From an optimization exercise on the open Yosys and OpenROAD flow, aimed at small area, a short achievable clock period and few clock cycles; shortcuts taken in it are not production practice.
Only simulation tests tie the RTL to the original design; equivalence was not proved.
The series may have gaps, and a smaller design here may also do less where the tests do not look.

$ cat design.v
module fulladder(
        input inA, 
		input inB, 
        input Cin,
		output add,
		output Co
 	); 
    assign add = inA ^ inB ^ Cin;
	assign Co = (inA & inB) | ((inA | inB) & Cin);
 endmodule
module rc_adder(
		 input signed [31:0] inA, 
		 input signed [31:0] inB,
		 input Cin, 
		 output signed [31:0] add,
		 output Co
 	); 
	wire [31:0] c;
	genvar i;
	assign c[0] =Cin;
	generate
		for(i = 0; i <= 30; i = i + 1) 
			begin    
				fulladder u(
					.inA(inA[i]), 
					.inB(inB[i]),
					.Cin(c[i]),
					.add(add[i]), 
					.Co(c[i+1])
				); 
			end 
	endgenerate
	fulladder u32(inA[31], inB[31], c[31], add[31], Co);
 endmodule
module mult(
         input signed [31:0] inA, 
		 input signed [31:0] inB, 
		 output signed [31:0] mult
 	);
    assign mult = inA * inB;   
endmodule
module ITERCOUNTER(
                 input clock,
				 input reset,
				 input start,
				 output reg [5:0] count
			   );
always @(posedge clock)
if ( reset )
begin
  count <= 6'd0;
end
else
begin
   if ( start )
    begin
	  count <= 6'd0;
    end
    else
	begin
	  count <= count + 1;
    end
end		
endmodule	
module MODSCALE(
                 input  [33:0] XF,
				 output [31:0] MODUL
			   );
parameter CORDIC_SCALE_FACTOR = 50'd159188;
assign MODUL = ( $signed( { {16{XF[33]}},XF} ) * $signed( CORDIC_SCALE_FACTOR ) ) >>> 18;
endmodule	
module ATAN_ROM(
                 input  [ 5:0] addr,
				 output [31:0] data
			   );
parameter ROMSIZE = 64;
parameter ATANLUT_FILENAME = "atanLUTd.hex";	
reg [31:0] atanLUT[ 0 : ROMSIZE-1 ];	
initial
begin
  $readmemh( "atanLUTd.hex", atanLUT );
end		
assign data = atanLUT[ addr ];  
endmodule	
module rec2pol( 
                input clock,
				input reset,
				input start,                
				input  signed [31:0] x,     
				input  signed [31:0] y,     
				output signed [31:0] mod,   
				output signed [31:0] angle  
			  );
wire [5:0] rom_addr;
wire signed [31:0] data_out_rom;
reg signed [33:0] xr;
reg signed [31:0] zr;
reg signed [33:0] yr;
ITERCOUNTER counter(clock, reset, start, rom_addr);
ATAN_ROM atan(rom_addr, data_out_rom);
MODSCALE scale(xr, mod);
assign angle = zr;
always @(posedge clock) 
	if (reset)
		zr <= 32'd0;
	else 
    begin
        if(start)
            zr <= 32'd0;
        else
            if(yr[33])
                zr <= zr - data_out_rom;
            else
                zr <= zr + data_out_rom;
    end
always @(posedge clock) 
	if (reset)
		yr <= 34'd0;
	else 
    begin
        if(start)
            yr <= y;
        else
            if(yr[33])
                yr <= yr + (xr >>> rom_addr);
            else
                yr <= yr - (xr >>> rom_addr);
    end
always @(posedge clock) 
	if (reset)
		xr <= 34'd0;
	else 
    begin
        if(start)
            xr <= x;
        else
            if(yr[33])
                xr <= xr - (yr >>> rom_addr);
            else
                xr <= xr + (yr >>> rom_addr);
    end
endmodule
module ALU(
		 input clock,  
		 input reset,  
		 input start, 
		 input [63:0] inA, 
		 input [63:0] inB,
		 input [ 4:0] opr, 
		 output reg signed [63:0] outAB, 
		 output done 
 );
 reg regdone;
 reg [4:0] count;
 reg sig;
 reg pend;  
 wire [63:0] add;
 wire [63:0] sub;
 wire [63:0] mult;
 wire [63:0] mult_im;
 wire signed [31:0] modA;
 wire signed [31:0] modB;
 wire signed [31:0] angleA;
 wire signed [31:0] angleB;
 wire Co1;
 wire Co2;
 wire Co3;
 wire Co4;
 wire Co5;
 rc_adder adder1(inA[31:0], inB[31:0],1'b0, add[31:0], Co1);
 rc_adder adder2(inA[63:32], inB[63:32],1'b0, add[63:32], Co2);
 rc_adder sub1(inA[31:0], -inB[31:0],1'b0, sub[31:0], Co3);
 rc_adder sub2(inA[63:32], -inB[63:32],1'b0, sub[63:32], Co4);
 mult mult1(inA[31:0], inB[31:0], mult[31:0]);
 mult mult2(inA[63:32], inB[63:32], mult[63:32]);
 mult mult3(inA[63:32], inB[31:0] , mult_im[31:0]);
 mult mult4(inA[31:0], inB[63:32], mult_im[63:32]);
 rec2pol rec2pol1(clock, reset , start, inA[63:32], inA[31:0], modA, angleA);
 rec2pol rec2pol2(clock, reset , start, inB[63:32], inB[31:0], modB, angleB);
 assign done = regdone;
 always @(posedge clock)
	if (reset)
		pend <= 1'b0;
	else if (start)
		pend <= (opr == 5'b01001) || (opr == 5'b01010);
	else if (sig)
		pend <= 1'b0;
 always @(posedge clock)
	if (reset)
			begin
				count <= 5'd0;
				sig <= 1'b0;
			end
		else 
		begin
			if(start)
				begin
					count <= 5'd0;
					sig <= 1'b0;
				end
			else
			begin
				if (count[4:0]==5'b11111)
					begin
						sig <= 1'b1;
						count <= 5'd0;
					end
				else
					begin
						count <= count + 1;
						sig <= 1'b0;
					end
			end
		end
 always @(posedge clock)
	if(reset)
		begin
			outAB <= 64'h0;
			regdone <= 1'b0;
		end
	else 
	if(regdone)
			regdone <= 1'b0;
	else 
	if(start || (sig && pend))
		begin
			case(opr)
			5'b00000:
				begin
					outAB <= inA;
					regdone <= 1'b1;
				end
			5'b00001:
				begin
					outAB <= inB;
					regdone <= 1'b1;
				end
			5'b00010:
				begin
					outAB <= add;
					regdone <= 1'b1;
				end
			5'b00011:
				begin
					outAB <= sub;
					regdone <= 1'b1;
				end
			5'b00100:
				begin
					outAB[63:32] <= mult[63:32] - mult[31:0]; 
					outAB[31:0] <= mult_im[63:32] + mult_im[31:0];
					regdone <= 1'b1;
				end
			5'b00110:
				begin
					outAB <= mult;
					regdone <= 1'b1;
				end
			5'b01000:
				begin
					outAB <= inA == inB;
					regdone <= 1'b1;
				end
			5'b01001:
				begin
					if(sig && !start)
						begin
							outAB <= {modA,angleA};
							regdone <= 1'b1;
						end
				end
			5'b01010:
				begin
					if(sig && !start)	
						begin
							outAB <= {modB,angleB};
							regdone <= 1'b1;
						end
				end
			endcase
		end
endmodule			
$ cat atanLUTd.hex
2d000000
1a90a732
0e094740
07200112
03938aa6
01ca3795
00e52a1b
007296d8
00394ba5
001ca5da
000e52ee
00072977
000394bc
0001ca5e
0000e52f
00007297
0000394c
00001ca6
00000e53
00000729
00000395
000001ca
000000e5
00000073
00000039
0000001d
0000000e
00000007
00000004
00000002
00000001
00000000
00000000
00000000
00000000
00000000
00000000
00000000
00000000
00000000
00000000
00000000
00000000
00000000
00000000
00000000
00000000
00000000
00000000
00000000
00000000
00000000
00000000
00000000
00000000
00000000
00000000
00000000
00000000
00000000
00000000
00000000
00000000
00000000
$ cat run.sh
#!/bin/bash
# synth_recipe.tcl (not shown) runs the flow's synth.tcl, then flattens the netlist and writes it again
# the make line also repeats each setting of config.mk as NAME=value (left out here)
make -C /OpenROAD-flow-scripts/flow DESIGN_CONFIG=/design/flow/config.mk WORK_HOME=/design/flow/orfs CLKGATE_MAP_FILE= SYNTH_SCRIPT=/design/flow/synth_recipe.tcl finish
$ cat config.mk
export PLATFORM = sky130hd
export DESIGN_NAME = ALU
export DESIGN_NICKNAME = ALU
export VERILOG_FILES = /design/flow/design.v
export SDC_FILE = /design/flow/constraint.sdc
export NUM_CORES = 4
export LEC_CHECK = 0
export CAP_MARGIN = 20
export CORE_MARGIN = 2
export CORE_UTILIZATION = 40
export PLACE_DENSITY = 0.6
export SLEW_MARGIN = 20
$ cat constraint.sdc
create_clock -name core_clock -period 17.0 [get_ports {clock}]
set_input_delay 3.4000 -clock core_clock [delete_from_list [all_inputs] [get_ports {clock}]]
set_output_delay 3.4000 -clock core_clock [all_outputs]
set_load 0.01 [all_outputs]
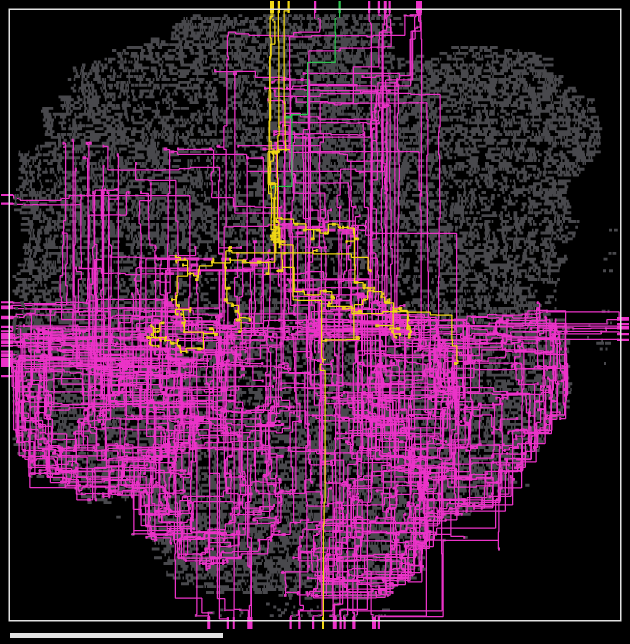
**Above:** run 1 (wires at chosen ports, followed through buffers).
Scale bar: 200 um.
| color | port | bits | direction | edge | end cells | buffers | wire |
|---|---|---|---|---|---|---|---|
| yellow | opr | 5 | input | 4 top, 1 bottom | 152 | 7 | 3,060 um |
| green | done | 1 | output | top | 1 | 1 | 229 um |
| magenta | inA | 64 | input | 26 left, 20 bottom, 11 top, 7 right | 1,764 | 154 | 76.2 mm |

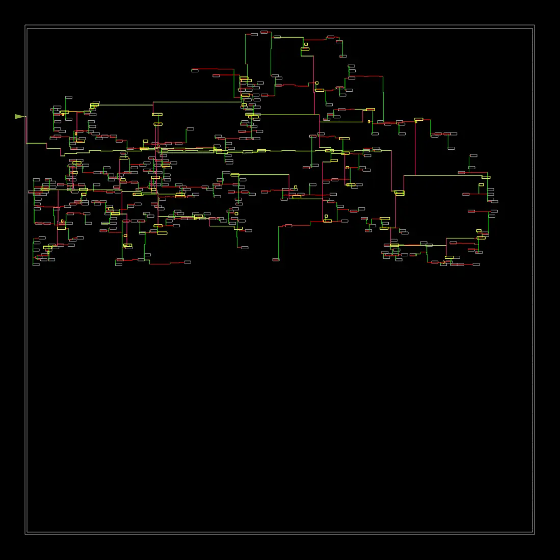
**Above:** run 1 (clock nets).
CTS Sinks: 344
clk_buf instances: 55
sequential cell count: 344
clock latency on the worst-skew pair: 0.70 ns

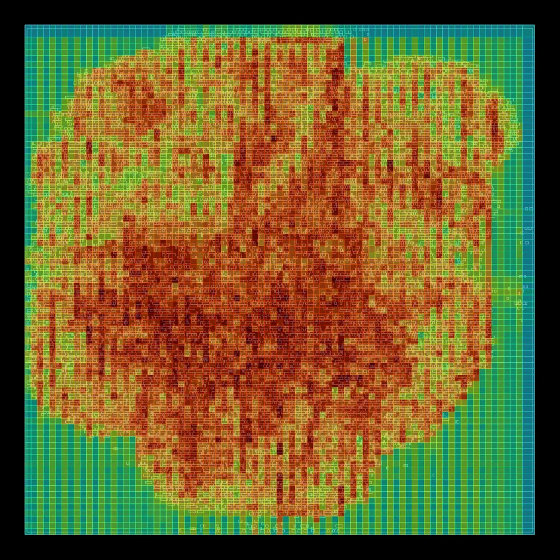
**Above:** run 1 (routing congestion).
Layout Utilization: 0.429
GRT met3 Usage: 0.101
drt wl/cell: 28.9 um
routing usage on met2: 0.501

==> run notes, run 1 <==
* Io pins at around 200
* Routed WL at 564,000 um
* Die H at 572 um
* CTS root buffer: clkbuf_16
* PortBufs at 200
* Starting density of the core at 0.402
* Crit path max fanout at 2
* EDFF count, synth at 0
* Register area share after synthesis at 0.0533
* Worst Max-Slew Pin Slew at 1.33 ns
* Final Wtd Congestion at 1.05
* Status: no timing/DRC/antenna violations
* Die area at 0.328 mm2
* Core Area at about 0.32 mm2
* Post-DP HPWL at roughly 440,000 um
* # Post-CTS Setup Buffers at 0
* Vias in the first global route at 111,894
* Met2 WL post-DR at 233,000 um
* Number of filler cells placed in the layout at 32,432
* CP dominant cell by count: fa_1
* Reg clk slew, reported paths at ~0.07 ns
* Total gr overflow at 0
* Design area at 0.138 mm2
* Synth cell types at 98
* CTS tree: built
* Clock buffer depth at 3
* Fmax at 0.0605 GHz
* CTS resizes at 0
* RSZ-0062 raised after global routing: no
* Placed instance area at between 0.1 and 0.15 mm2
* Final setup fails at 0
Testbench counts for the RTL of run 1, summed over its fixed seeds: cycles 73,288.
-- run 1: final timing paths --
kind / startpoint / to / slack (ns) / depth (start not counted)
setup / recovery: inB[1] / outAB[29]$_SDFFE_PP0P_ / 0.47 / 44
hold / removal: outAB[32]$_SDFFE_PP0P_ / outAB[32]$_SDFFE_PP0P_ / 0.46 / 2
setup reg to reg: rec2pol1.counter.count[0]$_SDFF_PP0_ / rec2pol1.yr[33]$_SDFF_PP0_ / 8.25 / 25
hold reg to reg: outAB[32]$_SDFFE_PP0P_ / outAB[32]$_SDFFE_PP0P_ / 0.46 / 2
-- run 1: critical path: cells and delay by family --
| kind | cells | cell delay, ns |
|---|---|---|
| AOI/OAI and AO/OA | 5 | 1.00 |
| buffers and inverters | 8 | 1.01 |
| adders and majority gates | 30 | 11.39 |
| muxes | 1 | 0.27 |
-- run 1: metrics by stage --
step	worst slack (ns)	std cells	hold slack [ns]
after CTS	0.227	19445	0.462
after global placement	-0.608	19368	0.443
after global routing	0.00949	19457	0.483
after detailed placement	-0.454	19369	0.453
after floorplan	0.265	15252	0.433
final	0.474	19488	0.461
-- run 1: synthesized netlist by cell type, drive strengths merged, types with 151 or more instances --
cell type  count  area share
inv         3020       0.088
o21ai        422       0.016
buf          253      0.0081
clkbuf       518       0.015
ha          1364        0.13
dfxtp        344       0.053
a21o         177       0.010
nand2       1933       0.056
mux2i        176       0.014
nor3         175      0.0068
nor2        1258       0.037
a21oi        589       0.023
fa          2337        0.36
mux4         151       0.026
xor2         206       0.014
xnor2        565       0.038
-- run 1: registers in the layout, indices dropped and copies added, names as in the netlist, 5 cells and up --
signal and count:
outAB 64, rec2pol1.xr 34, rec2pol1.yr 34, rec2pol2.xr 34, rec2pol2.yr 34, rec2pol1.zr 32, rec2pol2.zr 32, rec2pol1.data_out_rom 30
rec2pol2.data_out_rom 30, rec2pol1.counter.count 6, rec2pol2.counter.count 6, count 5
-- run 1: cell usage in the layout (no fill, tap or decap), drive strengths merged, types with 55 or more instances in the layout --
cell type / synthesis / final
a221oi: 75 / 75
clkbuf: 518 / 55
nand2b: 77 / 77
o21a: 80 / 80
mux2i: 176 / 176
xor2: 206 / 206
inv: 3020 / 3025
fa: 2337 / 2337
o21ai: 422 / 422
o211ai: 64 / 64
nor2: 1258 / 1258
ha: 1364 / 1364
clkdlybuf4s50: 0 / 121
mux4: 151 / 151
a21o: 177 / 177
nand2: 1933 / 1933
a21oi: 589 / 589
mux2: 84 / 84
dfxtp: 344 / 344
nand3: 146 / 146
nor3: 175 / 175
a211oi: 95 / 95
xnor2: 565 / 565
buf: 253 / 462
and2: 146 / 146
a31oi: 76 / 76
nor2b: 58 / 58
nor4: 79 / 79
-- run 1: cell families after synthesis --
logic type | synth area share
compound gates | 0.104
xor+xnor | 0.0526
fa+ha+maj | 0.494
buf+inv | 0.112
flops | 0.0533
mux | 0.0473
simple gates | 0.136
-- run 1: final cells by class --
type,instances,area [um2],area share
multi-input combinational,11077,108000,0.783
sequential,344,6910,0.0501
antenna,43,108,0.000780
inverter,3060,11500,0.0833
tap,4305,5390,0.0390
clock inverter,21,349,0.00253
clock buffer,55,1170,0.00847
timing repair buffer,583,4530,0.0328
-- run 1: layer usage --
layer | vias up | GRT usage
li1 | 47890 | -
met3 | 1719 | 0.101
met4 | 36 | 0.211
met1 | 56900 | 0.443
met2 | 7156 | 0.501
met5 | - | 0
--- run 2: outline of the changes from run 1 ---
design.v: 282 -> 876 lines; modules unchanged: 0
  FA: new, 4 lines
  MTREE: new, 664 lines
  ALU: edited, 140 -> 208 lines
  removed: fulladder, rc_adder, mult, ITERCOUNTER, MODSCALE, ATAN_ROM, rec2pol
==> module ALU as of run 2 <==
module ALU(
    input clock,
    input reset,
    input start,
    input [63:0] inA,
    input [63:0] inB,
    input [ 4:0] opr,
    output signed [63:0] outAB,
    output done
);
  reg regdone;
  assign done = regdone;
  reg busy;             
  reg st_pol;           
  reg st_as;            
  reg sub;              
  reg op4;              
  reg [2:0] mstep;      
  reg [4:0] it;         
  reg tneg, tfb, amask, kf;   
  reg [2:0] mp;           
  reg [33:0] xr, yr;
  reg [31:0] zr;
  reg [31:0] cs_s, cs_c;
  assign outAB = {xr[31:0], zr};
  wire signed [33:0] xs = $signed(xr) >>> it;
  wire signed [33:0] ys = $signed(yr) >>> it;
  wire ysign = yr[33];
  wire xsub = st_as ? sub : ysign;         
  wire ysub = ~ysign;                       
  wire [34:0] xsum = {xr, 1'b1} + {(xsub ? ~ys : ys), xsub};
  wire [34:0] ysum = {yr, 1'b1} + {(ysub ? ~xs : xs), ysub};
  wire [33:0] xadd = xsum[34:1];
  wire [33:0] yadd = ysum[34:1];
  reg [31:0] atan;
  always @(*)
    case (it)
      5'd0:  atan = 32'h2d000000;
      5'd1:  atan = 32'h1a90a732;
      5'd2:  atan = 32'h0e094740;
      5'd3:  atan = 32'h07200112;
      5'd4:  atan = 32'h03938aa6;
      5'd5:  atan = 32'h01ca3795;
      5'd6:  atan = 32'h00e52a1b;
      5'd7:  atan = 32'h007296d8;
      5'd8:  atan = 32'h00394ba5;
      5'd9:  atan = 32'h001ca5da;
      5'd10: atan = 32'h000e52ee;
      5'd11: atan = 32'h00072977;
      5'd12: atan = 32'h000394bc;
      5'd13: atan = 32'h0001ca5e;
      5'd14: atan = 32'h0000e52f;
      5'd15: atan = 32'h00007297;
      5'd16: atan = 32'h0000394c;
      5'd17: atan = 32'h00001ca6;
      5'd18: atan = 32'h00000e53;
      5'd19: atan = 32'h00000729;
      5'd20: atan = 32'h00000395;
      5'd21: atan = 32'h000001ca;
      5'd22: atan = 32'h000000e5;
      5'd23: atan = 32'h00000073;
      5'd24: atan = 32'h00000039;
      5'd25: atan = 32'h0000001d;
      5'd26: atan = 32'h0000000e;
      5'd27: atan = 32'h00000007;
      5'd28: atan = 32'h00000004;
      5'd29: atan = 32'h00000002;
      5'd30: atan = 32'h00000001;
      default: atan = 32'h00000000;
    endcase
  wire [2:0] y31 = yr[33:31];
  wire [2:0] dlt = ysign ? (3'd0 - y31) : y31;
  reg [17:0] dk;
  always @(*)
    case (dlt)
      3'd1: dk = 18'd39797;
      3'd2: dk = 18'd79594;
      3'd3: dk = 18'd119391;
      3'd4: dk = 18'd159188;
      default: dk = 18'd0;
    endcase
  wire [31:0] ts, tc;
  MTREE mt(.a({xr[31:16] & {16{~amask}}, xr[15:0]}), .b(yr[31:0]), .neg(tneg), .kf(kf),
           .fs(tfb ? cs_s : {14'd0, dk & {18{amask}}}), .fc(cs_c & {32{tfb}}), .s(ts), .c(tc));
  wire uinv = st_pol ? ysign : (st_as & sub);
  wire [31:0] up = st_pol ? zr : cs_s;
  wire [31:0] uq = st_pol ? atan : cs_c;
  wire [32:0] usum = {up, 1'b1} + {(uinv ? ~uq : uq), uinv};
  wire [31:0] zadd = usum[32:1];
  wire [31:0] cpa = usum[32:1];
  wire done2 = opr[3] ? ~(opr[1] | opr[0]) : ~(opr[2] | opr[1]);    
  wire mlast = op4 ? (mstep == 3'd5) : (mstep == 3'd3);
  always @(posedge clock) begin
    if (reset) begin
      regdone <= 1'b0;
      busy <= 1'b0;
      st_pol <= 1'b0;
      st_as <= 1'b0;
      mstep <= 3'd0;
      mp <= 3'd0;
    end else begin
      regdone <= 1'b0;
      st_as <= 1'b0;
      if (start) begin
        busy <= ~done2;
        st_pol <= opr[3] & (opr[1] | opr[0]);
        st_as <= ~opr[3] & ~opr[2] & opr[1];
        mstep <= {2'd0, opr[2]};
        regdone <= done2;
      end else begin
        if (regdone)
          busy <= 1'b0;
        if (st_as)
          regdone <= 1'b1;
        if (st_pol && it == 5'd31) begin
          st_pol <= 1'b0;
          mp <= 3'd2;
        end
        if (mp != 3'd0) begin
          mp <= (mp == 3'd4) ? 3'd0 : mp + 3'd1;
          if (mp == 3'd4)
            regdone <= 1'b1;
        end
        if (mstep != 3'd0) begin
          mstep <= mlast ? 3'd0 : mstep + 3'd1;
          if (mlast)
            regdone <= 1'b1;
        end
      end
    end
  end
  wire selb_hi = opr[3] ? opr[1] : (opr[0] & ~opr[1]);    
  wire zero_hi = opr[3] & ~opr[1] & ~opr[0];             
  wire mul = ~opr[3] & opr[2];                           
  always @(posedge clock) begin
    if (!busy) begin
      it <= 5'd0;
      tneg <= 1'b0;
      tfb <= 1'b0;
      amask <= 1'b0;
      kf <= 1'b0;
      sub <= opr[0];
      op4 <= ~opr[1];
      xr <= zero_hi ? 34'd0 :
            mul ? {2'd0, inA[31:0]} :
            selb_hi ? {{2{inB[63]}}, inB[63:32]} : {{2{inA[63]}}, inA[63:32]};
      yr <= opr[3] ? (opr[1] ? {{2{inB[31]}}, inB[31:0]} : {{2{inA[31]}}, inA[31:0]})
                   : ((opr[2] & opr[1]) ? {2'd0, inB[31:0]} : {{2{inB[63]}}, inB[63:32]});
      zr <= opr[3] ? {31'd0, ~(opr[1] | opr[0]) & (inA == inB)} : (opr[0] ? inB[31:0] : inA[31:0]);
      cs_s <= inA[31:0];
      cs_c <= inB[31:0];
    end else begin
      tneg <= 1'b0;
      tfb <= 1'b0;
      amask <= 1'b0;
      cs_s <= ts;
      cs_c <= tc;
      if (st_pol) begin
        it <= it + 5'd1;
        xr <= xadd;
        yr <= yadd;
        zr <= zadd;
        if (it == 5'd30) begin
          amask <= 1'b1;
          kf <= 1'b1;
        end
        if (it == 5'd31) begin
          xr <= {{16{xr[33]}}, xr[33:16]};
          zr <= zr;
        end
      end
      case (mp)
        3'd2: begin
          cs_s <= {16'd0, cpa[31:16]};
          cs_c <= 32'd0;
          tfb <= 1'b1;
        end
        3'd4: xr[31:0] <= cpa;
        default: ;
      endcase
      if (st_as) begin
        xr <= xadd;
        zr <= cpa;
      end
      if (mstep != 3'd0) begin
        tneg <= op4 && mstep == 3'd3;
        tfb <= op4 && (mstep == 3'd1 || mstep == 3'd3);
        case (mstep)
          3'd1: begin
            xr[31:0] <= inA[63:32];
            yr[31:0] <= op4 ? inB[31:0] : inB[63:32];
          end
          3'd2: begin
            xr[31:0] <= inA[63:32]; yr[31:0] <= inB[63:32];
            if (!op4) zr <= cpa;
          end
          3'd3: begin
            xr[31:0] <= op4 ? inA[31:0] : cpa;
            yr[31:0] <= inB[31:0];
            if (op4) zr <= cpa;
          end
          3'd5: xr[31:0] <= cpa;
          default: ;
        endcase
      end
    end
  end
endmodule
==> module FA as of run 2 <==
module FA(input a, input b, input c, output s, output co);
  assign s = a ^ b ^ c;
  assign co = (a & b) | (c & (a ^ b));
endmodule
==> flow/run.sh (new file) <==
#!/bin/bash
# The standard layout (standard.sh) with two repair settings changed; the clock period and
# the constraints stay the design's own:
#  - the setup repair aims for extra slack, so that repair_timing sizes and buffers the
#    design's real critical paths;
#  - the resizer may swap a cell for one of another footprint (a stronger drive).
# make's full output goes to flow_make.log here.
set -euo pipefail
export SETUP_SLACK_MARGIN=12
sed 's#"\${@:-finish}"#MATCH_CELL_FOOTPRINT=0 "${@:-finish}"#' standard.sh > flow_std.sh
grep -q MATCH_CELL_FOOTPRINT=0 flow_std.sh
bash flow_std.sh > flow_make.log 2>&1
==> standard.sh (new file) <==
#!/bin/bash
# synth_recipe.tcl (not shown) runs the flow's synth.tcl, then flattens the netlist and writes it again
# the make line also repeats each setting of config.mk as NAME=value (left out here)
make -C /OpenROAD-flow-scripts/flow DESIGN_CONFIG=/design/flow/config.mk WORK_HOME=/design/flow/orfs CLKGATE_MAP_FILE= SYNTH_SCRIPT=/design/flow/synth_recipe.tcl "${@:-finish}"
--- a/config.mk
+++ b/config.mk
@@ -6,7 +6,8 @@
 export NUM_CORES = 4
 export LEC_CHECK = 0
+export ABC_AREA = 1
 export CAP_MARGIN = 20
 export CORE_MARGIN = 2
-export CORE_UTILIZATION = 40
+export CORE_UTILIZATION = 45
 export PLACE_DENSITY = 0.6
 export SLEW_MARGIN = 20
removed: atanLUTd.hex
removed: run.sh
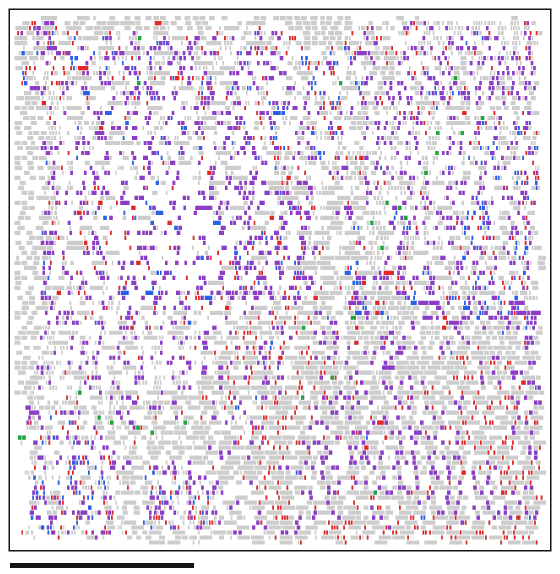
**Above:** run 2 (gate-type map).
Scale bar: 100 um.
| color | family | cells | where |
|---|---|---|---|
| purple | inverting AOI/OAI gates | 1,601 | spread over the die |
| blue | NOR gates | 323 | spread over the die |
| green | AND and OR gates | 27 | spread over the die |
| red | inverters | 719 | spread over the die |
multi-input combinational area share: 0.674
final std cells w/o fill: 7,002
most common cell after layout, fill and taps aside: nand2_1

==> run notes, run 2 <==
* Routed WL at 224,000 um (-60%)
* Top cells by count, synth: nand2_1 (1,212), inv_1 (686), o21ai_0 (619)
* Post-Synth XOR/XNOR Area at 0.107 (+0.0543)
* Min-delay src: regdone$_SDFF_PP0_
* Most frequent cell after synthesis: nand2_1
* CP dominant cell by count: nand2_1
* Synth cell types at 68 (-31%)
* EDFF count, synth at 6 (+6)
* Regs by FF count: xr (34), yr (34)
* Hold path depth at 1 (-1)
* CTS root buffer: clkbuf_16
* Fmax at 0.194 GHz (+220%)
* Crit path max fanout at 14 (+12)
* Synth Area in Simple Gates at 0.206 (+0.0698)
* Final setup fails at 0 (unchanged)
* Final Wtd Congestion at 1.13 (+8.3%)
* Register area share after synthesis at 0.115 (+0.0619)
* Worst path bufs/invs at 2 (-6)
* Area leader, netlist: fa_1
* CTS tree: built
* FF-to-FF setup slack at 11.98 ns (+3.73 ns)
* Status: no timing/DRC/antenna violations
* Synth top area cells: fa_1 (13%), nand2_1 (12%), dfxtp_1 (11%), o21ai_0 (8.2%), xor2_1 (7.9%)
* Slowest CP cell: o21ai_0
* Total gr overflow at 0 (unchanged)
* Reg-to-Reg Start: st_pol$_SDFFE_PP0P_
* Vias in the first global route at 40,996 (-63%)
* Clock latency on the worst-skew pair at 0.63 ns (-0.07 ns)
* Worst Max-Slew Pin Slew at 1.06 ns (-0.270 ns)
* CTS Sinks at 215 (-38%)
* Synth Area in Compound Gates at 0.255 (+0.151)
* Core Area at 0.0836 mm2 (-74%)
* Number of filler cells placed in the layout at 8,598 (-73%)
* Post-DP HPWL at 167,000 um (-62%)
* CP top delay family: compound AO/OA/AOI/OAI gates
* Reg2Reg Capture Point: xr[31]$_DFF_P_
* Reg2reg path depth at 16 (-36%)
* Most frequent cells in the layout: nand2_1 (1,191), inv_1 (636), o21ai_0 (578)
* Starting density of the core at 0.453 (+0.0511)
* Register Area at 0.00460 mm2 (-33%)
* Die area at 0.0865 mm2 (-74%)
* Hold EP: busy$_SDFFE_PP0P_
* Clock buffer depth at 3 (unchanged)
* Die H at 294 um (-49%)
* Mux contribution to synthesized area at 0.0143 (-0.0330)
* Drt wl/cell at 32.0 um (+11%)
* Num CTS Buffers at 30
* Post-Synth Adder-Cell Area at 0.185 (-0.309)
Testbench counts for the RTL of run 2, summed over its fixed seeds: cycles 85,665.
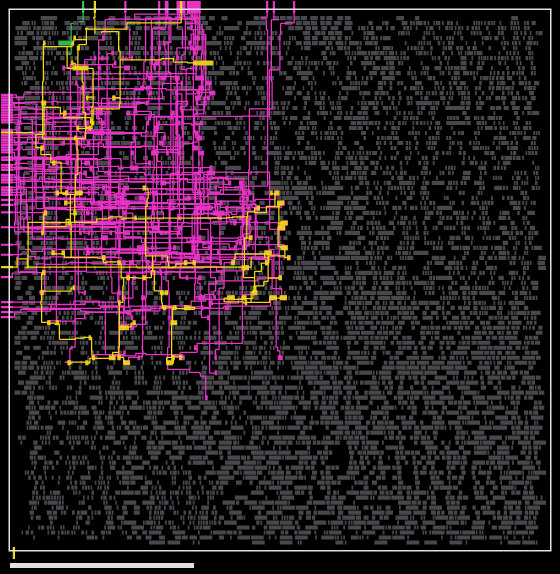
**Above:** run 2 (wires at chosen ports, followed through buffers).
Scale bar: 100 um.
| color | port | bits | direction | edge | end cells | buffers | wire |
|---|---|---|---|---|---|---|---|
| magenta | inA | 64 | input | 45 left, 19 top | 253 | 67 | 11,600 um |
| yellow | opr | 5 | input | 2 top, 2 left, 1 bottom | 99 | 7 | 1,760 um |
| green | done | 1 | output | top | 1 | 1 | 27.7 um |
PortBufs: 199
io pins: 201

-- run 2: changes by cell type after synthesis, moves of 288 or more --
cell,delta
ha_1,-1213
fa_1,-2082
nor2_1,-987
nand2_1,-721
inv_1,-2331
xnor2_1,-451
o22ai_1,+288
-- run 2: layout make-up --
class / count / share of cell area
Sequential cell: 215 / 0.104
Clock buffer: 34 / 0.0183
Clock inverter: 21 / 0.00497
Multi-Input combinational cell: 4473 / 0.674
Tap cell: 1080 / 0.0307
Inverter: 716 / 0.0646
Timing Repair inverter: 3 / 0.000398
Timing Repair Buffer: 451 / 0.102
Antenna cell: 9 / 0.000512
-- run 2: worst max path at each step --
stage | start | end | cells after the start
floorplan | tneg$_SDFF_PN0_ | cs_c[31]$_DFF_P_ | 24
global placement | opr[0] | xr[31]$_DFF_P_ | 11
detailed placement | opr[0] | xr[33]$_DFFE_PP_ | 9
CTS | tneg$_SDFF_PN0_ | cs_c[31]$_DFF_P_ | 23
global route | it[0]$_SDFFE_PN0P_ | xr[32]$_DFFE_PP_ | 27
finish | opr[2] | yr[25]$_DFF_P_ | 6
-- run 2: cells by family after synthesis --
logic type / count (synthesis)
AO/OA/AOI/OAI: 1653
XOR/XNOR: 459
adder cells (fa/ha/maj): 406
buffers and inverters: 1125
flip-flops: 215
multiplexers: 54
AND/OR/NAND/NOR: 1900
-- run 2: what timing repair did --
item,4_1_cts,5_1_grt
setup buffers,61,68
pin swaps,10,37
resized for setup,254,211
setup endpoints to repair,183,83
hold endpoints to repair,0,0
cloned,5,10
-- run 2: worst reg2reg max path: cells and delay by family (launching register included) --
kind	cells	cell delay (ns)
and+or+nand+nor	8	1.56
DFF	1	0.48
xor gates and xnor gates	1	0.47
AOI/OAI and AO/OA	2	0.89
buffers and inverters	4	1.15
adders and majority gates	1	0.35
-- run 2: per-layer routing --
layer	track usage	vias to the layer above	part of all wire
met5	0	-	0.00024
met1	0.665	21496	0.38
met3	0.160	805	0.16
met4	0.294	8	0.081
met2	0.690	3836	0.39
li1	-	19660	-
-- run 2: stage by stage --
step | setup WS [ns] | instance area (um2) | hold slack, ns | util | instances
5_1_grt | 11.85 | 44000 | 0.492 | 0.527 | 6993
3_3_place_gp | 10.53 | 40400 | 0.462 | 0.484 | 6794
6_report | 11.86 | 44000 | 0.467 | 0.527 | 7002
2_1_floorplan | 12.02 | 37900 | 0.482 | - | 5812
4_1_cts | 11.88 | 42700 | 0.481 | 0.511 | 6915
3_5_place_dp | 10.54 | 40400 | 0.473 | 0.484 | 6794
==> run 3: changes to the inputs <==
==> flow/run.sh (replaced) <==
#!/bin/bash
# The standard layout (standard.sh) with three layout settings changed; the clock period
# and the constraints stay the design's own:
#  - the setup repair aims for extra slack, so that repair_timing sizes and buffers the
#    design's real critical paths;
#  - the resizer may swap a cell for one of another footprint (a stronger drive);
#  - every input and output port still gets its own buffer, a sky130_fd_sc_hd__buf_4.
# make's full output goes to flow_make.log here.
set -euo pipefail
export SETUP_SLACK_MARGIN=12
sed 's#"\${@:-finish}"#MATCH_CELL_FOOTPRINT=0 "BUFFER_PORTS_ARGS=-buffer_cell sky130_fd_sc_hd__buf_4" "${@:-finish}"#' standard.sh > flow_std.sh
grep -q MATCH_CELL_FOOTPRINT=0 flow_std.sh
bash flow_std.sh > flow_make.log 2>&1
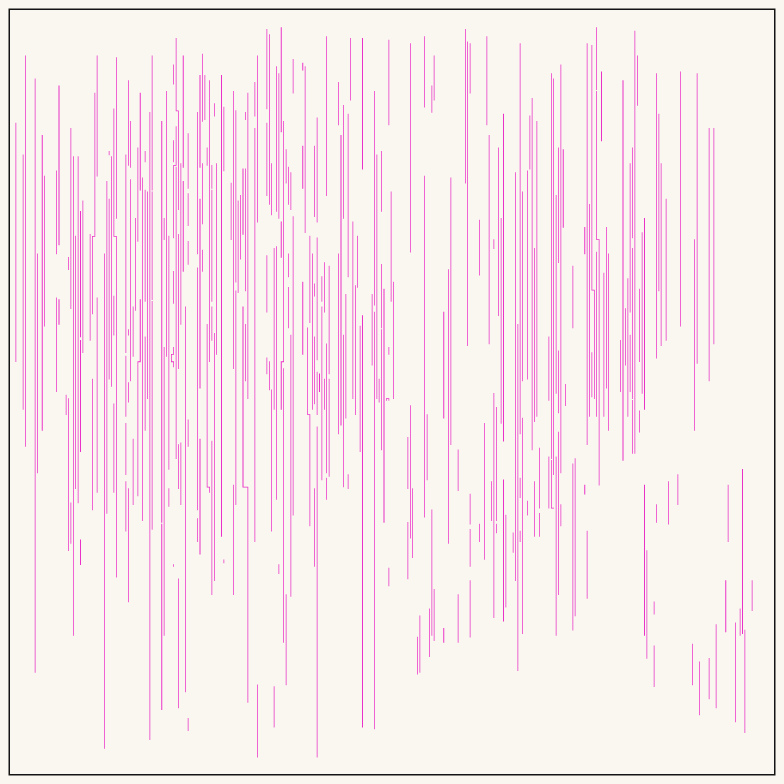
**Above:** run 3 (met4 routing).
main direction: vertical
share of all routed wire: 7.9%
longest straight run: 241 um
wire length on this layer: 17,700 um
nets with wire on the layer: 258

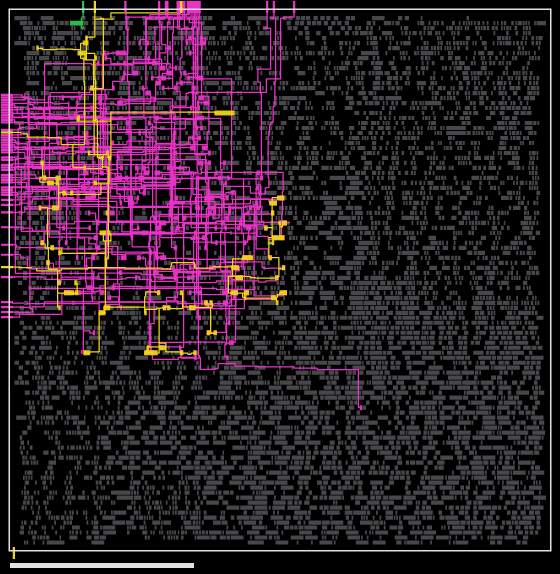
**Above:** run 3 (wires at chosen ports, followed through buffers).
Scale bar: 100 um.
| color | port | bits | direction | edge | end cells | buffers | wire |
|---|---|---|---|---|---|---|---|
| green | done | 1 | output | top | 1 | 1 | 11.9 um |
| yellow | opr | 5 | input | 2 top, 2 left, 1 bottom | 99 | 4 | 1,440 um |
| magenta | inA | 64 | input | 45 left, 19 top | 253 | 64 | 11,500 um |

==> run notes, run 3 <==
* Status: no timing/DRC/antenna violations
* Core Area at 0.0836 mm2 (unchanged)
* EDFF count, synth at 6 (unchanged)
* Tmin final at 5.00 ns
* Most common cell after layout, fill and taps aside: nand2_1
* Hold EP: busy$_SDFFE_PP0P_
* Synth cell types at 68 (unchanged)
* Slowest CP cell: o21ai_0
* Hold path depth at 1 (unchanged)
* Reg2Reg Capture Point: cs_c[31]$_DFF_P_
* CP top delay family: compound AO/OA/AOI/OAI gates
* Register area share after synthesis at 0.115 (unchanged)
* Starting density of the core at 0.453 (unchanged)
* Vias in the first global route at 40,763 (-0.57%)
* Worst path bufs/invs at 1 (-1)
* Slew Limit Fails at 0
* Die H at 294 um (unchanged)
* Final setup fails at 0 (unchanged)
* Fmax at 0.200 GHz (+2.8%)
* Setup WS post-layout at 12.00 ns (+0.139 ns)
* Num CTS Buffers at 28 (-6.7%)
* Synthesized instance count at around 5,800
* Clock latency on the worst-skew pair at 0.63 ns (about the same)
* Layout Utilization at 0.511 (-0.0158)
* Min-delay src: regdone$_SDFF_PP0_
* Gr usage total at 0.498
* Synth top area cells: fa_1 (13%), nand2_1 (12%), dfxtp_1 (11%), o21ai_0 (8.2%), xor2_1 (7.9%)
* CP max stage delay at 0.99 ns
* CTS Sinks at 215 (unchanged)
* Routed WL at 223,000 um (-0.53%)
* Worst Clk Skew at 0.0258 ns
* Drt wl/cell at 32.1 um (+0.30%)
* Worst Max-Slew Pin Slew at 1.26 ns (+0.205 ns)
* PortBufs at 199 (unchanged)
* Area leader, netlist: fa_1
* Pre-CTS setup slack at 10.53 ns (-0.00470 ns)
* Crit path max fanout at 36 (+22)
* CTS tree: built
* Final Wtd Congestion at 1.12 (-1.2%)
* Top cells by count, synth: nand2_1 (1,212), inv_1 (686), o21ai_0 (619)
* Total gr overflow at 0 (unchanged)
* Regs by FF count: xr (34), yr (34)
* Initial DRC count at a little over 7,000
* Reg-to-Reg Start: xr[0]$_DFF_P_
* Die area at 0.0865 mm2 (unchanged)
* Syn nets at 6,354
* FF-to-FF setup slack at 12.03 ns (+0.05 ns)
* Clock buffer depth at 3 (unchanged)
* CP dominant cell by count: nand2_1
* Most frequent cell after synthesis: nand2_1
## run 3: changes by cell type in the layout (fill, tap and decap cells not counted), moves of 8 or more
cell,previous run,this run
buf_4,189,357
buf_6,27,16
clkdlybuf4s50_1,156,0
clkinvlp_4,31,19
dfxtp_1,129,158
dfxtp_4,54,19
diode_2,9,1
dlymetal6s2s_1,41,0
inv_1,636,666
inv_2,34,16
## run 3: area by class of cell
cell class	instances	area, um2
multi-input combinational	4473	29600
inverter	716	2770
antenna	1	2.50
sequential	215	4480
timing repair buffer	405	3450
clock inverter	18	265
timing repair inverter	3	17.5
clock buffer	33	751
fill	8681	40900
tap	1080	1350
## run 3: how the worst max path moves through the flow
stage / cells after the start / start / to
3_5_place_dp: 10 / opr[0] / zr[0]$_DFF_P_
4_1_cts: 23 / kf$_SDFFE_PN0P_ / cs_c[31]$_DFF_P_
2_1_floorplan: 24 / tneg$_SDFF_PN0_ / cs_c[31]$_DFF_P_
5_1_grt: 23 / kf$_SDFFE_PN0P_ / cs_c[31]$_DFF_P_
6_report: 4 / opr[1] / yr[1]$_DFF_P_
3_3_place_gp: 10 / opr[0] / zr[0]$_DFF_P_
## run 3: stage by stage
step / cell area, um2 / cells / hold WS (ns)
finish: 42700 / 6944 / 0.458
floorplan: 37900 / 5812 / 0.482
global route: 42700 / 6943 / 0.471
CTS: 41500 / 6874 / 0.460
global placement: 39900 / 6796 / 0.442
detailed placement: 39900 / 6796 / 0.447
## run 3: worst reg2reg max path, delay by kind of cell, from the launching register on
kind	cells	cell delay, ns
xor+xnor	5	1.10
fa+ha+maj	4	1.95
buf+inv	3	1.03
flops	1	0.30
simple gates	6	0.49
## run 3: repair_timing
item	in CTS	in global routing
buffers inserted	23	63
endpoints found under the setup margin	98	83
gates cloned	4	6
resized for setup	110	184
pin swaps	3	40
## run 3: cells by family (layout without fill, tap and decap cells)
group,after synthesis,count (layout),synth area share
adder cells (fa/ha/maj),406,406,0.185
multiplexers,54,54,0.0143
flip-flops,215,215,0.115
XOR/XNOR,459,459,0.107
buffers and inverters,1125,1175,0.117
AO/OA/AOI/OAI,1653,1654,0.255
AND/OR/NAND/NOR,1900,1900,0.206
other,0,1,0
## run 3: routing by layer
metal  GRT usage  up-vias  share of wire
li1            -    19537              -
met1       0.666    21493           0.38
met2       0.684     3607           0.39
met3       0.173      746           0.15
met4       0.296       12          0.079
met5           0        -        0.00036
==> run 4: changes to the inputs <==
--- a/config.mk
+++ b/config.mk
@@ -12,2 +12,4 @@
 export PLACE_DENSITY = 0.6
 export SLEW_MARGIN = 20
+export SYNTH_HIERARCHICAL = 1
+export SYNTH_MINIMUM_KEEP_SIZE = 0
==> run notes, run 4 <==
* Status: no timing/DRC/antenna violations
* Row count at between 100 and 150
* CTS Sinks at 215 (unchanged)
* Total gr overflow at 0 (unchanged)
* Core Area at 0.0865 mm2 (+3.5%)
* Synth top area cells: nand2_1 (15%), fa_1 (14%), dfxtp_1 (11%), o21ai_0 (9.8%), xor2_1 (7.7%)
* Clock buffer depth at 3 (unchanged)
* Slew Limit Fails at 0 (unchanged)
* Worst EP required at 17.50 ns
* Final Wtd Congestion at 1.12 (about the same)
* Min Hold Slack at 0.456 ns (-0.00174 ns)
* Final setup fails at 0 (unchanged)
* Synth cell types at 68 (unchanged)
* Worst Max-Slew Pin Slew at 1.13 ns (-0.138 ns)
* Most frequent cell after synthesis: nand2_1
* Crit path max fanout at 36 (unchanged)
* Register area share after synthesis at 0.111 (-0.00376)
* Regs by FF count: xr (34), yr (34)
* Top cells by count, synth: nand2_1 (1,600), o21ai_0 (767), inv_1 (547)
* Die area at 0.0894 mm2 (+3.3%)
* Num CTS Buffers at 27 (-3.6%)
* Initial DRC count at 6,798 (-5.2%)
* Clock latency on the worst-skew pair at 0.61 ns (-0.02 ns)
* Die H at 299 um (+1.6%)
* EDFF count, synth at 6 (unchanged)
* Area leader, netlist: nand2_1
* Vias in the first global route at 42,500 (+4.3%)
* Fmax at 0.196 GHz (-2.1%)
* Syn nets at 6,710 (+5.6%)
* Most common cell after layout, fill and taps aside: nand2_1
* Io pins at 201
* Worst Clk Skew at 0.0400 ns (+0.0141 ns)
* Starting density of the core at 0.453 (-0.000574)
* PortBufs at 199 (unchanged)
* Post-synth ARST share at 0
-- run 4: cell types whose count changed after synthesis, moves of 24 or more --
cell      previous run  this run
nand2_1           1212      1600
buf_2               27        64
xnor2_1            114        35
buf_1               60        36
o221ai_1            62        26
buf_4               35       114
clkbuf_1           280       235
o21ai_0            619       767
o21ai_1             17       119
nor2_1             271       303
nand3_1            287       324
o22ai_1            342       153
inv_1              686       547
-- run 4: worst max-delay path, cell delays in order (launching register included) --
cell     delay (ns)
dfxtp_4        0.55
buf_4          0.55
nand2_1        0.47
nand2_1        0.18
ha_1           0.35
a21o_1         0.22
a31oi_1        0.25
o21ai_0        0.23
a21oi_1        0.22
nand3_1        0.18
nand2_1        0.45
inv_2          0.22
nand2_1        0.31
o21ai_1        0.21
a21oi_1        0.34
nor2_1         0.08
nand2_1        0.10
nand2_1        0.05
-- run 4: path summary, 6_finish.rpt --
check                                         end  cells after the start                start  slack [ns]
worst max register to register     xr[27]$_DFF_P_                     17  st_pol$_SDFFE_PP0P_       11.89
worst max-delay path               xr[27]$_DFF_P_                     17  st_pol$_SDFFE_PP0P_       11.89
worst min register to register  busy$_SDFFE_PP0P_                      1   regdone$_SDFF_PP0_        0.46
worst min-delay path            busy$_SDFFE_PP0P_                      1   regdone$_SDFF_PP0_        0.46
-- run 4: modules after synthesis, one instance, submodules excluded --
module  cell area [um2]  cells  copies in the design
ALU               26400   4601                     1
MTREE              7290   1277                     1
FA                 20.0      1                   271
-- run 4: per-stage QoR --
stage	area, um2	std cells	worst slack (ns)	util
6_report	42500	7248	11.89	0.491
5_1_grt	42400	7228	11.88	0.491
4_1_cts	41900	7198	12.00	0.484
3_5_place_dp	40500	7136	10.81	0.468
3_3_place_gp	40500	7136	10.83	0.468
2_1_floorplan	39200	6149	12.12	-
-- run 4: per-layer routing --
layer | global-route usage | routed length [um] | vias to the layer above
li1 | - | - | 20200
met1 | 0.617 | 84300 | 22058
met2 | 0.704 | 92400 | 3479
met3 | 0.150 | 30600 | 950
met4 | 0.379 | 22100 | 18
met5 | 0 | 130 | -
-- run 4: cell type report --
class | count | area (um2)
Fill cell | 9280 | 44000
Tap cell | 1155 | 1450
Timing Repair inverter | 3 | 17.5
Clock buffer | 31 | 721
Inverter | 576 | 2270
Sequential cell | 215 | 4440
Clock inverter | 16 | 185
Antenna cell | 21 | 52.6
Multi-Input combinational cell | 4893 | 30600
Timing Repair Buffer | 338 | 2750
-- run 4: timing repair --
action	4_1_cts	5_1_grt
gates cloned	2	6
pin swaps	4	3
gates resized for setup	102	102
setup endpoints to repair	98	79
buffers inserted	13	23
-- run 4: cell families (layout without fill, tap and decap cells) --
| family | count (synthesis) | after routing | synth area share |
|---|---|---|---|
| buffers and inverters | 1043 | 964 | 0.116 |
| adders and majority gates | 425 | 425 | 0.188 |
| and+or+nand+nor | 2345 | 2346 | 0.243 |
| xor gates and xnor gates | 385 | 385 | 0.0869 |
| muxes | 48 | 48 | 0.0123 |
| DFF | 215 | 215 | 0.111 |
| other | 0 | 21 | 0 |
| AOI/OAI and AO/OA | 1688 | 1689 | 0.242 |
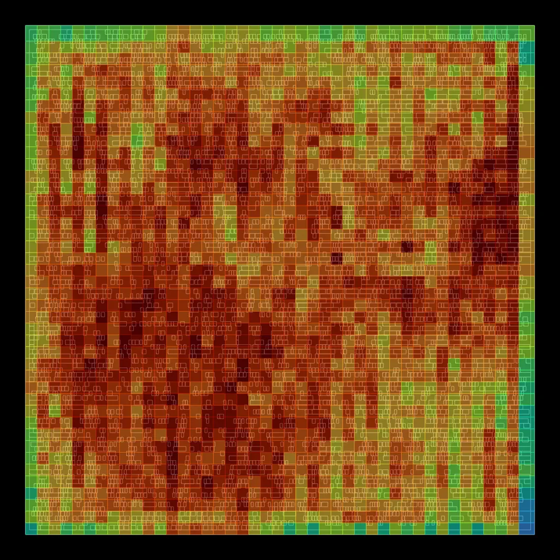
**Above:** run 4 (routing congestion).
drt wl/cell: 31.7 um
routing usage on met2: 0.704
met1 Resource Use GR: 0.617
gr usage total: 0.492

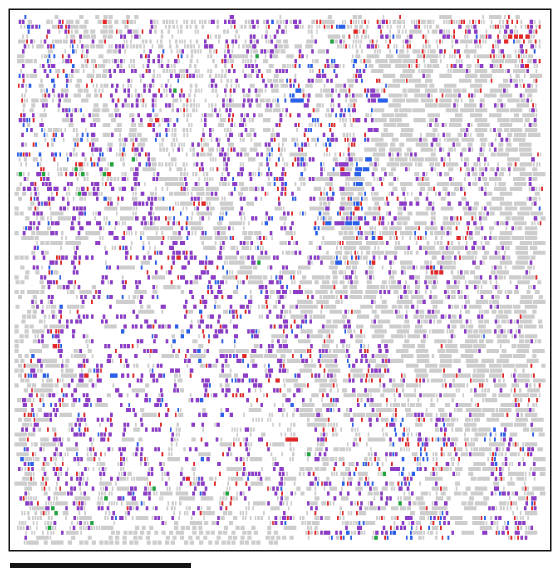
**Above:** run 4 (gate-type map).
Scale bar: 100 um.
| color | family | cells |
|---|---|---|
| blue | NOR gates | 365 |
| green | AND and OR gates | 23 |
| red | inverters | 579 |
| purple | inverting AOI/OAI gates | 1,650 |

==> run 5: changes to the inputs <==
--- a/flow/run.sh
+++ b/flow/run.sh
@@ -8,5 +8,5 @@
 # make's full output goes to flow_make.log here.
 set -euo pipefail
-export SETUP_SLACK_MARGIN=12
+export SETUP_SLACK_MARGIN=12.6
 sed 's#"\${@:-finish}"#MATCH_CELL_FOOTPRINT=0 "BUFFER_PORTS_ARGS=-buffer_cell sky130_fd_sc_hd__buf_4" "${@:-finish}"#' standard.sh > flow_std.sh
 grep -q MATCH_CELL_FOOTPRINT=0 flow_std.sh
--- a/config.mk
+++ b/config.mk
@@ -12,4 +12,2 @@
 export PLACE_DENSITY = 0.6
 export SLEW_MARGIN = 20
-export SYNTH_HIERARCHICAL = 1
-export SYNTH_MINIMUM_KEEP_SIZE = 0
==> run notes, run 5 <==
* Status: no timing/DRC/antenna violations
* Core Area at 0.0836 mm2 (-3.4%)
* Register area share after synthesis at 0.115 (+0.00376)
* Worst path bufs/invs at 1 (-1)
* Area leader, netlist: fa_1
* Most frequent cells in the layout: nand2_1 (1,156), inv_1 (610), o21ai_0 (462)
* Die H at 294 um (-1.6%)
* Setup WS post-layout at 12.10 ns (+0.214 ns)
* EDFF count, synth at 6 (unchanged)
* Final Wtd Congestion at 1.11 (-1.2%)
* CP top delay family: adder cells
* Starting density of the core at 0.453 (+0.000574)
* Worst Clk Skew at 0.0152 ns (-0.0247 ns)
* FF-to-FF setup slack at 12.10 ns (+0.21 ns)
* Synth top area cells: fa_1 (13%), nand2_1 (12%), dfxtp_1 (11%), o21ai_0 (8.2%), xor2_1 (7.9%)
* Syn nets at 6,354 (-5.3%)
* Most common cell after layout, fill and taps aside: nand2_1
* Placed instance area at 0.0400 mm2 (-1.1%)
* Total negative setup slack at 0 ns
* Total gr overflow at 0 (unchanged)
* Most frequent cell after synthesis: nand2_1
* Initial DRC count at 7,565 (+11%)
* Pre-CTS setup slack at 10.83 ns (+0.0138 ns)
* Final std cells w/o fill at 7,175 (-1.0%)
* Worst Max-Slew Pin Slew at 1.05 ns (-0.0755 ns)
* Worst EP required at 17.56 ns (+0.06 ns)
* Top cells by count, synth: nand2_1 (1,212), inv_1 (686), o21ai_0 (619)
* Row count at 106 (-1.9%)
* Clock latency on the worst-skew pair at 0.62 ns (about the same)
* Critical path cell sequence: inv_1 > a21oi_4 > o21a_4 > o22ai_1 > xor2_1 > fa_1 > fa_1 > fa_1 > fa_1 > xnor2_1 > xor2_1 > xor2_1 > xor2_2 > nand3b_1 > nand3_2 > nand2_1
* Reg clk slew, reported paths at 0.07 ns
* Design area at 0.0477 mm2 (+12%)
* Clock buffer depth at 3 (unchanged)
* Num CTS Buffers at 29 (+7.4%)
* Slowest CP cell: dfxtp_2
* Final setup fails at 0 (unchanged)
* Slew Limit Fails at 0 (unchanged)
* CP dominant cell by count: fa_1
* Vias in the first global route at 43,263 (+1.8%)
* PortBufs at 199 (unchanged)
* Regs by FF count: xr (34), yr (34)
==> run 5: changes by cell type in the layout (fill, tap and decap cells not counted), sizes merged, moves of 36 or more <==
cell    change
xnor2      +79
inv       +116
o21ai     -248
nand3      -40
nand2     -383
o221ai     +36
buf       +263
o22ai     +189
==> run 5: cell families (layout without fill, tap and decap cells) <==
group	after synthesis	in the layout	synth area share
muxes	54	54	0.0143
AOI/OAI and AO/OA	1653	1653	0.255
DFF	215	215	0.115
and+or+nand+nor	1900	1902	0.206
xor gates and xnor gates	459	459	0.107
other	0	10	0
adders and majority gates	406	406	0.185
buffers and inverters	1125	1396	0.117
==> run 5: stage by stage <==
| stage | utilization | hold slack [ns] |
|---|---|---|
| global route | 0.570 | 0.499 |
| CTS | 0.542 | 0.487 |
| detailed placement | 0.479 | 0.505 |
| global placement | 0.479 | 0.509 |
| floorplan | - | 0.482 |
| finish | 0.571 | 0.492 |
==> run 5: final cells by class <==
type                       count  area [um2]
clock buffer                  36         835
clock inverter                18         215
timing repair buffer         620        6140
multi-input combinational   4474       31500
sequential                   215        4650
inverter                     716        2940
timing repair inverter         6        46.3
tap                         1080        1350
fill                        8189       35900
antenna                       10        25.0
==> run 5: final timing paths <==
| check | depth (start not counted) | from | to |
|---|---|---|---|
| worst max-delay path | 16 | yr[16]$_DFF_P_ | cs_c[31]$_DFF_P_ |
| worst min-delay path | 1 | regdone$_SDFF_PP0_ | busy$_SDFFE_PP0P_ |
| worst max register to register | 16 | yr[16]$_DFF_P_ | cs_c[31]$_DFF_P_ |
| worst min register to register | 1 | regdone$_SDFF_PP0_ | busy$_SDFFE_PP0P_ |
==> run 5: timing repair <==
action,CTS,global route
resized for setup,724,422
pin swaps,115,152
endpoints found under the hold margin,0,0
setup endpoints to repair,220,177
setup buffers,188,100
cloned,25,6
==> run 5: per-layer routing <==
layer | track usage | routed length [um] | part of all wire | up-vias
met5 | 0 | 186 | 0.00079 | -
met4 | 0.352 | 20700 | 0.088 | 16
met3 | 0.194 | 36600 | 0.16 | 1049
met2 | 0.727 | 91700 | 0.39 | 3997
met1 | 0.673 | 86600 | 0.37 | 22500
li1 | - | - | - | 19994
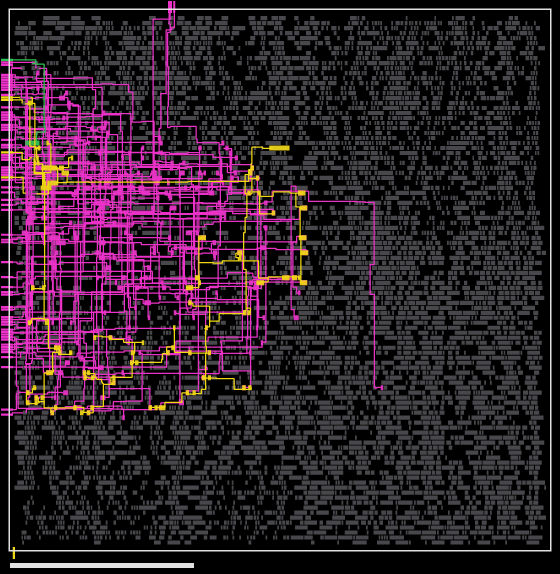
**Above:** run 5 (wires at chosen ports, followed through buffers).
Scale bar: 100 um.
| color | port | bits | direction | edge | end cells | buffers | wire |
|---|---|---|---|---|---|---|---|
| green | done | 1 | output | left | 1 | 1 | 71.7 um |
| magenta | inA | 64 | input | 61 left, 3 top | 253 | 64 | 12,700 um |
| yellow | opr | 5 | input | 4 left, 1 bottom | 99 | 5 | 1,320 um |

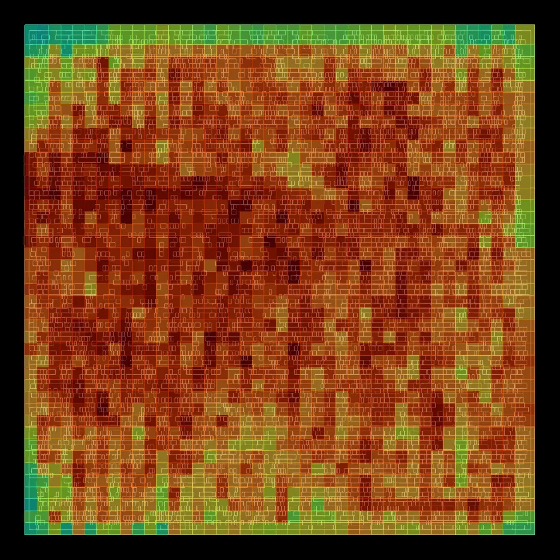
**Above:** run 5 (routing congestion).
routing usage on met2: 0.727
gr usage total: 0.524
drt wl/cell: 32.9 um
Layout Utilization: 0.571
GRT met3 Usage: 0.194

==> run 6: changes to the inputs <==
--- a/flow/run.sh
+++ b/flow/run.sh
@@ -8,5 +8,5 @@
 # make's full output goes to flow_make.log here.
 set -euo pipefail
-export SETUP_SLACK_MARGIN=12.6
+export SETUP_SLACK_MARGIN=12
 sed 's#"\${@:-finish}"#MATCH_CELL_FOOTPRINT=0 "BUFFER_PORTS_ARGS=-buffer_cell sky130_fd_sc_hd__buf_4" "${@:-finish}"#' standard.sh > flow_std.sh
 grep -q MATCH_CELL_FOOTPRINT=0 flow_std.sh
--- a/config.mk
+++ b/config.mk
@@ -10,4 +10,4 @@
 export CORE_MARGIN = 2
 export CORE_UTILIZATION = 45
-export PLACE_DENSITY = 0.6
+export PLACE_DENSITY = 0.7
 export SLEW_MARGIN = 20
==> run notes, run 6 <==
* Status: no timing/DRC/antenna violations
* Syn nets at 6,354 (unchanged)
* Clock latency on the worst-skew pair at 0.62 ns (about the same)
* Total negative setup slack at 0 ns (unchanged)
* Final setup fails at 0 (unchanged)
* Clock buffer depth at 3 (unchanged)
* Area taken by multi-input logic gates at 0.0297 mm2 (-5.7%)
* Final Wtd Congestion at 1.15 (+4.0%)
* Top cells by count, synth: nand2_1 (1,212), inv_1 (686), o21ai_0 (619)
* Hold path depth at 1 (unchanged)
* Row count at 106 (unchanged)
* Total gr overflow at 0 (unchanged)
* Most frequent cells in the layout: nand2_1 (1,191), inv_1 (664), o21ai_0 (582)
* Reg clk slew, reported paths at 0.06 ns (about the same)
* Area leader, netlist: fa_1
* Placed instance area at 0.0398 mm2 (-0.58%)
* Core Area at 0.0836 mm2 (unchanged)
* Register Area at 0.00449 mm2 (-3.5%)
* Register area share after synthesis at 0.115 (unchanged)
* Layout Utilization at 0.514 (-0.0571)
* Reg-to-Reg Start: kf$_SDFFE_PN0P_
* Min-delay src: regdone$_SDFF_PP0_
* Synth top area cells: fa_1 (13%), nand2_1 (12%), dfxtp_1 (11%), o21ai_0 (8.2%), xor2_1 (7.9%)
* EDFF count, synth at 6 (unchanged)
==> run 6: area by class of cell <==
type | count | share of cell area
Clock buffer | 39 | 0.0199
Multi-Input combinational cell | 4474 | 0.692
Inverter | 716 | 0.0649
Timing Repair inverter | 6 | 0.000816
Sequential cell | 215 | 0.105
Clock inverter | 15 | 0.00382
Timing Repair Buffer | 410 | 0.0823
Antenna cell | 5 | 0.000292
Tap cell | 1080 | 0.0315
==> run 6: worst max-delay path, cell delays in order <==
cell and delay [ns]:
buf_4 0.43, nand2_1 0.62, o21ai_0 1.10, nand2_1 0.10
==> run 6: how the worst min path moves through the flow <==
stage	endpoint	slack [ns]
3_3_place_gp	busy$_SDFFE_PP0P_	0.44
5_1_grt	busy$_SDFFE_PP0P_	0.47
2_1_floorplan	mp[1]$_SDFFE_PP0P_	0.48
4_1_cts	busy$_SDFFE_PP0P_	0.47
3_5_place_dp	busy$_SDFFE_PP0P_	0.45
6_report	busy$_SDFFE_PP0P_	0.46
==> run 6: cell families after synthesis <==
kind of cell | after synthesis | synth area share
flip-flops | 215 | 0.115
AO/OA/AOI/OAI | 1653 | 0.255
multiplexers | 54 | 0.0143
buffers and inverters | 1125 | 0.117
adder cells (fa/ha/maj) | 406 | 0.185
AND/OR/NAND/NOR | 1900 | 0.206
XOR/XNOR | 459 | 0.107
==> run 6: per-stage QoR <==
step,hold slack [ns]
after detailed placement,0.452
after floorplan,0.482
after global routing,0.472
final,0.460
after global placement,0.441
after CTS,0.468
==> run 6: what timing repair did <==
action                                  4_1_cts  5_1_grt
resized for setup                           116      210
hold endpoints to repair                      0        0
endpoints found under the setup margin      117       74
setup buffers                                25       80
gates cloned                                  2       15
pin swaps                                     2       37
==> run 6: layer usage <==
metal	part of all wire	global-route usage	vias up
li1	-	-	19561
met1	0.37	0.633	21396
met2	0.39	0.675	3830
met3	0.16	0.180	852
met4	0.086	0.310	18
met5	0.00082	0.00908	-
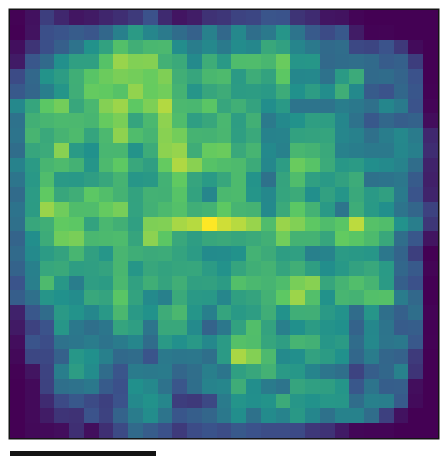
**Above:** run 6 (routed metal per tile).
Scale bar: 100 um. The die is cut into 29 by 29 equal tiles; dark purple is low, yellow is high, scaled to the fullest tile. Values are wire area over tile area, all layers added.
fullest tile: 1.0
tiles over half the peak: 51%
mean over tiles: 0.48
nearly empty tiles: 5.0%
Routed WL: 221,000 um
gr usage total: 0.487
vias post-DR: 45,657
drt wl/cell: 31.8 um

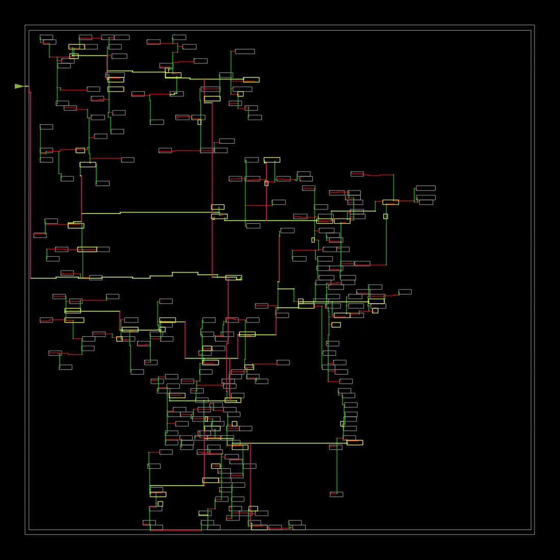
**Above:** run 6 (clock nets).
clk_buf instances: 39
sequential cell count: 215
Worst Clk Skew: 0.0158 ns
Num CTS Buffers: 29

==> run 7: changes to the inputs <==
--- a/config.mk
+++ b/config.mk
@@ -9,5 +9,5 @@
 export CAP_MARGIN = 20
 export CORE_MARGIN = 2
-export CORE_UTILIZATION = 45
-export PLACE_DENSITY = 0.7
+export CORE_UTILIZATION = 50
+export PLACE_DENSITY = 0.65
 export SLEW_MARGIN = 20
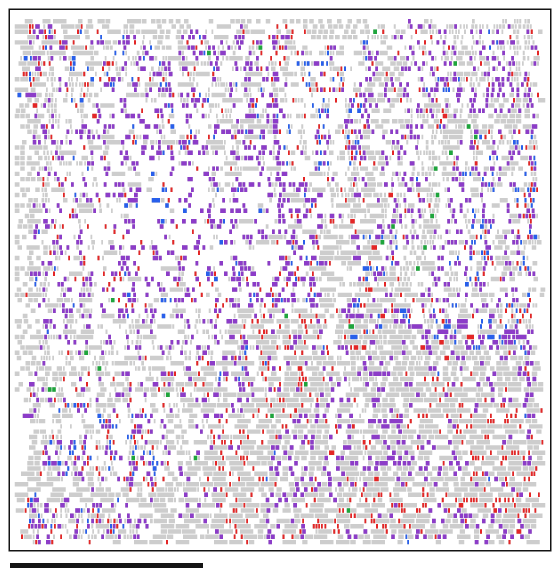
**Above:** run 7 (gate-type map).
Scale bar: 100 um.
| color | family | cells | where |
|---|---|---|---|
| green | AND and OR gates | 27 | spread over the die |
| blue | NOR gates | 322 | spread over the die |
| red | inverters | 723 | spread over the die |
| purple | inverting AOI/OAI gates | 1,601 | spread over the die |
final std cells w/o fill: 6,814
multi-input combinational area share: 0.703

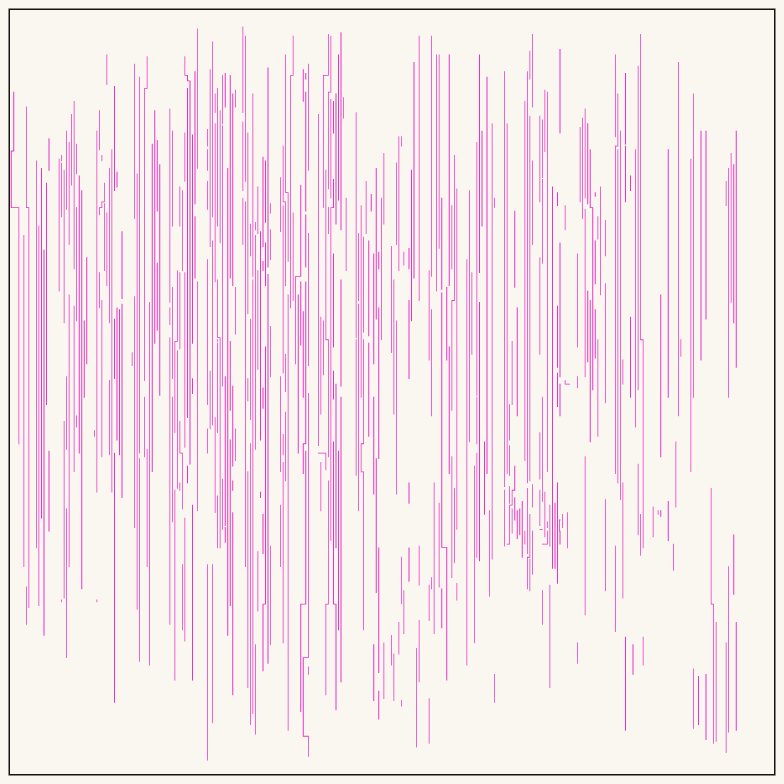
**Above:** run 7 (met4 routing).
longest straight run: 171 um
wire length on this layer: 20,000 um
share of all routed wire: 9.4%
main direction: vertical

==> run notes, run 7 <==
* Worst Clk Skew at 0.0239 ns (+0.00805 ns)
* DRC at 0
* Area leader, netlist: fa_1
* CP max stage delay at 0.94 ns (-0.16 ns)
* Min-delay src: regdone$_SDFF_PP0_
* Drt via density at 6.70
* Final setup fails at 0 (unchanged)
* Gr usage total at 0.524 (+0.0363)
* Core Area at 0.0747 mm2 (-11%)
* DR pass1 iterations at 7
* Routed WL at 213,000 um (-3.7%)
* Hold-fix buffers, CTS at 0
* EDFF count, synth at 6 (unchanged)
* First-pass GRT wire length at 295,000 um
* Worst path bufs/invs at 1 (unchanged)
* Synth cell types at 68
* Syn nets at 6,354 (unchanged)
* Total negative setup slack at 0 ns (unchanged)
* CTS Sinks at roughly 220
* Most frequent cells in the layout: nand2_1 (1,193), inv_1 (667), o21ai_0 (597)
* Synth Warn # at 609
* Drt wl/cell at 31.3 um (-1.6%)
* Worst EP required at between 15 and 20 ns
* CP dominant cell by count: nand2_1
* Slowest CP cell: o21ai_0
* Slew Limit Fails at 0
* Clock buffer depth at 3 (unchanged)
* Reg-to-Reg Start: yr[1]$_DFF_P_
* Total gr overflow at 0 (unchanged)
* Top cells by count, synth: nand2_1 (1,212), inv_1 (686), o21ai_0 (619)
* Critical path cell sequence: buf_6 > nand2_1 > o21ai_0 > nand2_1
* Reg clk slew, reported paths at 0.06 ns (about the same)
* RSZ-0062 raised after global routing: yes
* Tmin final at 5.09 ns
* Num CTS Buffers at 29 (unchanged)
* Register area share after synthesis at 0.115 (unchanged)
* Most common cell after layout, fill and taps aside: nand2_1
* Row count at 100 (-5.7%)
* Synthesized area at 0.0379 mm2
* Die area at 0.0780 mm2
* Post-route clock period utilization at 0.299
* Worst setup path class: in -> reg
* Number of filler cells placed in the layout at between 7,000 and 8,000
* Crit path from: opr[1]
* Synthesized instance count at 5,812
* Worst hold path type: reg -> reg
* Final Wtd Congestion at 1.14 (-1.2%)
* Post-DP HPWL at 161,000 um
* Status: no timing/DRC/antenna violations
* Min Hold Slack at 0.460 ns (+0.000775 ns)
* CP top delay family: compound AO/OA/AOI/OAI gates
* Synth top area cells: fa_1 (13%), nand2_1 (12%), dfxtp_1 (11%), o21ai_0 (8.2%), xor2_1 (7.9%)
* Clock latency on the worst-skew pair at 0.62 ns (about the same)
* Vias post-DR at 45,644 (-0.028%)
* CTS root buffer: clkbuf_16
* Die Wd at 279 um
run 7: path summary, 6_finish.rpt:
path	end	slack [ns]	depth (start not counted)
setup / recovery	yr[28]$_DFF_P_	11.91	4
hold / removal	busy$_SDFFE_PP0P_	0.46	1
hold reg to reg	busy$_SDFFE_PP0P_	0.46	1
setup reg to reg	cs_c[31]$_DFF_P_	11.96	18
run 7: final cells by class:
class                   instances  area [um2]  share of cell area
clock buffers                  35         800              0.0191
repair buffers                372        3040              0.0724
well taps                     969        1210              0.0289
multi-input cells            4473       29500               0.703
clock inverters                19         131             0.00313
inverters                     716        2770              0.0660
repair inverters                7        37.5            0.000895
flip-flops and latches        215        4470               0.107
diodes                          8        20.0            0.000477
run 7: logic make-up after synthesis:
logic type	Yosys count	share of synthesized area
AO/OA/AOI/OAI	1653	0.255
XOR/XNOR	459	0.107
adder cells (fa/ha/maj)	406	0.185
buffers and inverters	1125	0.117
flip-flops	215	0.115
multiplexers	54	0.0143
AND/OR/NAND/NOR	1900	0.206
run 7: through the flow:
step           area, um2   util
5_1_grt            41900  0.561
6_report           41900  0.562
2_1_floorplan      37900      -
4_1_cts            41000  0.549
3_5_place_dp       39700  0.532
3_3_place_gp       39700  0.532
run 7: layer usage:
metal | global-route usage | wire [um]
met5 | 0 | 146
met4 | 0.373 | 20000
met3 | 0.195 | 35700
met2 | 0.699 | 79500
met1 | 0.687 | 77700
run 7: what timing repair did:
action                     CTS  global route
gates resized for setup     86           142
setup endpoints to repair   94            75
gates cloned                 3            10
pin swaps                    5            37
buffers inserted            15            49
**Run 7: wires at chosen ports, followed through buffers**

Scale bar: 100 um.
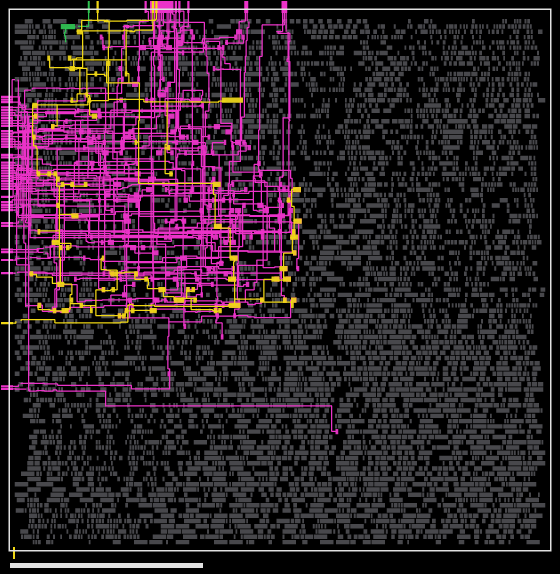

==> run 8: changes to the inputs <==
--- a/config.mk
+++ b/config.mk
@@ -12,2 +12,4 @@
 export PLACE_DENSITY = 0.65
 export SLEW_MARGIN = 20
+export SYNTH_HIERARCHICAL = 1
+export SYNTH_MINIMUM_KEEP_SIZE = 0
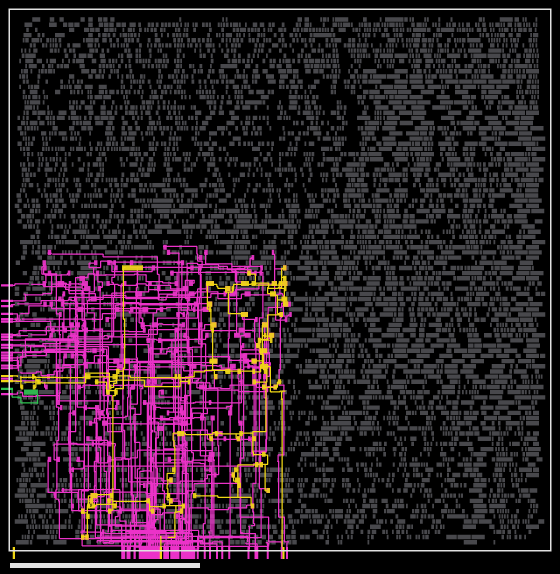
**Above:** run 8 (wires at chosen ports, followed through buffers).
Scale bar: 100 um.
| color | port | bits | direction | edge | end cells | buffers | wire |
|---|---|---|---|---|---|---|---|
| yellow | opr | 5 | input | 3 bottom, 2 left | 102 | 4 | 1,250 um |
| green | done | 1 | output | left | 1 | 1 | 27.4 um |
| magenta | inA | 64 | input | 45 bottom, 19 left | 246 | 64 | 11,200 um |

==> run notes, run 8 <==
* Reg clk slew, reported paths at 0.07 ns (about the same)
* Die area at 0.0806 mm2 (+3.3%)
* Hold path depth at 1 (unchanged)
* Post-route clock period utilization at 0.299 (-0.000924)
* Layout Utilization at 0.549 (-0.0124)
* Area leader, netlist: nand2_1
* Worst EP required at 17.55 ns (+0.12 ns)
* Worst setup path class: in -> reg
* Die Wd at 284 um (+1.6%)
* Register area share after synthesis at 0.111 (-0.00376)
* Synth Warn # at 615 (+0.99%)
* Status: no timing/DRC/antenna violations
* Post-DP HPWL at 167,000 um (+4.1%)
* Clock latency on the worst-skew pair at 0.61 ns (about the same)
* Tmin final at 5.08 ns (-0.0157 ns)
* Most common cell after layout, fill and taps aside: nand2_1
* Core Area at 0.0775 mm2 (+3.7%)
* Synthesized instance count at 6,149 (+5.8%)
* Hold-fix buffers, CTS at 0 (unchanged)
* Total negative setup slack at 0 ns (unchanged)
* Final Wtd Congestion at 1.14 (-0.14%)
* Row count at 102 (+2.0%)
* Routed WL at 221,000 um (+3.9%)
* Synthesized area at 0.0392 mm2 (+3.4%)
* Syn nets at 6,710 (+5.6%)
* CTS root buffer: clkbuf_16
* Total gr overflow at 0 (unchanged)
* Worst Clk Skew at 0.0436 ns (+0.0197 ns)
* EDFF count, synth at 6 (unchanged)
* DRC at 0 (unchanged)
* Min Hold Slack at 0.465 ns (+0.00481 ns)
* Vias post-DR at 47,458 (+4.0%)
* Top cells by count, synth: nand2_1 (1,600), o21ai_0 (767), inv_1 (547)
* Drt via density at 6.65 (-0.79%)
* DR pass1 iterations at 9 (+2)
* Num CTS Buffers at 26 (-10%)
* Synth cell types at 68 (unchanged)
* Reg2reg path depth at 13 (-5)
* Most frequent cells in the layout: nand2_1 (1,583), o21ai_0 (745), inv_1 (528)
* Slew Limit Fails at 0 (unchanged)
* Final setup fails at 0 (unchanged)
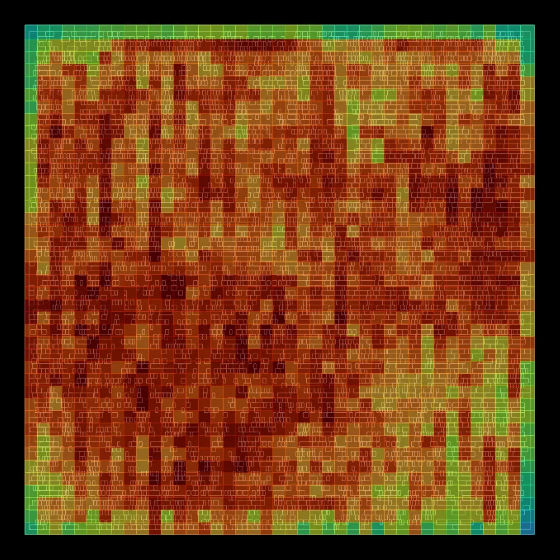
**Above:** run 8 (routing congestion).
drt wl/cell: 31.0 um
gr usage total: 0.523
routing usage on met2: 0.736

-- run 8: worst max-delay path, stage by stage --
cell and delay, ns:
buf_4 0.15, inv_1 0.49, o22ai_1 0.27, nor4_1 0.27
nand4_1 0.20, nor4_1 0.51, nand2_1 0.19, nand3_1 0.12
-- run 8: stage by stage --
stage	std cells	area (um2)
CTS	7081	41700
floorplan	6149	39200
global route	7121	42500
finish	7141	42500
global placement	7011	40300
detailed placement	7011	40300
-- run 8: what timing repair did --
action / in CTS / in global routing
setup endpoints to repair: 100 / 79
buffers inserted: 21 / 32
resized for setup: 90 / 138
pin swaps: 4 / 10
cloned: 1 / 6
-- run 8: kinds of logic after synthesis --
kind of cell / Yosys count / synth area share
AOI/OAI and AO/OA: 1688 / 0.242
muxes: 48 / 0.0123
adders and majority gates: 425 / 0.188
DFF: 215 / 0.111
xor gates and xnor gates: 385 / 0.0869
buffers and inverters: 1043 / 0.116
and+or+nand+nor: 2345 / 0.243
-- run 8: final timing paths --
kind	to	slack, ns	from
setup reg to reg	cs_c[31]$_DFF_P_	11.97	xr[25]$_DFF_P_
hold / removal	busy$_SDFFE_PP0P_	0.47	regdone$_SDFF_PP0_
setup / recovery	zr[0]$_DFF_P_	11.92	inB[23]
hold reg to reg	busy$_SDFFE_PP0P_	0.47	regdone$_SDFF_PP0_
-- run 8: layout make-up --
cell class	instances	area, um2	area share
Clock inverter	17	235	0.00553
Antenna cell	21	52.6	0.00124
Sequential cell	215	4450	0.105
Clock buffer	31	721	0.0169
Tap cell	1040	1300	0.0306
Timing Repair Buffer	346	2900	0.0682
Inverter	576	2300	0.0540
Timing Repair inverter	2	10.0	0.000235
Multi-Input combinational cell	4893	30600	0.719
-- run 8: layer usage --
layer  share of wire  track usage  vias to the layer above  wire length [um]
li1                -            -                    20200                 -
met5         0.00070            0                        -               156
met3            0.15        0.205                     1175             32600
met4            0.10        0.416                       18             22200
met2            0.40        0.736                     3976             87900
met1            0.35        0.630                    22089             78500
-- run 8: per-module statistics from Yosys, one instance, submodules excluded --
| module | cells inside | area (um2) |
|---|---|---|
| MTREE | 1277 | 7290 |
| ALU | 4601 | 26400 |
| FA | 1 | 20.0 |
==> run 9: changes to the inputs <==
--- a/flow/run.sh
+++ b/flow/run.sh
@@ -8,5 +8,5 @@
 # make's full output goes to flow_make.log here.
 set -euo pipefail
-export SETUP_SLACK_MARGIN=12
+export SETUP_SLACK_MARGIN=11.8
 sed 's#"\${@:-finish}"#MATCH_CELL_FOOTPRINT=0 "BUFFER_PORTS_ARGS=-buffer_cell sky130_fd_sc_hd__buf_4" "${@:-finish}"#' standard.sh > flow_std.sh
 grep -q MATCH_CELL_FOOTPRINT=0 flow_std.sh
--- a/config.mk
+++ b/config.mk
@@ -12,4 +12,2 @@
 export PLACE_DENSITY = 0.65
 export SLEW_MARGIN = 20
-export SYNTH_HIERARCHICAL = 1
-export SYNTH_MINIMUM_KEEP_SIZE = 0
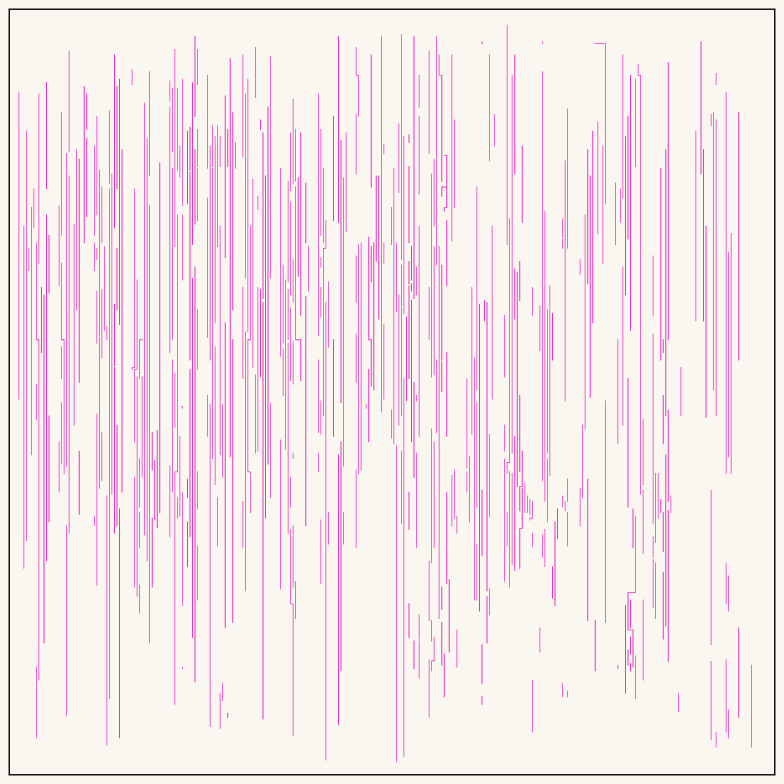
**Above:** run 9 (met4 routing).
wire length on this layer: 18,900 um
nets with wire on the layer: 302
main direction: vertical
share of all routed wire: 8.8%
longest straight run: 186 um
Routed WL: 215,000 um
vias post-DR: 45,645

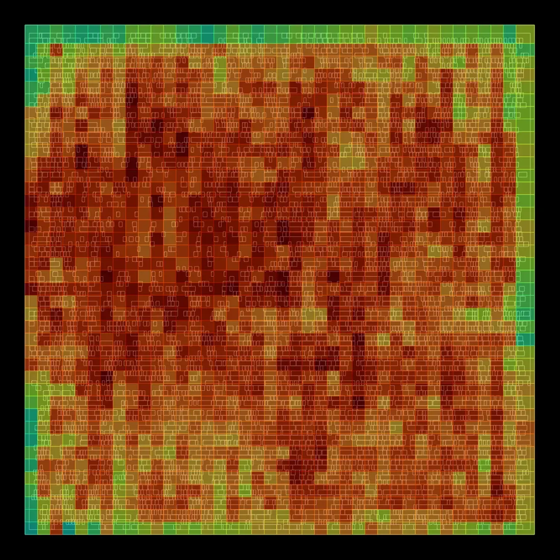
**Above:** run 9 (routing congestion).
gr usage total: 0.530
Layout Utilization: 0.560

==> run notes, run 9 <==
* Status: no timing/DRC/antenna violations
* Syn nets at 6,354 (-5.3%)
* Worst setup path class: in -> reg
* DR pass1 iterations at 7 (-2)
* Critical path cell sequence: buf_4 > nand2_1 > buf_4 > clkinvlp_4 > nor2_1 > o21ai_0 > inv_1 > nand2_1
* Post-route clock period utilization at 0.303 (+0.00444)
* Final setup fails at 0 (unchanged)
* Row count at 100 (-2.0%)
* CTS root buffer: clkbuf_16
* Num CTS Buffers at 28 (+7.7%)
* Slew Limit Fails at 0 (unchanged)
* Die area at 0.0780 mm2 (-3.2%)
* Hold-fix buffers, CTS at 0 (unchanged)
* Clock latency on the worst-skew pair at 0.62 ns (about the same)
* Synth cell types at 68 (unchanged)
* Most common cell after layout, fill and taps aside: nand2_1
* Top cells by count, synth: nand2_1 (1,212), inv_1 (686), o21ai_0 (619)
* Slowest CP cell: clkinvlp_4
* Core Area at 0.0747 mm2 (-3.6%)
* Drt wl/cell at 31.7 um (+2.4%)
* Register area share after synthesis at 0.115 (+0.00376)
* Post-DP HPWL at 164,000 um (-2.0%)
* Min-delay src: regdone$_SDFF_PP0_
* Worst Clk Skew at 0.0223 ns (-0.0213 ns)
* Area leader, netlist: fa_1
* Synth Warn # at 609 (-0.98%)
* CP max stage delay at 0.54 ns (+0.03 ns)
* Total negative setup slack at 0 ns (unchanged)
* DRC at 0 (unchanged)
* Synthesized area at 0.0379 mm2 (-3.3%)
* Largest net degree at the start of global routing at 99
* Total gr overflow at 0 (unchanged)
* Initial DRC count at 8,416
* Most frequent cells in the layout: nand2_1 (1,196), inv_1 (669), o21ai_0 (593)
* Die Wd at 279 um (-1.6%)
* Crit path from: opr[1]
* Synthesized instance count at 5,812 (-5.5%)
* Worst EP required at 17.50 ns (-0.05 ns)
* Drt via density at 6.73 (+1.2%)
* Tmin final at 5.15 ns (+0.0754 ns)
* Reg-to-Reg Start: xr[2]$_DFF_P_
[run 9: cell types whose count changed after synthesis, moves of 36 or more]
cell	before	now
clkbuf_1	235	280
o21ai_1	119	17
nand2_1	1600	1212
o21ai_0	767	619
nand3_1	324	287
buf_4	114	35
buf_2	64	27
inv_1	547	686
o22ai_1	153	342
o221ai_1	26	62
xnor2_1	35	114
[run 9: repair_timing]
| action | in CTS | in global routing |
|---|---|---|
| pin swaps | 2 | 9 |
| cloned | 2 | 8 |
| setup buffers | 13 | 30 |
| endpoints found under the setup margin | 70 | 62 |
| gates resized for setup | 75 | 139 |
[run 9: path summary, 6_finish.rpt]
path | slack (ns) | endpoint | depth (start not counted)
worst max-delay path | 11.85 | yr[23]$_DFF_P_ | 8
worst min-delay path | 0.45 | busy$_SDFFE_PP0P_ | 1
worst max register to register | 11.89 | cs_c[31]$_DFF_P_ | 16
worst min register to register | 0.45 | busy$_SDFFE_PP0P_ | 1
[run 9: per-stage QoR]
stage          instances  setup WS (ns)  cell area (um2)  utilization
2_1_floorplan       5812          11.95            37900            -
6_report            6787          11.85            41800        0.560
5_1_grt             6780          11.64            41800        0.559
3_5_place_dp        6675          10.64            39700        0.532
4_1_cts             6742          11.74            41000        0.550
3_3_place_gp        6675          10.52            39700        0.532
[run 9: kinds of logic (layout without fill, tap and decap cells)]
| family | after synthesis | after routing | synth area share |
|---|---|---|---|
| AOI/OAI and AO/OA | 1653 | 1654 | 0.255 |
| xor gates and xnor gates | 459 | 459 | 0.107 |
| adders and majority gates | 406 | 406 | 0.185 |
| buffers and inverters | 1125 | 1123 | 0.117 |
| DFF | 215 | 215 | 0.115 |
| muxes | 54 | 54 | 0.0143 |
| other | 0 | 7 | 0 |
| and+or+nand+nor | 1900 | 1900 | 0.206 |
[run 9: worst max-delay path, delay by kind of cell]
family	cells	cell delay (ns)
AND/OR/NAND/NOR	3	0.45
buffers and inverters	4	1.38
AO/OA/AOI/OAI	1	0.36
[run 9: final cells by class]
type,count,area (um2),area share
multi-input combinational,4473,29400,0.704
clock inverter,21,253,0.00605
timing repair inverter,4,20.0,0.000479
timing repair buffer,351,2890,0.0691
tap,969,1210,0.0290
clock buffer,31,733,0.0175
sequential,215,4490,0.107
inverter,716,2760,0.0661
antenna,7,17.5,0.000419
[run 9: layer usage]
metal  up-vias  global-route usage  routed length, um
met5         -              0.0106                206
met4        14               0.347              18900
met3       952               0.198              35700
met2      3994               0.730              82700
met1     21245               0.685              77900
li1      19440                   -                  -
**Run 9: routed metal per tile**

Scale bar: 100 um. The die is cut into 28 by 28 equal tiles; dark purple is low, yellow is high, scaled to the fullest tile. Values are wire area over tile area, all layers added.
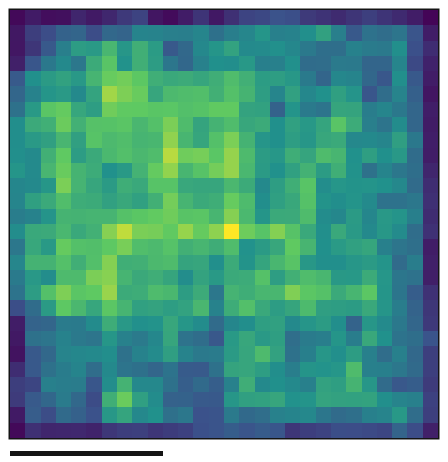

==> run 10: changes to the inputs <==
==> run.sh (new file) <==
#!/bin/bash
# synth_recipe.tcl (not shown) runs the flow's synth.tcl, then flattens the netlist and writes it again
# the make line also repeats each setting of config.mk as NAME=value (left out here)
make -C /OpenROAD-flow-scripts/flow DESIGN_CONFIG=/design/flow/config.mk WORK_HOME=/design/flow/orfs CLKGATE_MAP_FILE= SYNTH_SCRIPT=/design/flow/synth_recipe.tcl finish
--- a/config.mk
+++ b/config.mk
@@ -9,5 +9,5 @@
 export CAP_MARGIN = 20
 export CORE_MARGIN = 2
-export CORE_UTILIZATION = 50
-export PLACE_DENSITY = 0.65
+export CORE_UTILIZATION = 45
+export PLACE_DENSITY = 0.6
 export SLEW_MARGIN = 20
removed: flow/run.sh
removed: standard.sh
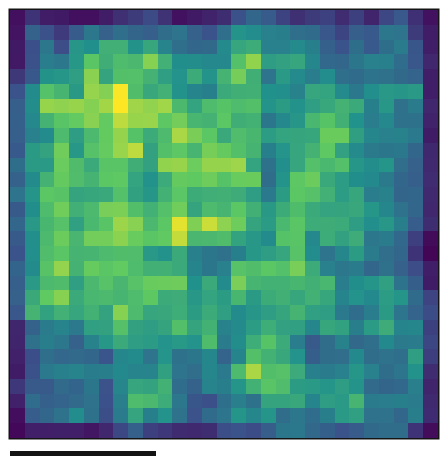
**Above:** run 10 (routed metal per tile).
Scale bar: 100 um. The die is cut into 29 by 29 equal tiles; dark purple is low, yellow is high, scaled to the fullest tile. Values are wire area over tile area, all layers added.
mean over tiles: 0.48
tiles over half the peak: 52%
fullest tile: 0.96
nearly empty tiles: 0.10%

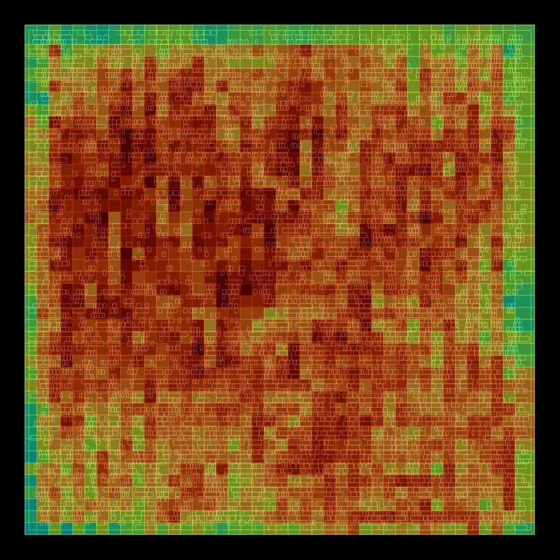
**Above:** run 10 (routing congestion).
busiest grt layer: met2
gr usage total: 0.500
Layout Utilization: 0.496
drt wl/cell: 32.6 um

==> run notes, run 10 <==
* DR pass1 iterations at 8 (+1)
* Status: no timing/DRC/antenna violations
* Total negative setup slack at 0 ns (unchanged)
* Total gr overflow at 0 (unchanged)
* DRC at 0 (unchanged)
* CTS root buffer: clkbuf_16
* Hold-fix buffers, CTS at 0 (unchanged)
* Initial DRC count at 7,433 (-12%)
* Slew Limit Fails at 0 (unchanged)
* Top cells by count, synth: nand2_1 (1,212), inv_1 (686), o21ai_0 (619)
* Tmin final at 6.15 ns (+0.994 ns)
* Synth cell types at 68 (unchanged)
* Post-route clock period utilization at 0.361 (+0.0585)
* Synth Warn # at 609 (unchanged)
* Vias post-DR at 45,274 (-0.81%)
* Num CTS Buffers at 27 (-3.6%)
* Die area at 0.0865 mm2 (+11%)
* Clock latency on the worst-skew pair at 0.63 ns (about the same)
* # Post-CTS Setup Buffers at 0 (-13)
* Post-DP HPWL at 172,000 um (+4.8%)
* Synthesized instance count at 5,812 (unchanged)
* CTS resizes at 0 (-100%)
* Register area share after synthesis at 0.115 (unchanged)
* Pre-CTS setup slack at 10.41 ns (-0.224 ns)
* Worst EP required at 17.50 ns (about the same)
* Placed instance area at 0.0405 mm2 (+1.9%)
run 10: stage by stage:
step                std cells  hold slack [ns]
floorplan                5812            0.482
global placement         6799            0.453
detailed placement       6800            0.464
CTS                      6850            0.474
global route             6850            0.491
finish                   6859            0.466
run 10: worst max-delay path: cells and delay by family, from the launching register on:
family	cells	cell delay [ns]
compound gates	9	2.22
xor+xnor	1	0.12
fa+ha+maj	1	0.40
buf+inv	7	1.09
flops	1	0.98
mux	1	0.24
simple gates	11	0.98
run 10: cell type report:
| cell class | instances | area, um2 | area share |
|---|---|---|---|
| antenna | 9 | 22.5 | 0.000544 |
| clock buffer | 35 | 778 | 0.0188 |
| clock inverter | 15 | 156 | 0.00377 |
| inverter | 716 | 2700 | 0.0651 |
| multi-input combinational | 4472 | 29200 | 0.704 |
| sequential | 215 | 4380 | 0.106 |
| tap | 1080 | 1350 | 0.0326 |
| timing repair buffer | 317 | 2870 | 0.0693 |
run 10: cell families (layout without fill, tap and decap cells):
logic type                 after synthesis  count (layout)  synth area share
and+or+nand+nor                       1900            1900             0.206
AOI/OAI and AO/OA                     1653            1653             0.255
buffers and inverters                 1125            1083             0.117
xor gates and xnor gates               459             459             0.107
adders and majority gates              406             406             0.185
DFF                                    215             215             0.115
muxes                                   54              54            0.0143
other                                    0               9                 0
run 10: worst paths after layout:
kind / to / start / slack, ns / cells after the start
worst max-delay path: xr[16]$_DFF_P_ / yr[33]$_DFFE_PP_ / 10.86 / 30
worst max register to register: xr[16]$_DFF_P_ / yr[33]$_DFFE_PP_ / 10.86 / 30
worst min-delay path: busy$_SDFFE_PP0P_ / regdone$_SDFF_PP0_ / 0.47 / 1
worst min register to register: busy$_SDFFE_PP0P_ / regdone$_SDFF_PP0_ / 0.47 / 1
run 10: routing by layer:
metal / up-vias / global-route usage / wire length [um]
met1: 21249 / 0.663 / 84800
li1: 19367 / - / -
met5: - / 0 / 75
met3: 786 / 0.168 / 34500
met4: 8 / 0.327 / 18600
met2: 3864 / 0.686 / 85500
==> run 11: changes to the inputs <==
==> flow/run.sh (new file) <==
#!/bin/bash
# The standard layout (standard.sh), with the setup repair asked to leave extra slack so
# that repair_timing sizes and buffers the design's real critical paths (the clock period and
# the constraints stay the design's own). make's full output goes to flow_make.log here.
set -euo pipefail
export SETUP_SLACK_MARGIN=11.5
bash standard.sh > flow_make.log 2>&1
==> standard.sh (new file) <==
#!/bin/bash
# synth_recipe.tcl (not shown) runs the flow's synth.tcl, then flattens the netlist and writes it again
# the make line also repeats each setting of config.mk as NAME=value (left out here)
make -C /OpenROAD-flow-scripts/flow DESIGN_CONFIG=/design/flow/config.mk WORK_HOME=/design/flow/orfs CLKGATE_MAP_FILE= SYNTH_SCRIPT=/design/flow/synth_recipe.tcl "${@:-finish}"
removed: run.sh
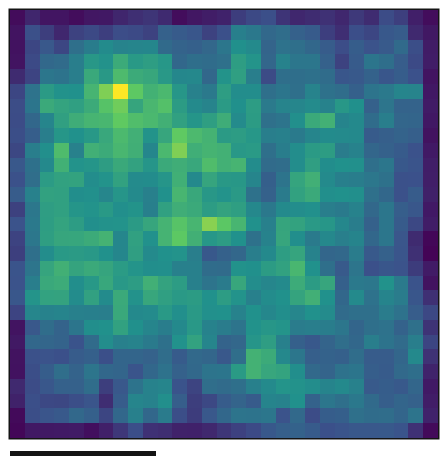
**Above:** run 11 (routed metal per tile).
Scale bar: 100 um. The die is cut into 29 by 29 equal tiles; dark purple is low, yellow is high, scaled to the fullest tile. Values are wire area over tile area, all layers added.
mean over tiles: 0.48
fullest tile: 1.2
tiles over half the peak: 28%

==> run notes, run 11 <==
* Crit. path cell count at 1 (-97%)
* Drt wl/cell at 32.6 um (+0.15%)
* Total gr overflow at 0 (unchanged)
* Gr usage total at 0.501 (about the same)
* Synth Area in Simple Gates at 0.206 (unchanged)
* Initial DRC count at 7,548 (+1.5%)
* Worst setup path class: reg -> out
* Slew Limit Fails at 0 (unchanged)
* Post-DP HPWL at 172,000 um (unchanged)
* Slowest CP cell: dfxtp_1
* DRC at 0 (unchanged)
* FF-to-FF setup slack at 11.60 ns (+0.74 ns)
* Worst EP required at 13.60 ns (-3.90 ns)
* Post-route clock period utilization at 0.328 (-0.0331)
* Mux contribution to synthesized area at 0.0143 (unchanged)
* Hold-fix buffers, CTS at 0 (unchanged)
* Num CTS Buffers at 27 (unchanged)
* CP top delay family: flip-flops
* Synth Area in Compound Gates at 0.255 (unchanged)
* Met1 WL at 85,200 um (+0.53%)
* DR pass1 iterations at 7 (-1)
* Placed instance area at 0.0405 mm2 (unchanged)
* Main combinational cell family by area after synthesis: compound AO/OA/AOI/OAI gates
* Synth Warn # at 609 (unchanged)
* Total negative setup slack at 0 ns (unchanged)
* Synthesized instance count at 5,812 (unchanged)
* Status: no timing/DRC/antenna violations
* Register area share after synthesis at 0.115 (unchanged)
* Synth cell types at 68 (unchanged)
* Metal3 WL at 34,400 um (-0.32%)
* Vias post-DR at 45,426 (+0.34%)
* Reg2reg path depth at 21 (-30%)
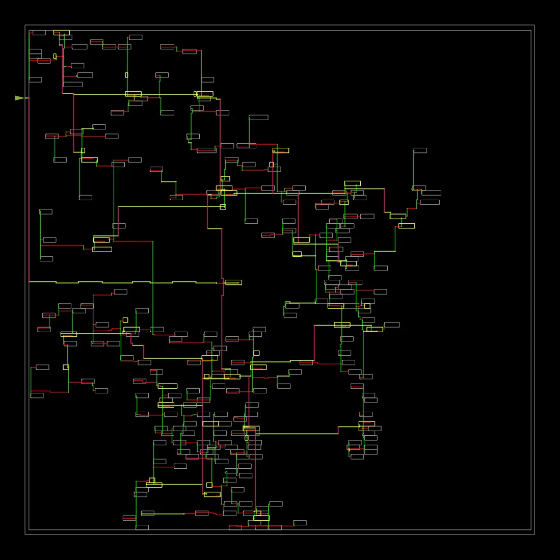
**Above:** run 11 (clock nets).
clock latency on the worst-skew pair: 0.62 ns
Worst Clk Skew: 0.0217 ns
clk_buf instances: 35

-- run 11: layout make-up --
class / count / area [um2]
Fill cell: 8659 / 41700
Multi-Input combinational cell: 4473 / 29300
Sequential cell: 215 / 4420
Timing Repair Buffer: 334 / 3060
Inverter: 716 / 2740
Tap cell: 1080 / 1350
Clock buffer: 35 / 778
Clock inverter: 15 / 156
Antenna cell: 7 / 17.5
-- run 11: per-layer routing --
metal	track usage	up-vias
met4	0.323	14
li1	-	19398
met3	0.174	858
met1	0.660	21302
met5	0	-
met2	0.687	3854
-- run 11: kinds of logic after synthesis --
logic type,Yosys count
AOI/OAI and AO/OA,1653
xor gates and xnor gates,459
DFF,215
muxes,54
and+or+nand+nor,1900
adders and majority gates,406
buffers and inverters,1125
-- run 11: metrics by stage --
| step | setup slack, ns | hold slack (ns) | utilization | instances |
|---|---|---|---|---|
| after global placement | 10.35 | 0.453 | 0.484 | 6799 |
| after detailed placement | 10.41 | 0.464 | 0.484 | 6800 |
| after CTS | 11.44 | 0.474 | 0.496 | 6853 |
| after floorplan | 11.95 | 0.482 | - | 5812 |
| after global routing | 11.29 | 0.491 | 0.500 | 6868 |
| final | 11.42 | 0.467 | 0.501 | 6875 |
-- run 11: path summary, 6_finish.rpt --
check | startpoint | endpoint
setup / recovery | xr[24]$_DFF_P_ | outAB[56]
hold / removal | regdone$_SDFF_PP0_ | busy$_SDFFE_PP0P_
setup reg to reg | st_pol$_SDFFE_PP0P_ | xr[21]$_DFF_P_
hold reg to reg | regdone$_SDFF_PP0_ | busy$_SDFFE_PP0P_
-- run 11: what timing repair did --
action	in CTS	in global routing
hold endpoints to repair	0	0
gates resized for setup	23	72
setup endpoints to repair	56	54
gates cloned	0	1
setup buffers	3	14
pin swaps	0	2

==> layout pictures side by side <==
Wires at chosen ports, followed through buffers.
Scale bar: 100 um.
shot_01.png
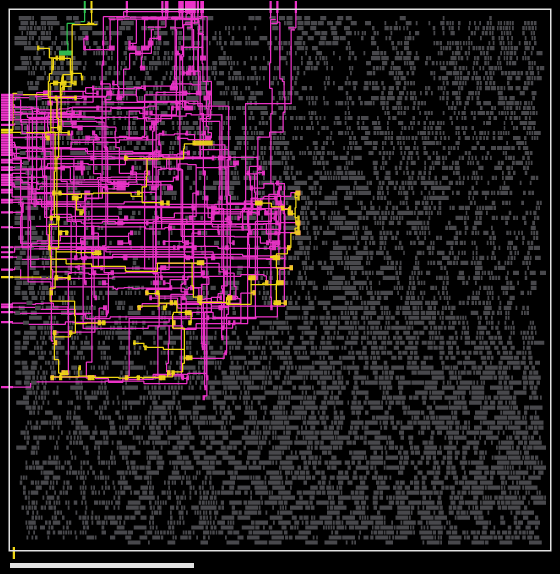
shot_02.png
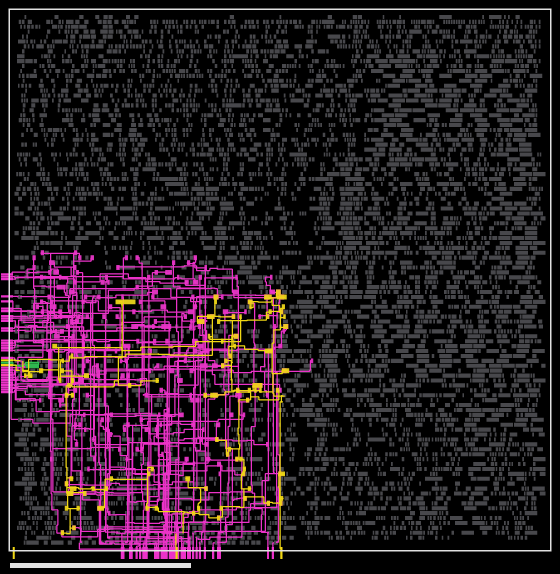
shot_02.png -> run 4
shot_01.png -> run 11

[afterwards: timing with drivers on the ports]
The flow's constraints put no driver on any port. The routed layouts listed below were extracted and timed again, unchanged, in two steps.
Step 1 sets driving cells, clkbuf_16 on the clock port and buf_2 on the other inputs (assumed; they add their load-dependent delay and slew).
Step 2 adds t to the input delays and takes it off the output delays; t is the mean of the earliest and latest rising clock arrival at the registers after step 1. Input paths then give back, and output paths get back, about the clock's delay inside the block.
a / b / c = ideal ports / drivers / drivers and shift; a / b = the first two.
run	shift t [ns]	setup WS [ns]	worst setup path at the end	slew at the worst register clock pin (ns)	worst slew at a driven data input, ns
run 1	0.740	0.474 / 0.244 / -0.496	input to register	0.08 / 0.08	0.42
run 2	0.676	11.857 / 11.893 / 11.216	input to register	0.07 / 0.07	0.07
run 3	0.679	11.996 / 12.017 / 11.338	input to register	0.08 / 0.08	0.06
run 4	0.667	11.886 / 11.859 / 11.335	input to register	0.07 / 0.07	0.10
run 5	0.677	12.101 / 12.101 / 11.672	input to register	0.07 / 0.07	0.07
run 6	0.687	11.763 / 11.803 / 11.116	input to register	0.07 / 0.07	0.07
run 7	0.680	11.909 / 11.858 / 11.264	input to register	0.07 / 0.07	0.05
run 8	0.660	11.925 / 11.855 / 11.312	input to register	0.07 / 0.07	0.10
run 9	0.680	11.849 / 11.837 / 11.213	input to register	0.08 / 0.08	0.05
run 10	0.684	10.855 / 10.855 / 10.220	input to register	0.08 / 0.08	0.07
run 11	0.681	11.417 / 11.349 / 10.837	input to register	0.08 / 0.08	0.06
With both steps, setup timing fails in run 1, where it was met with ideal ports. For run 1, which loses most, drivers alone change the setup slack by -0.230 ns; drivers and shift together by -0.970 ns.
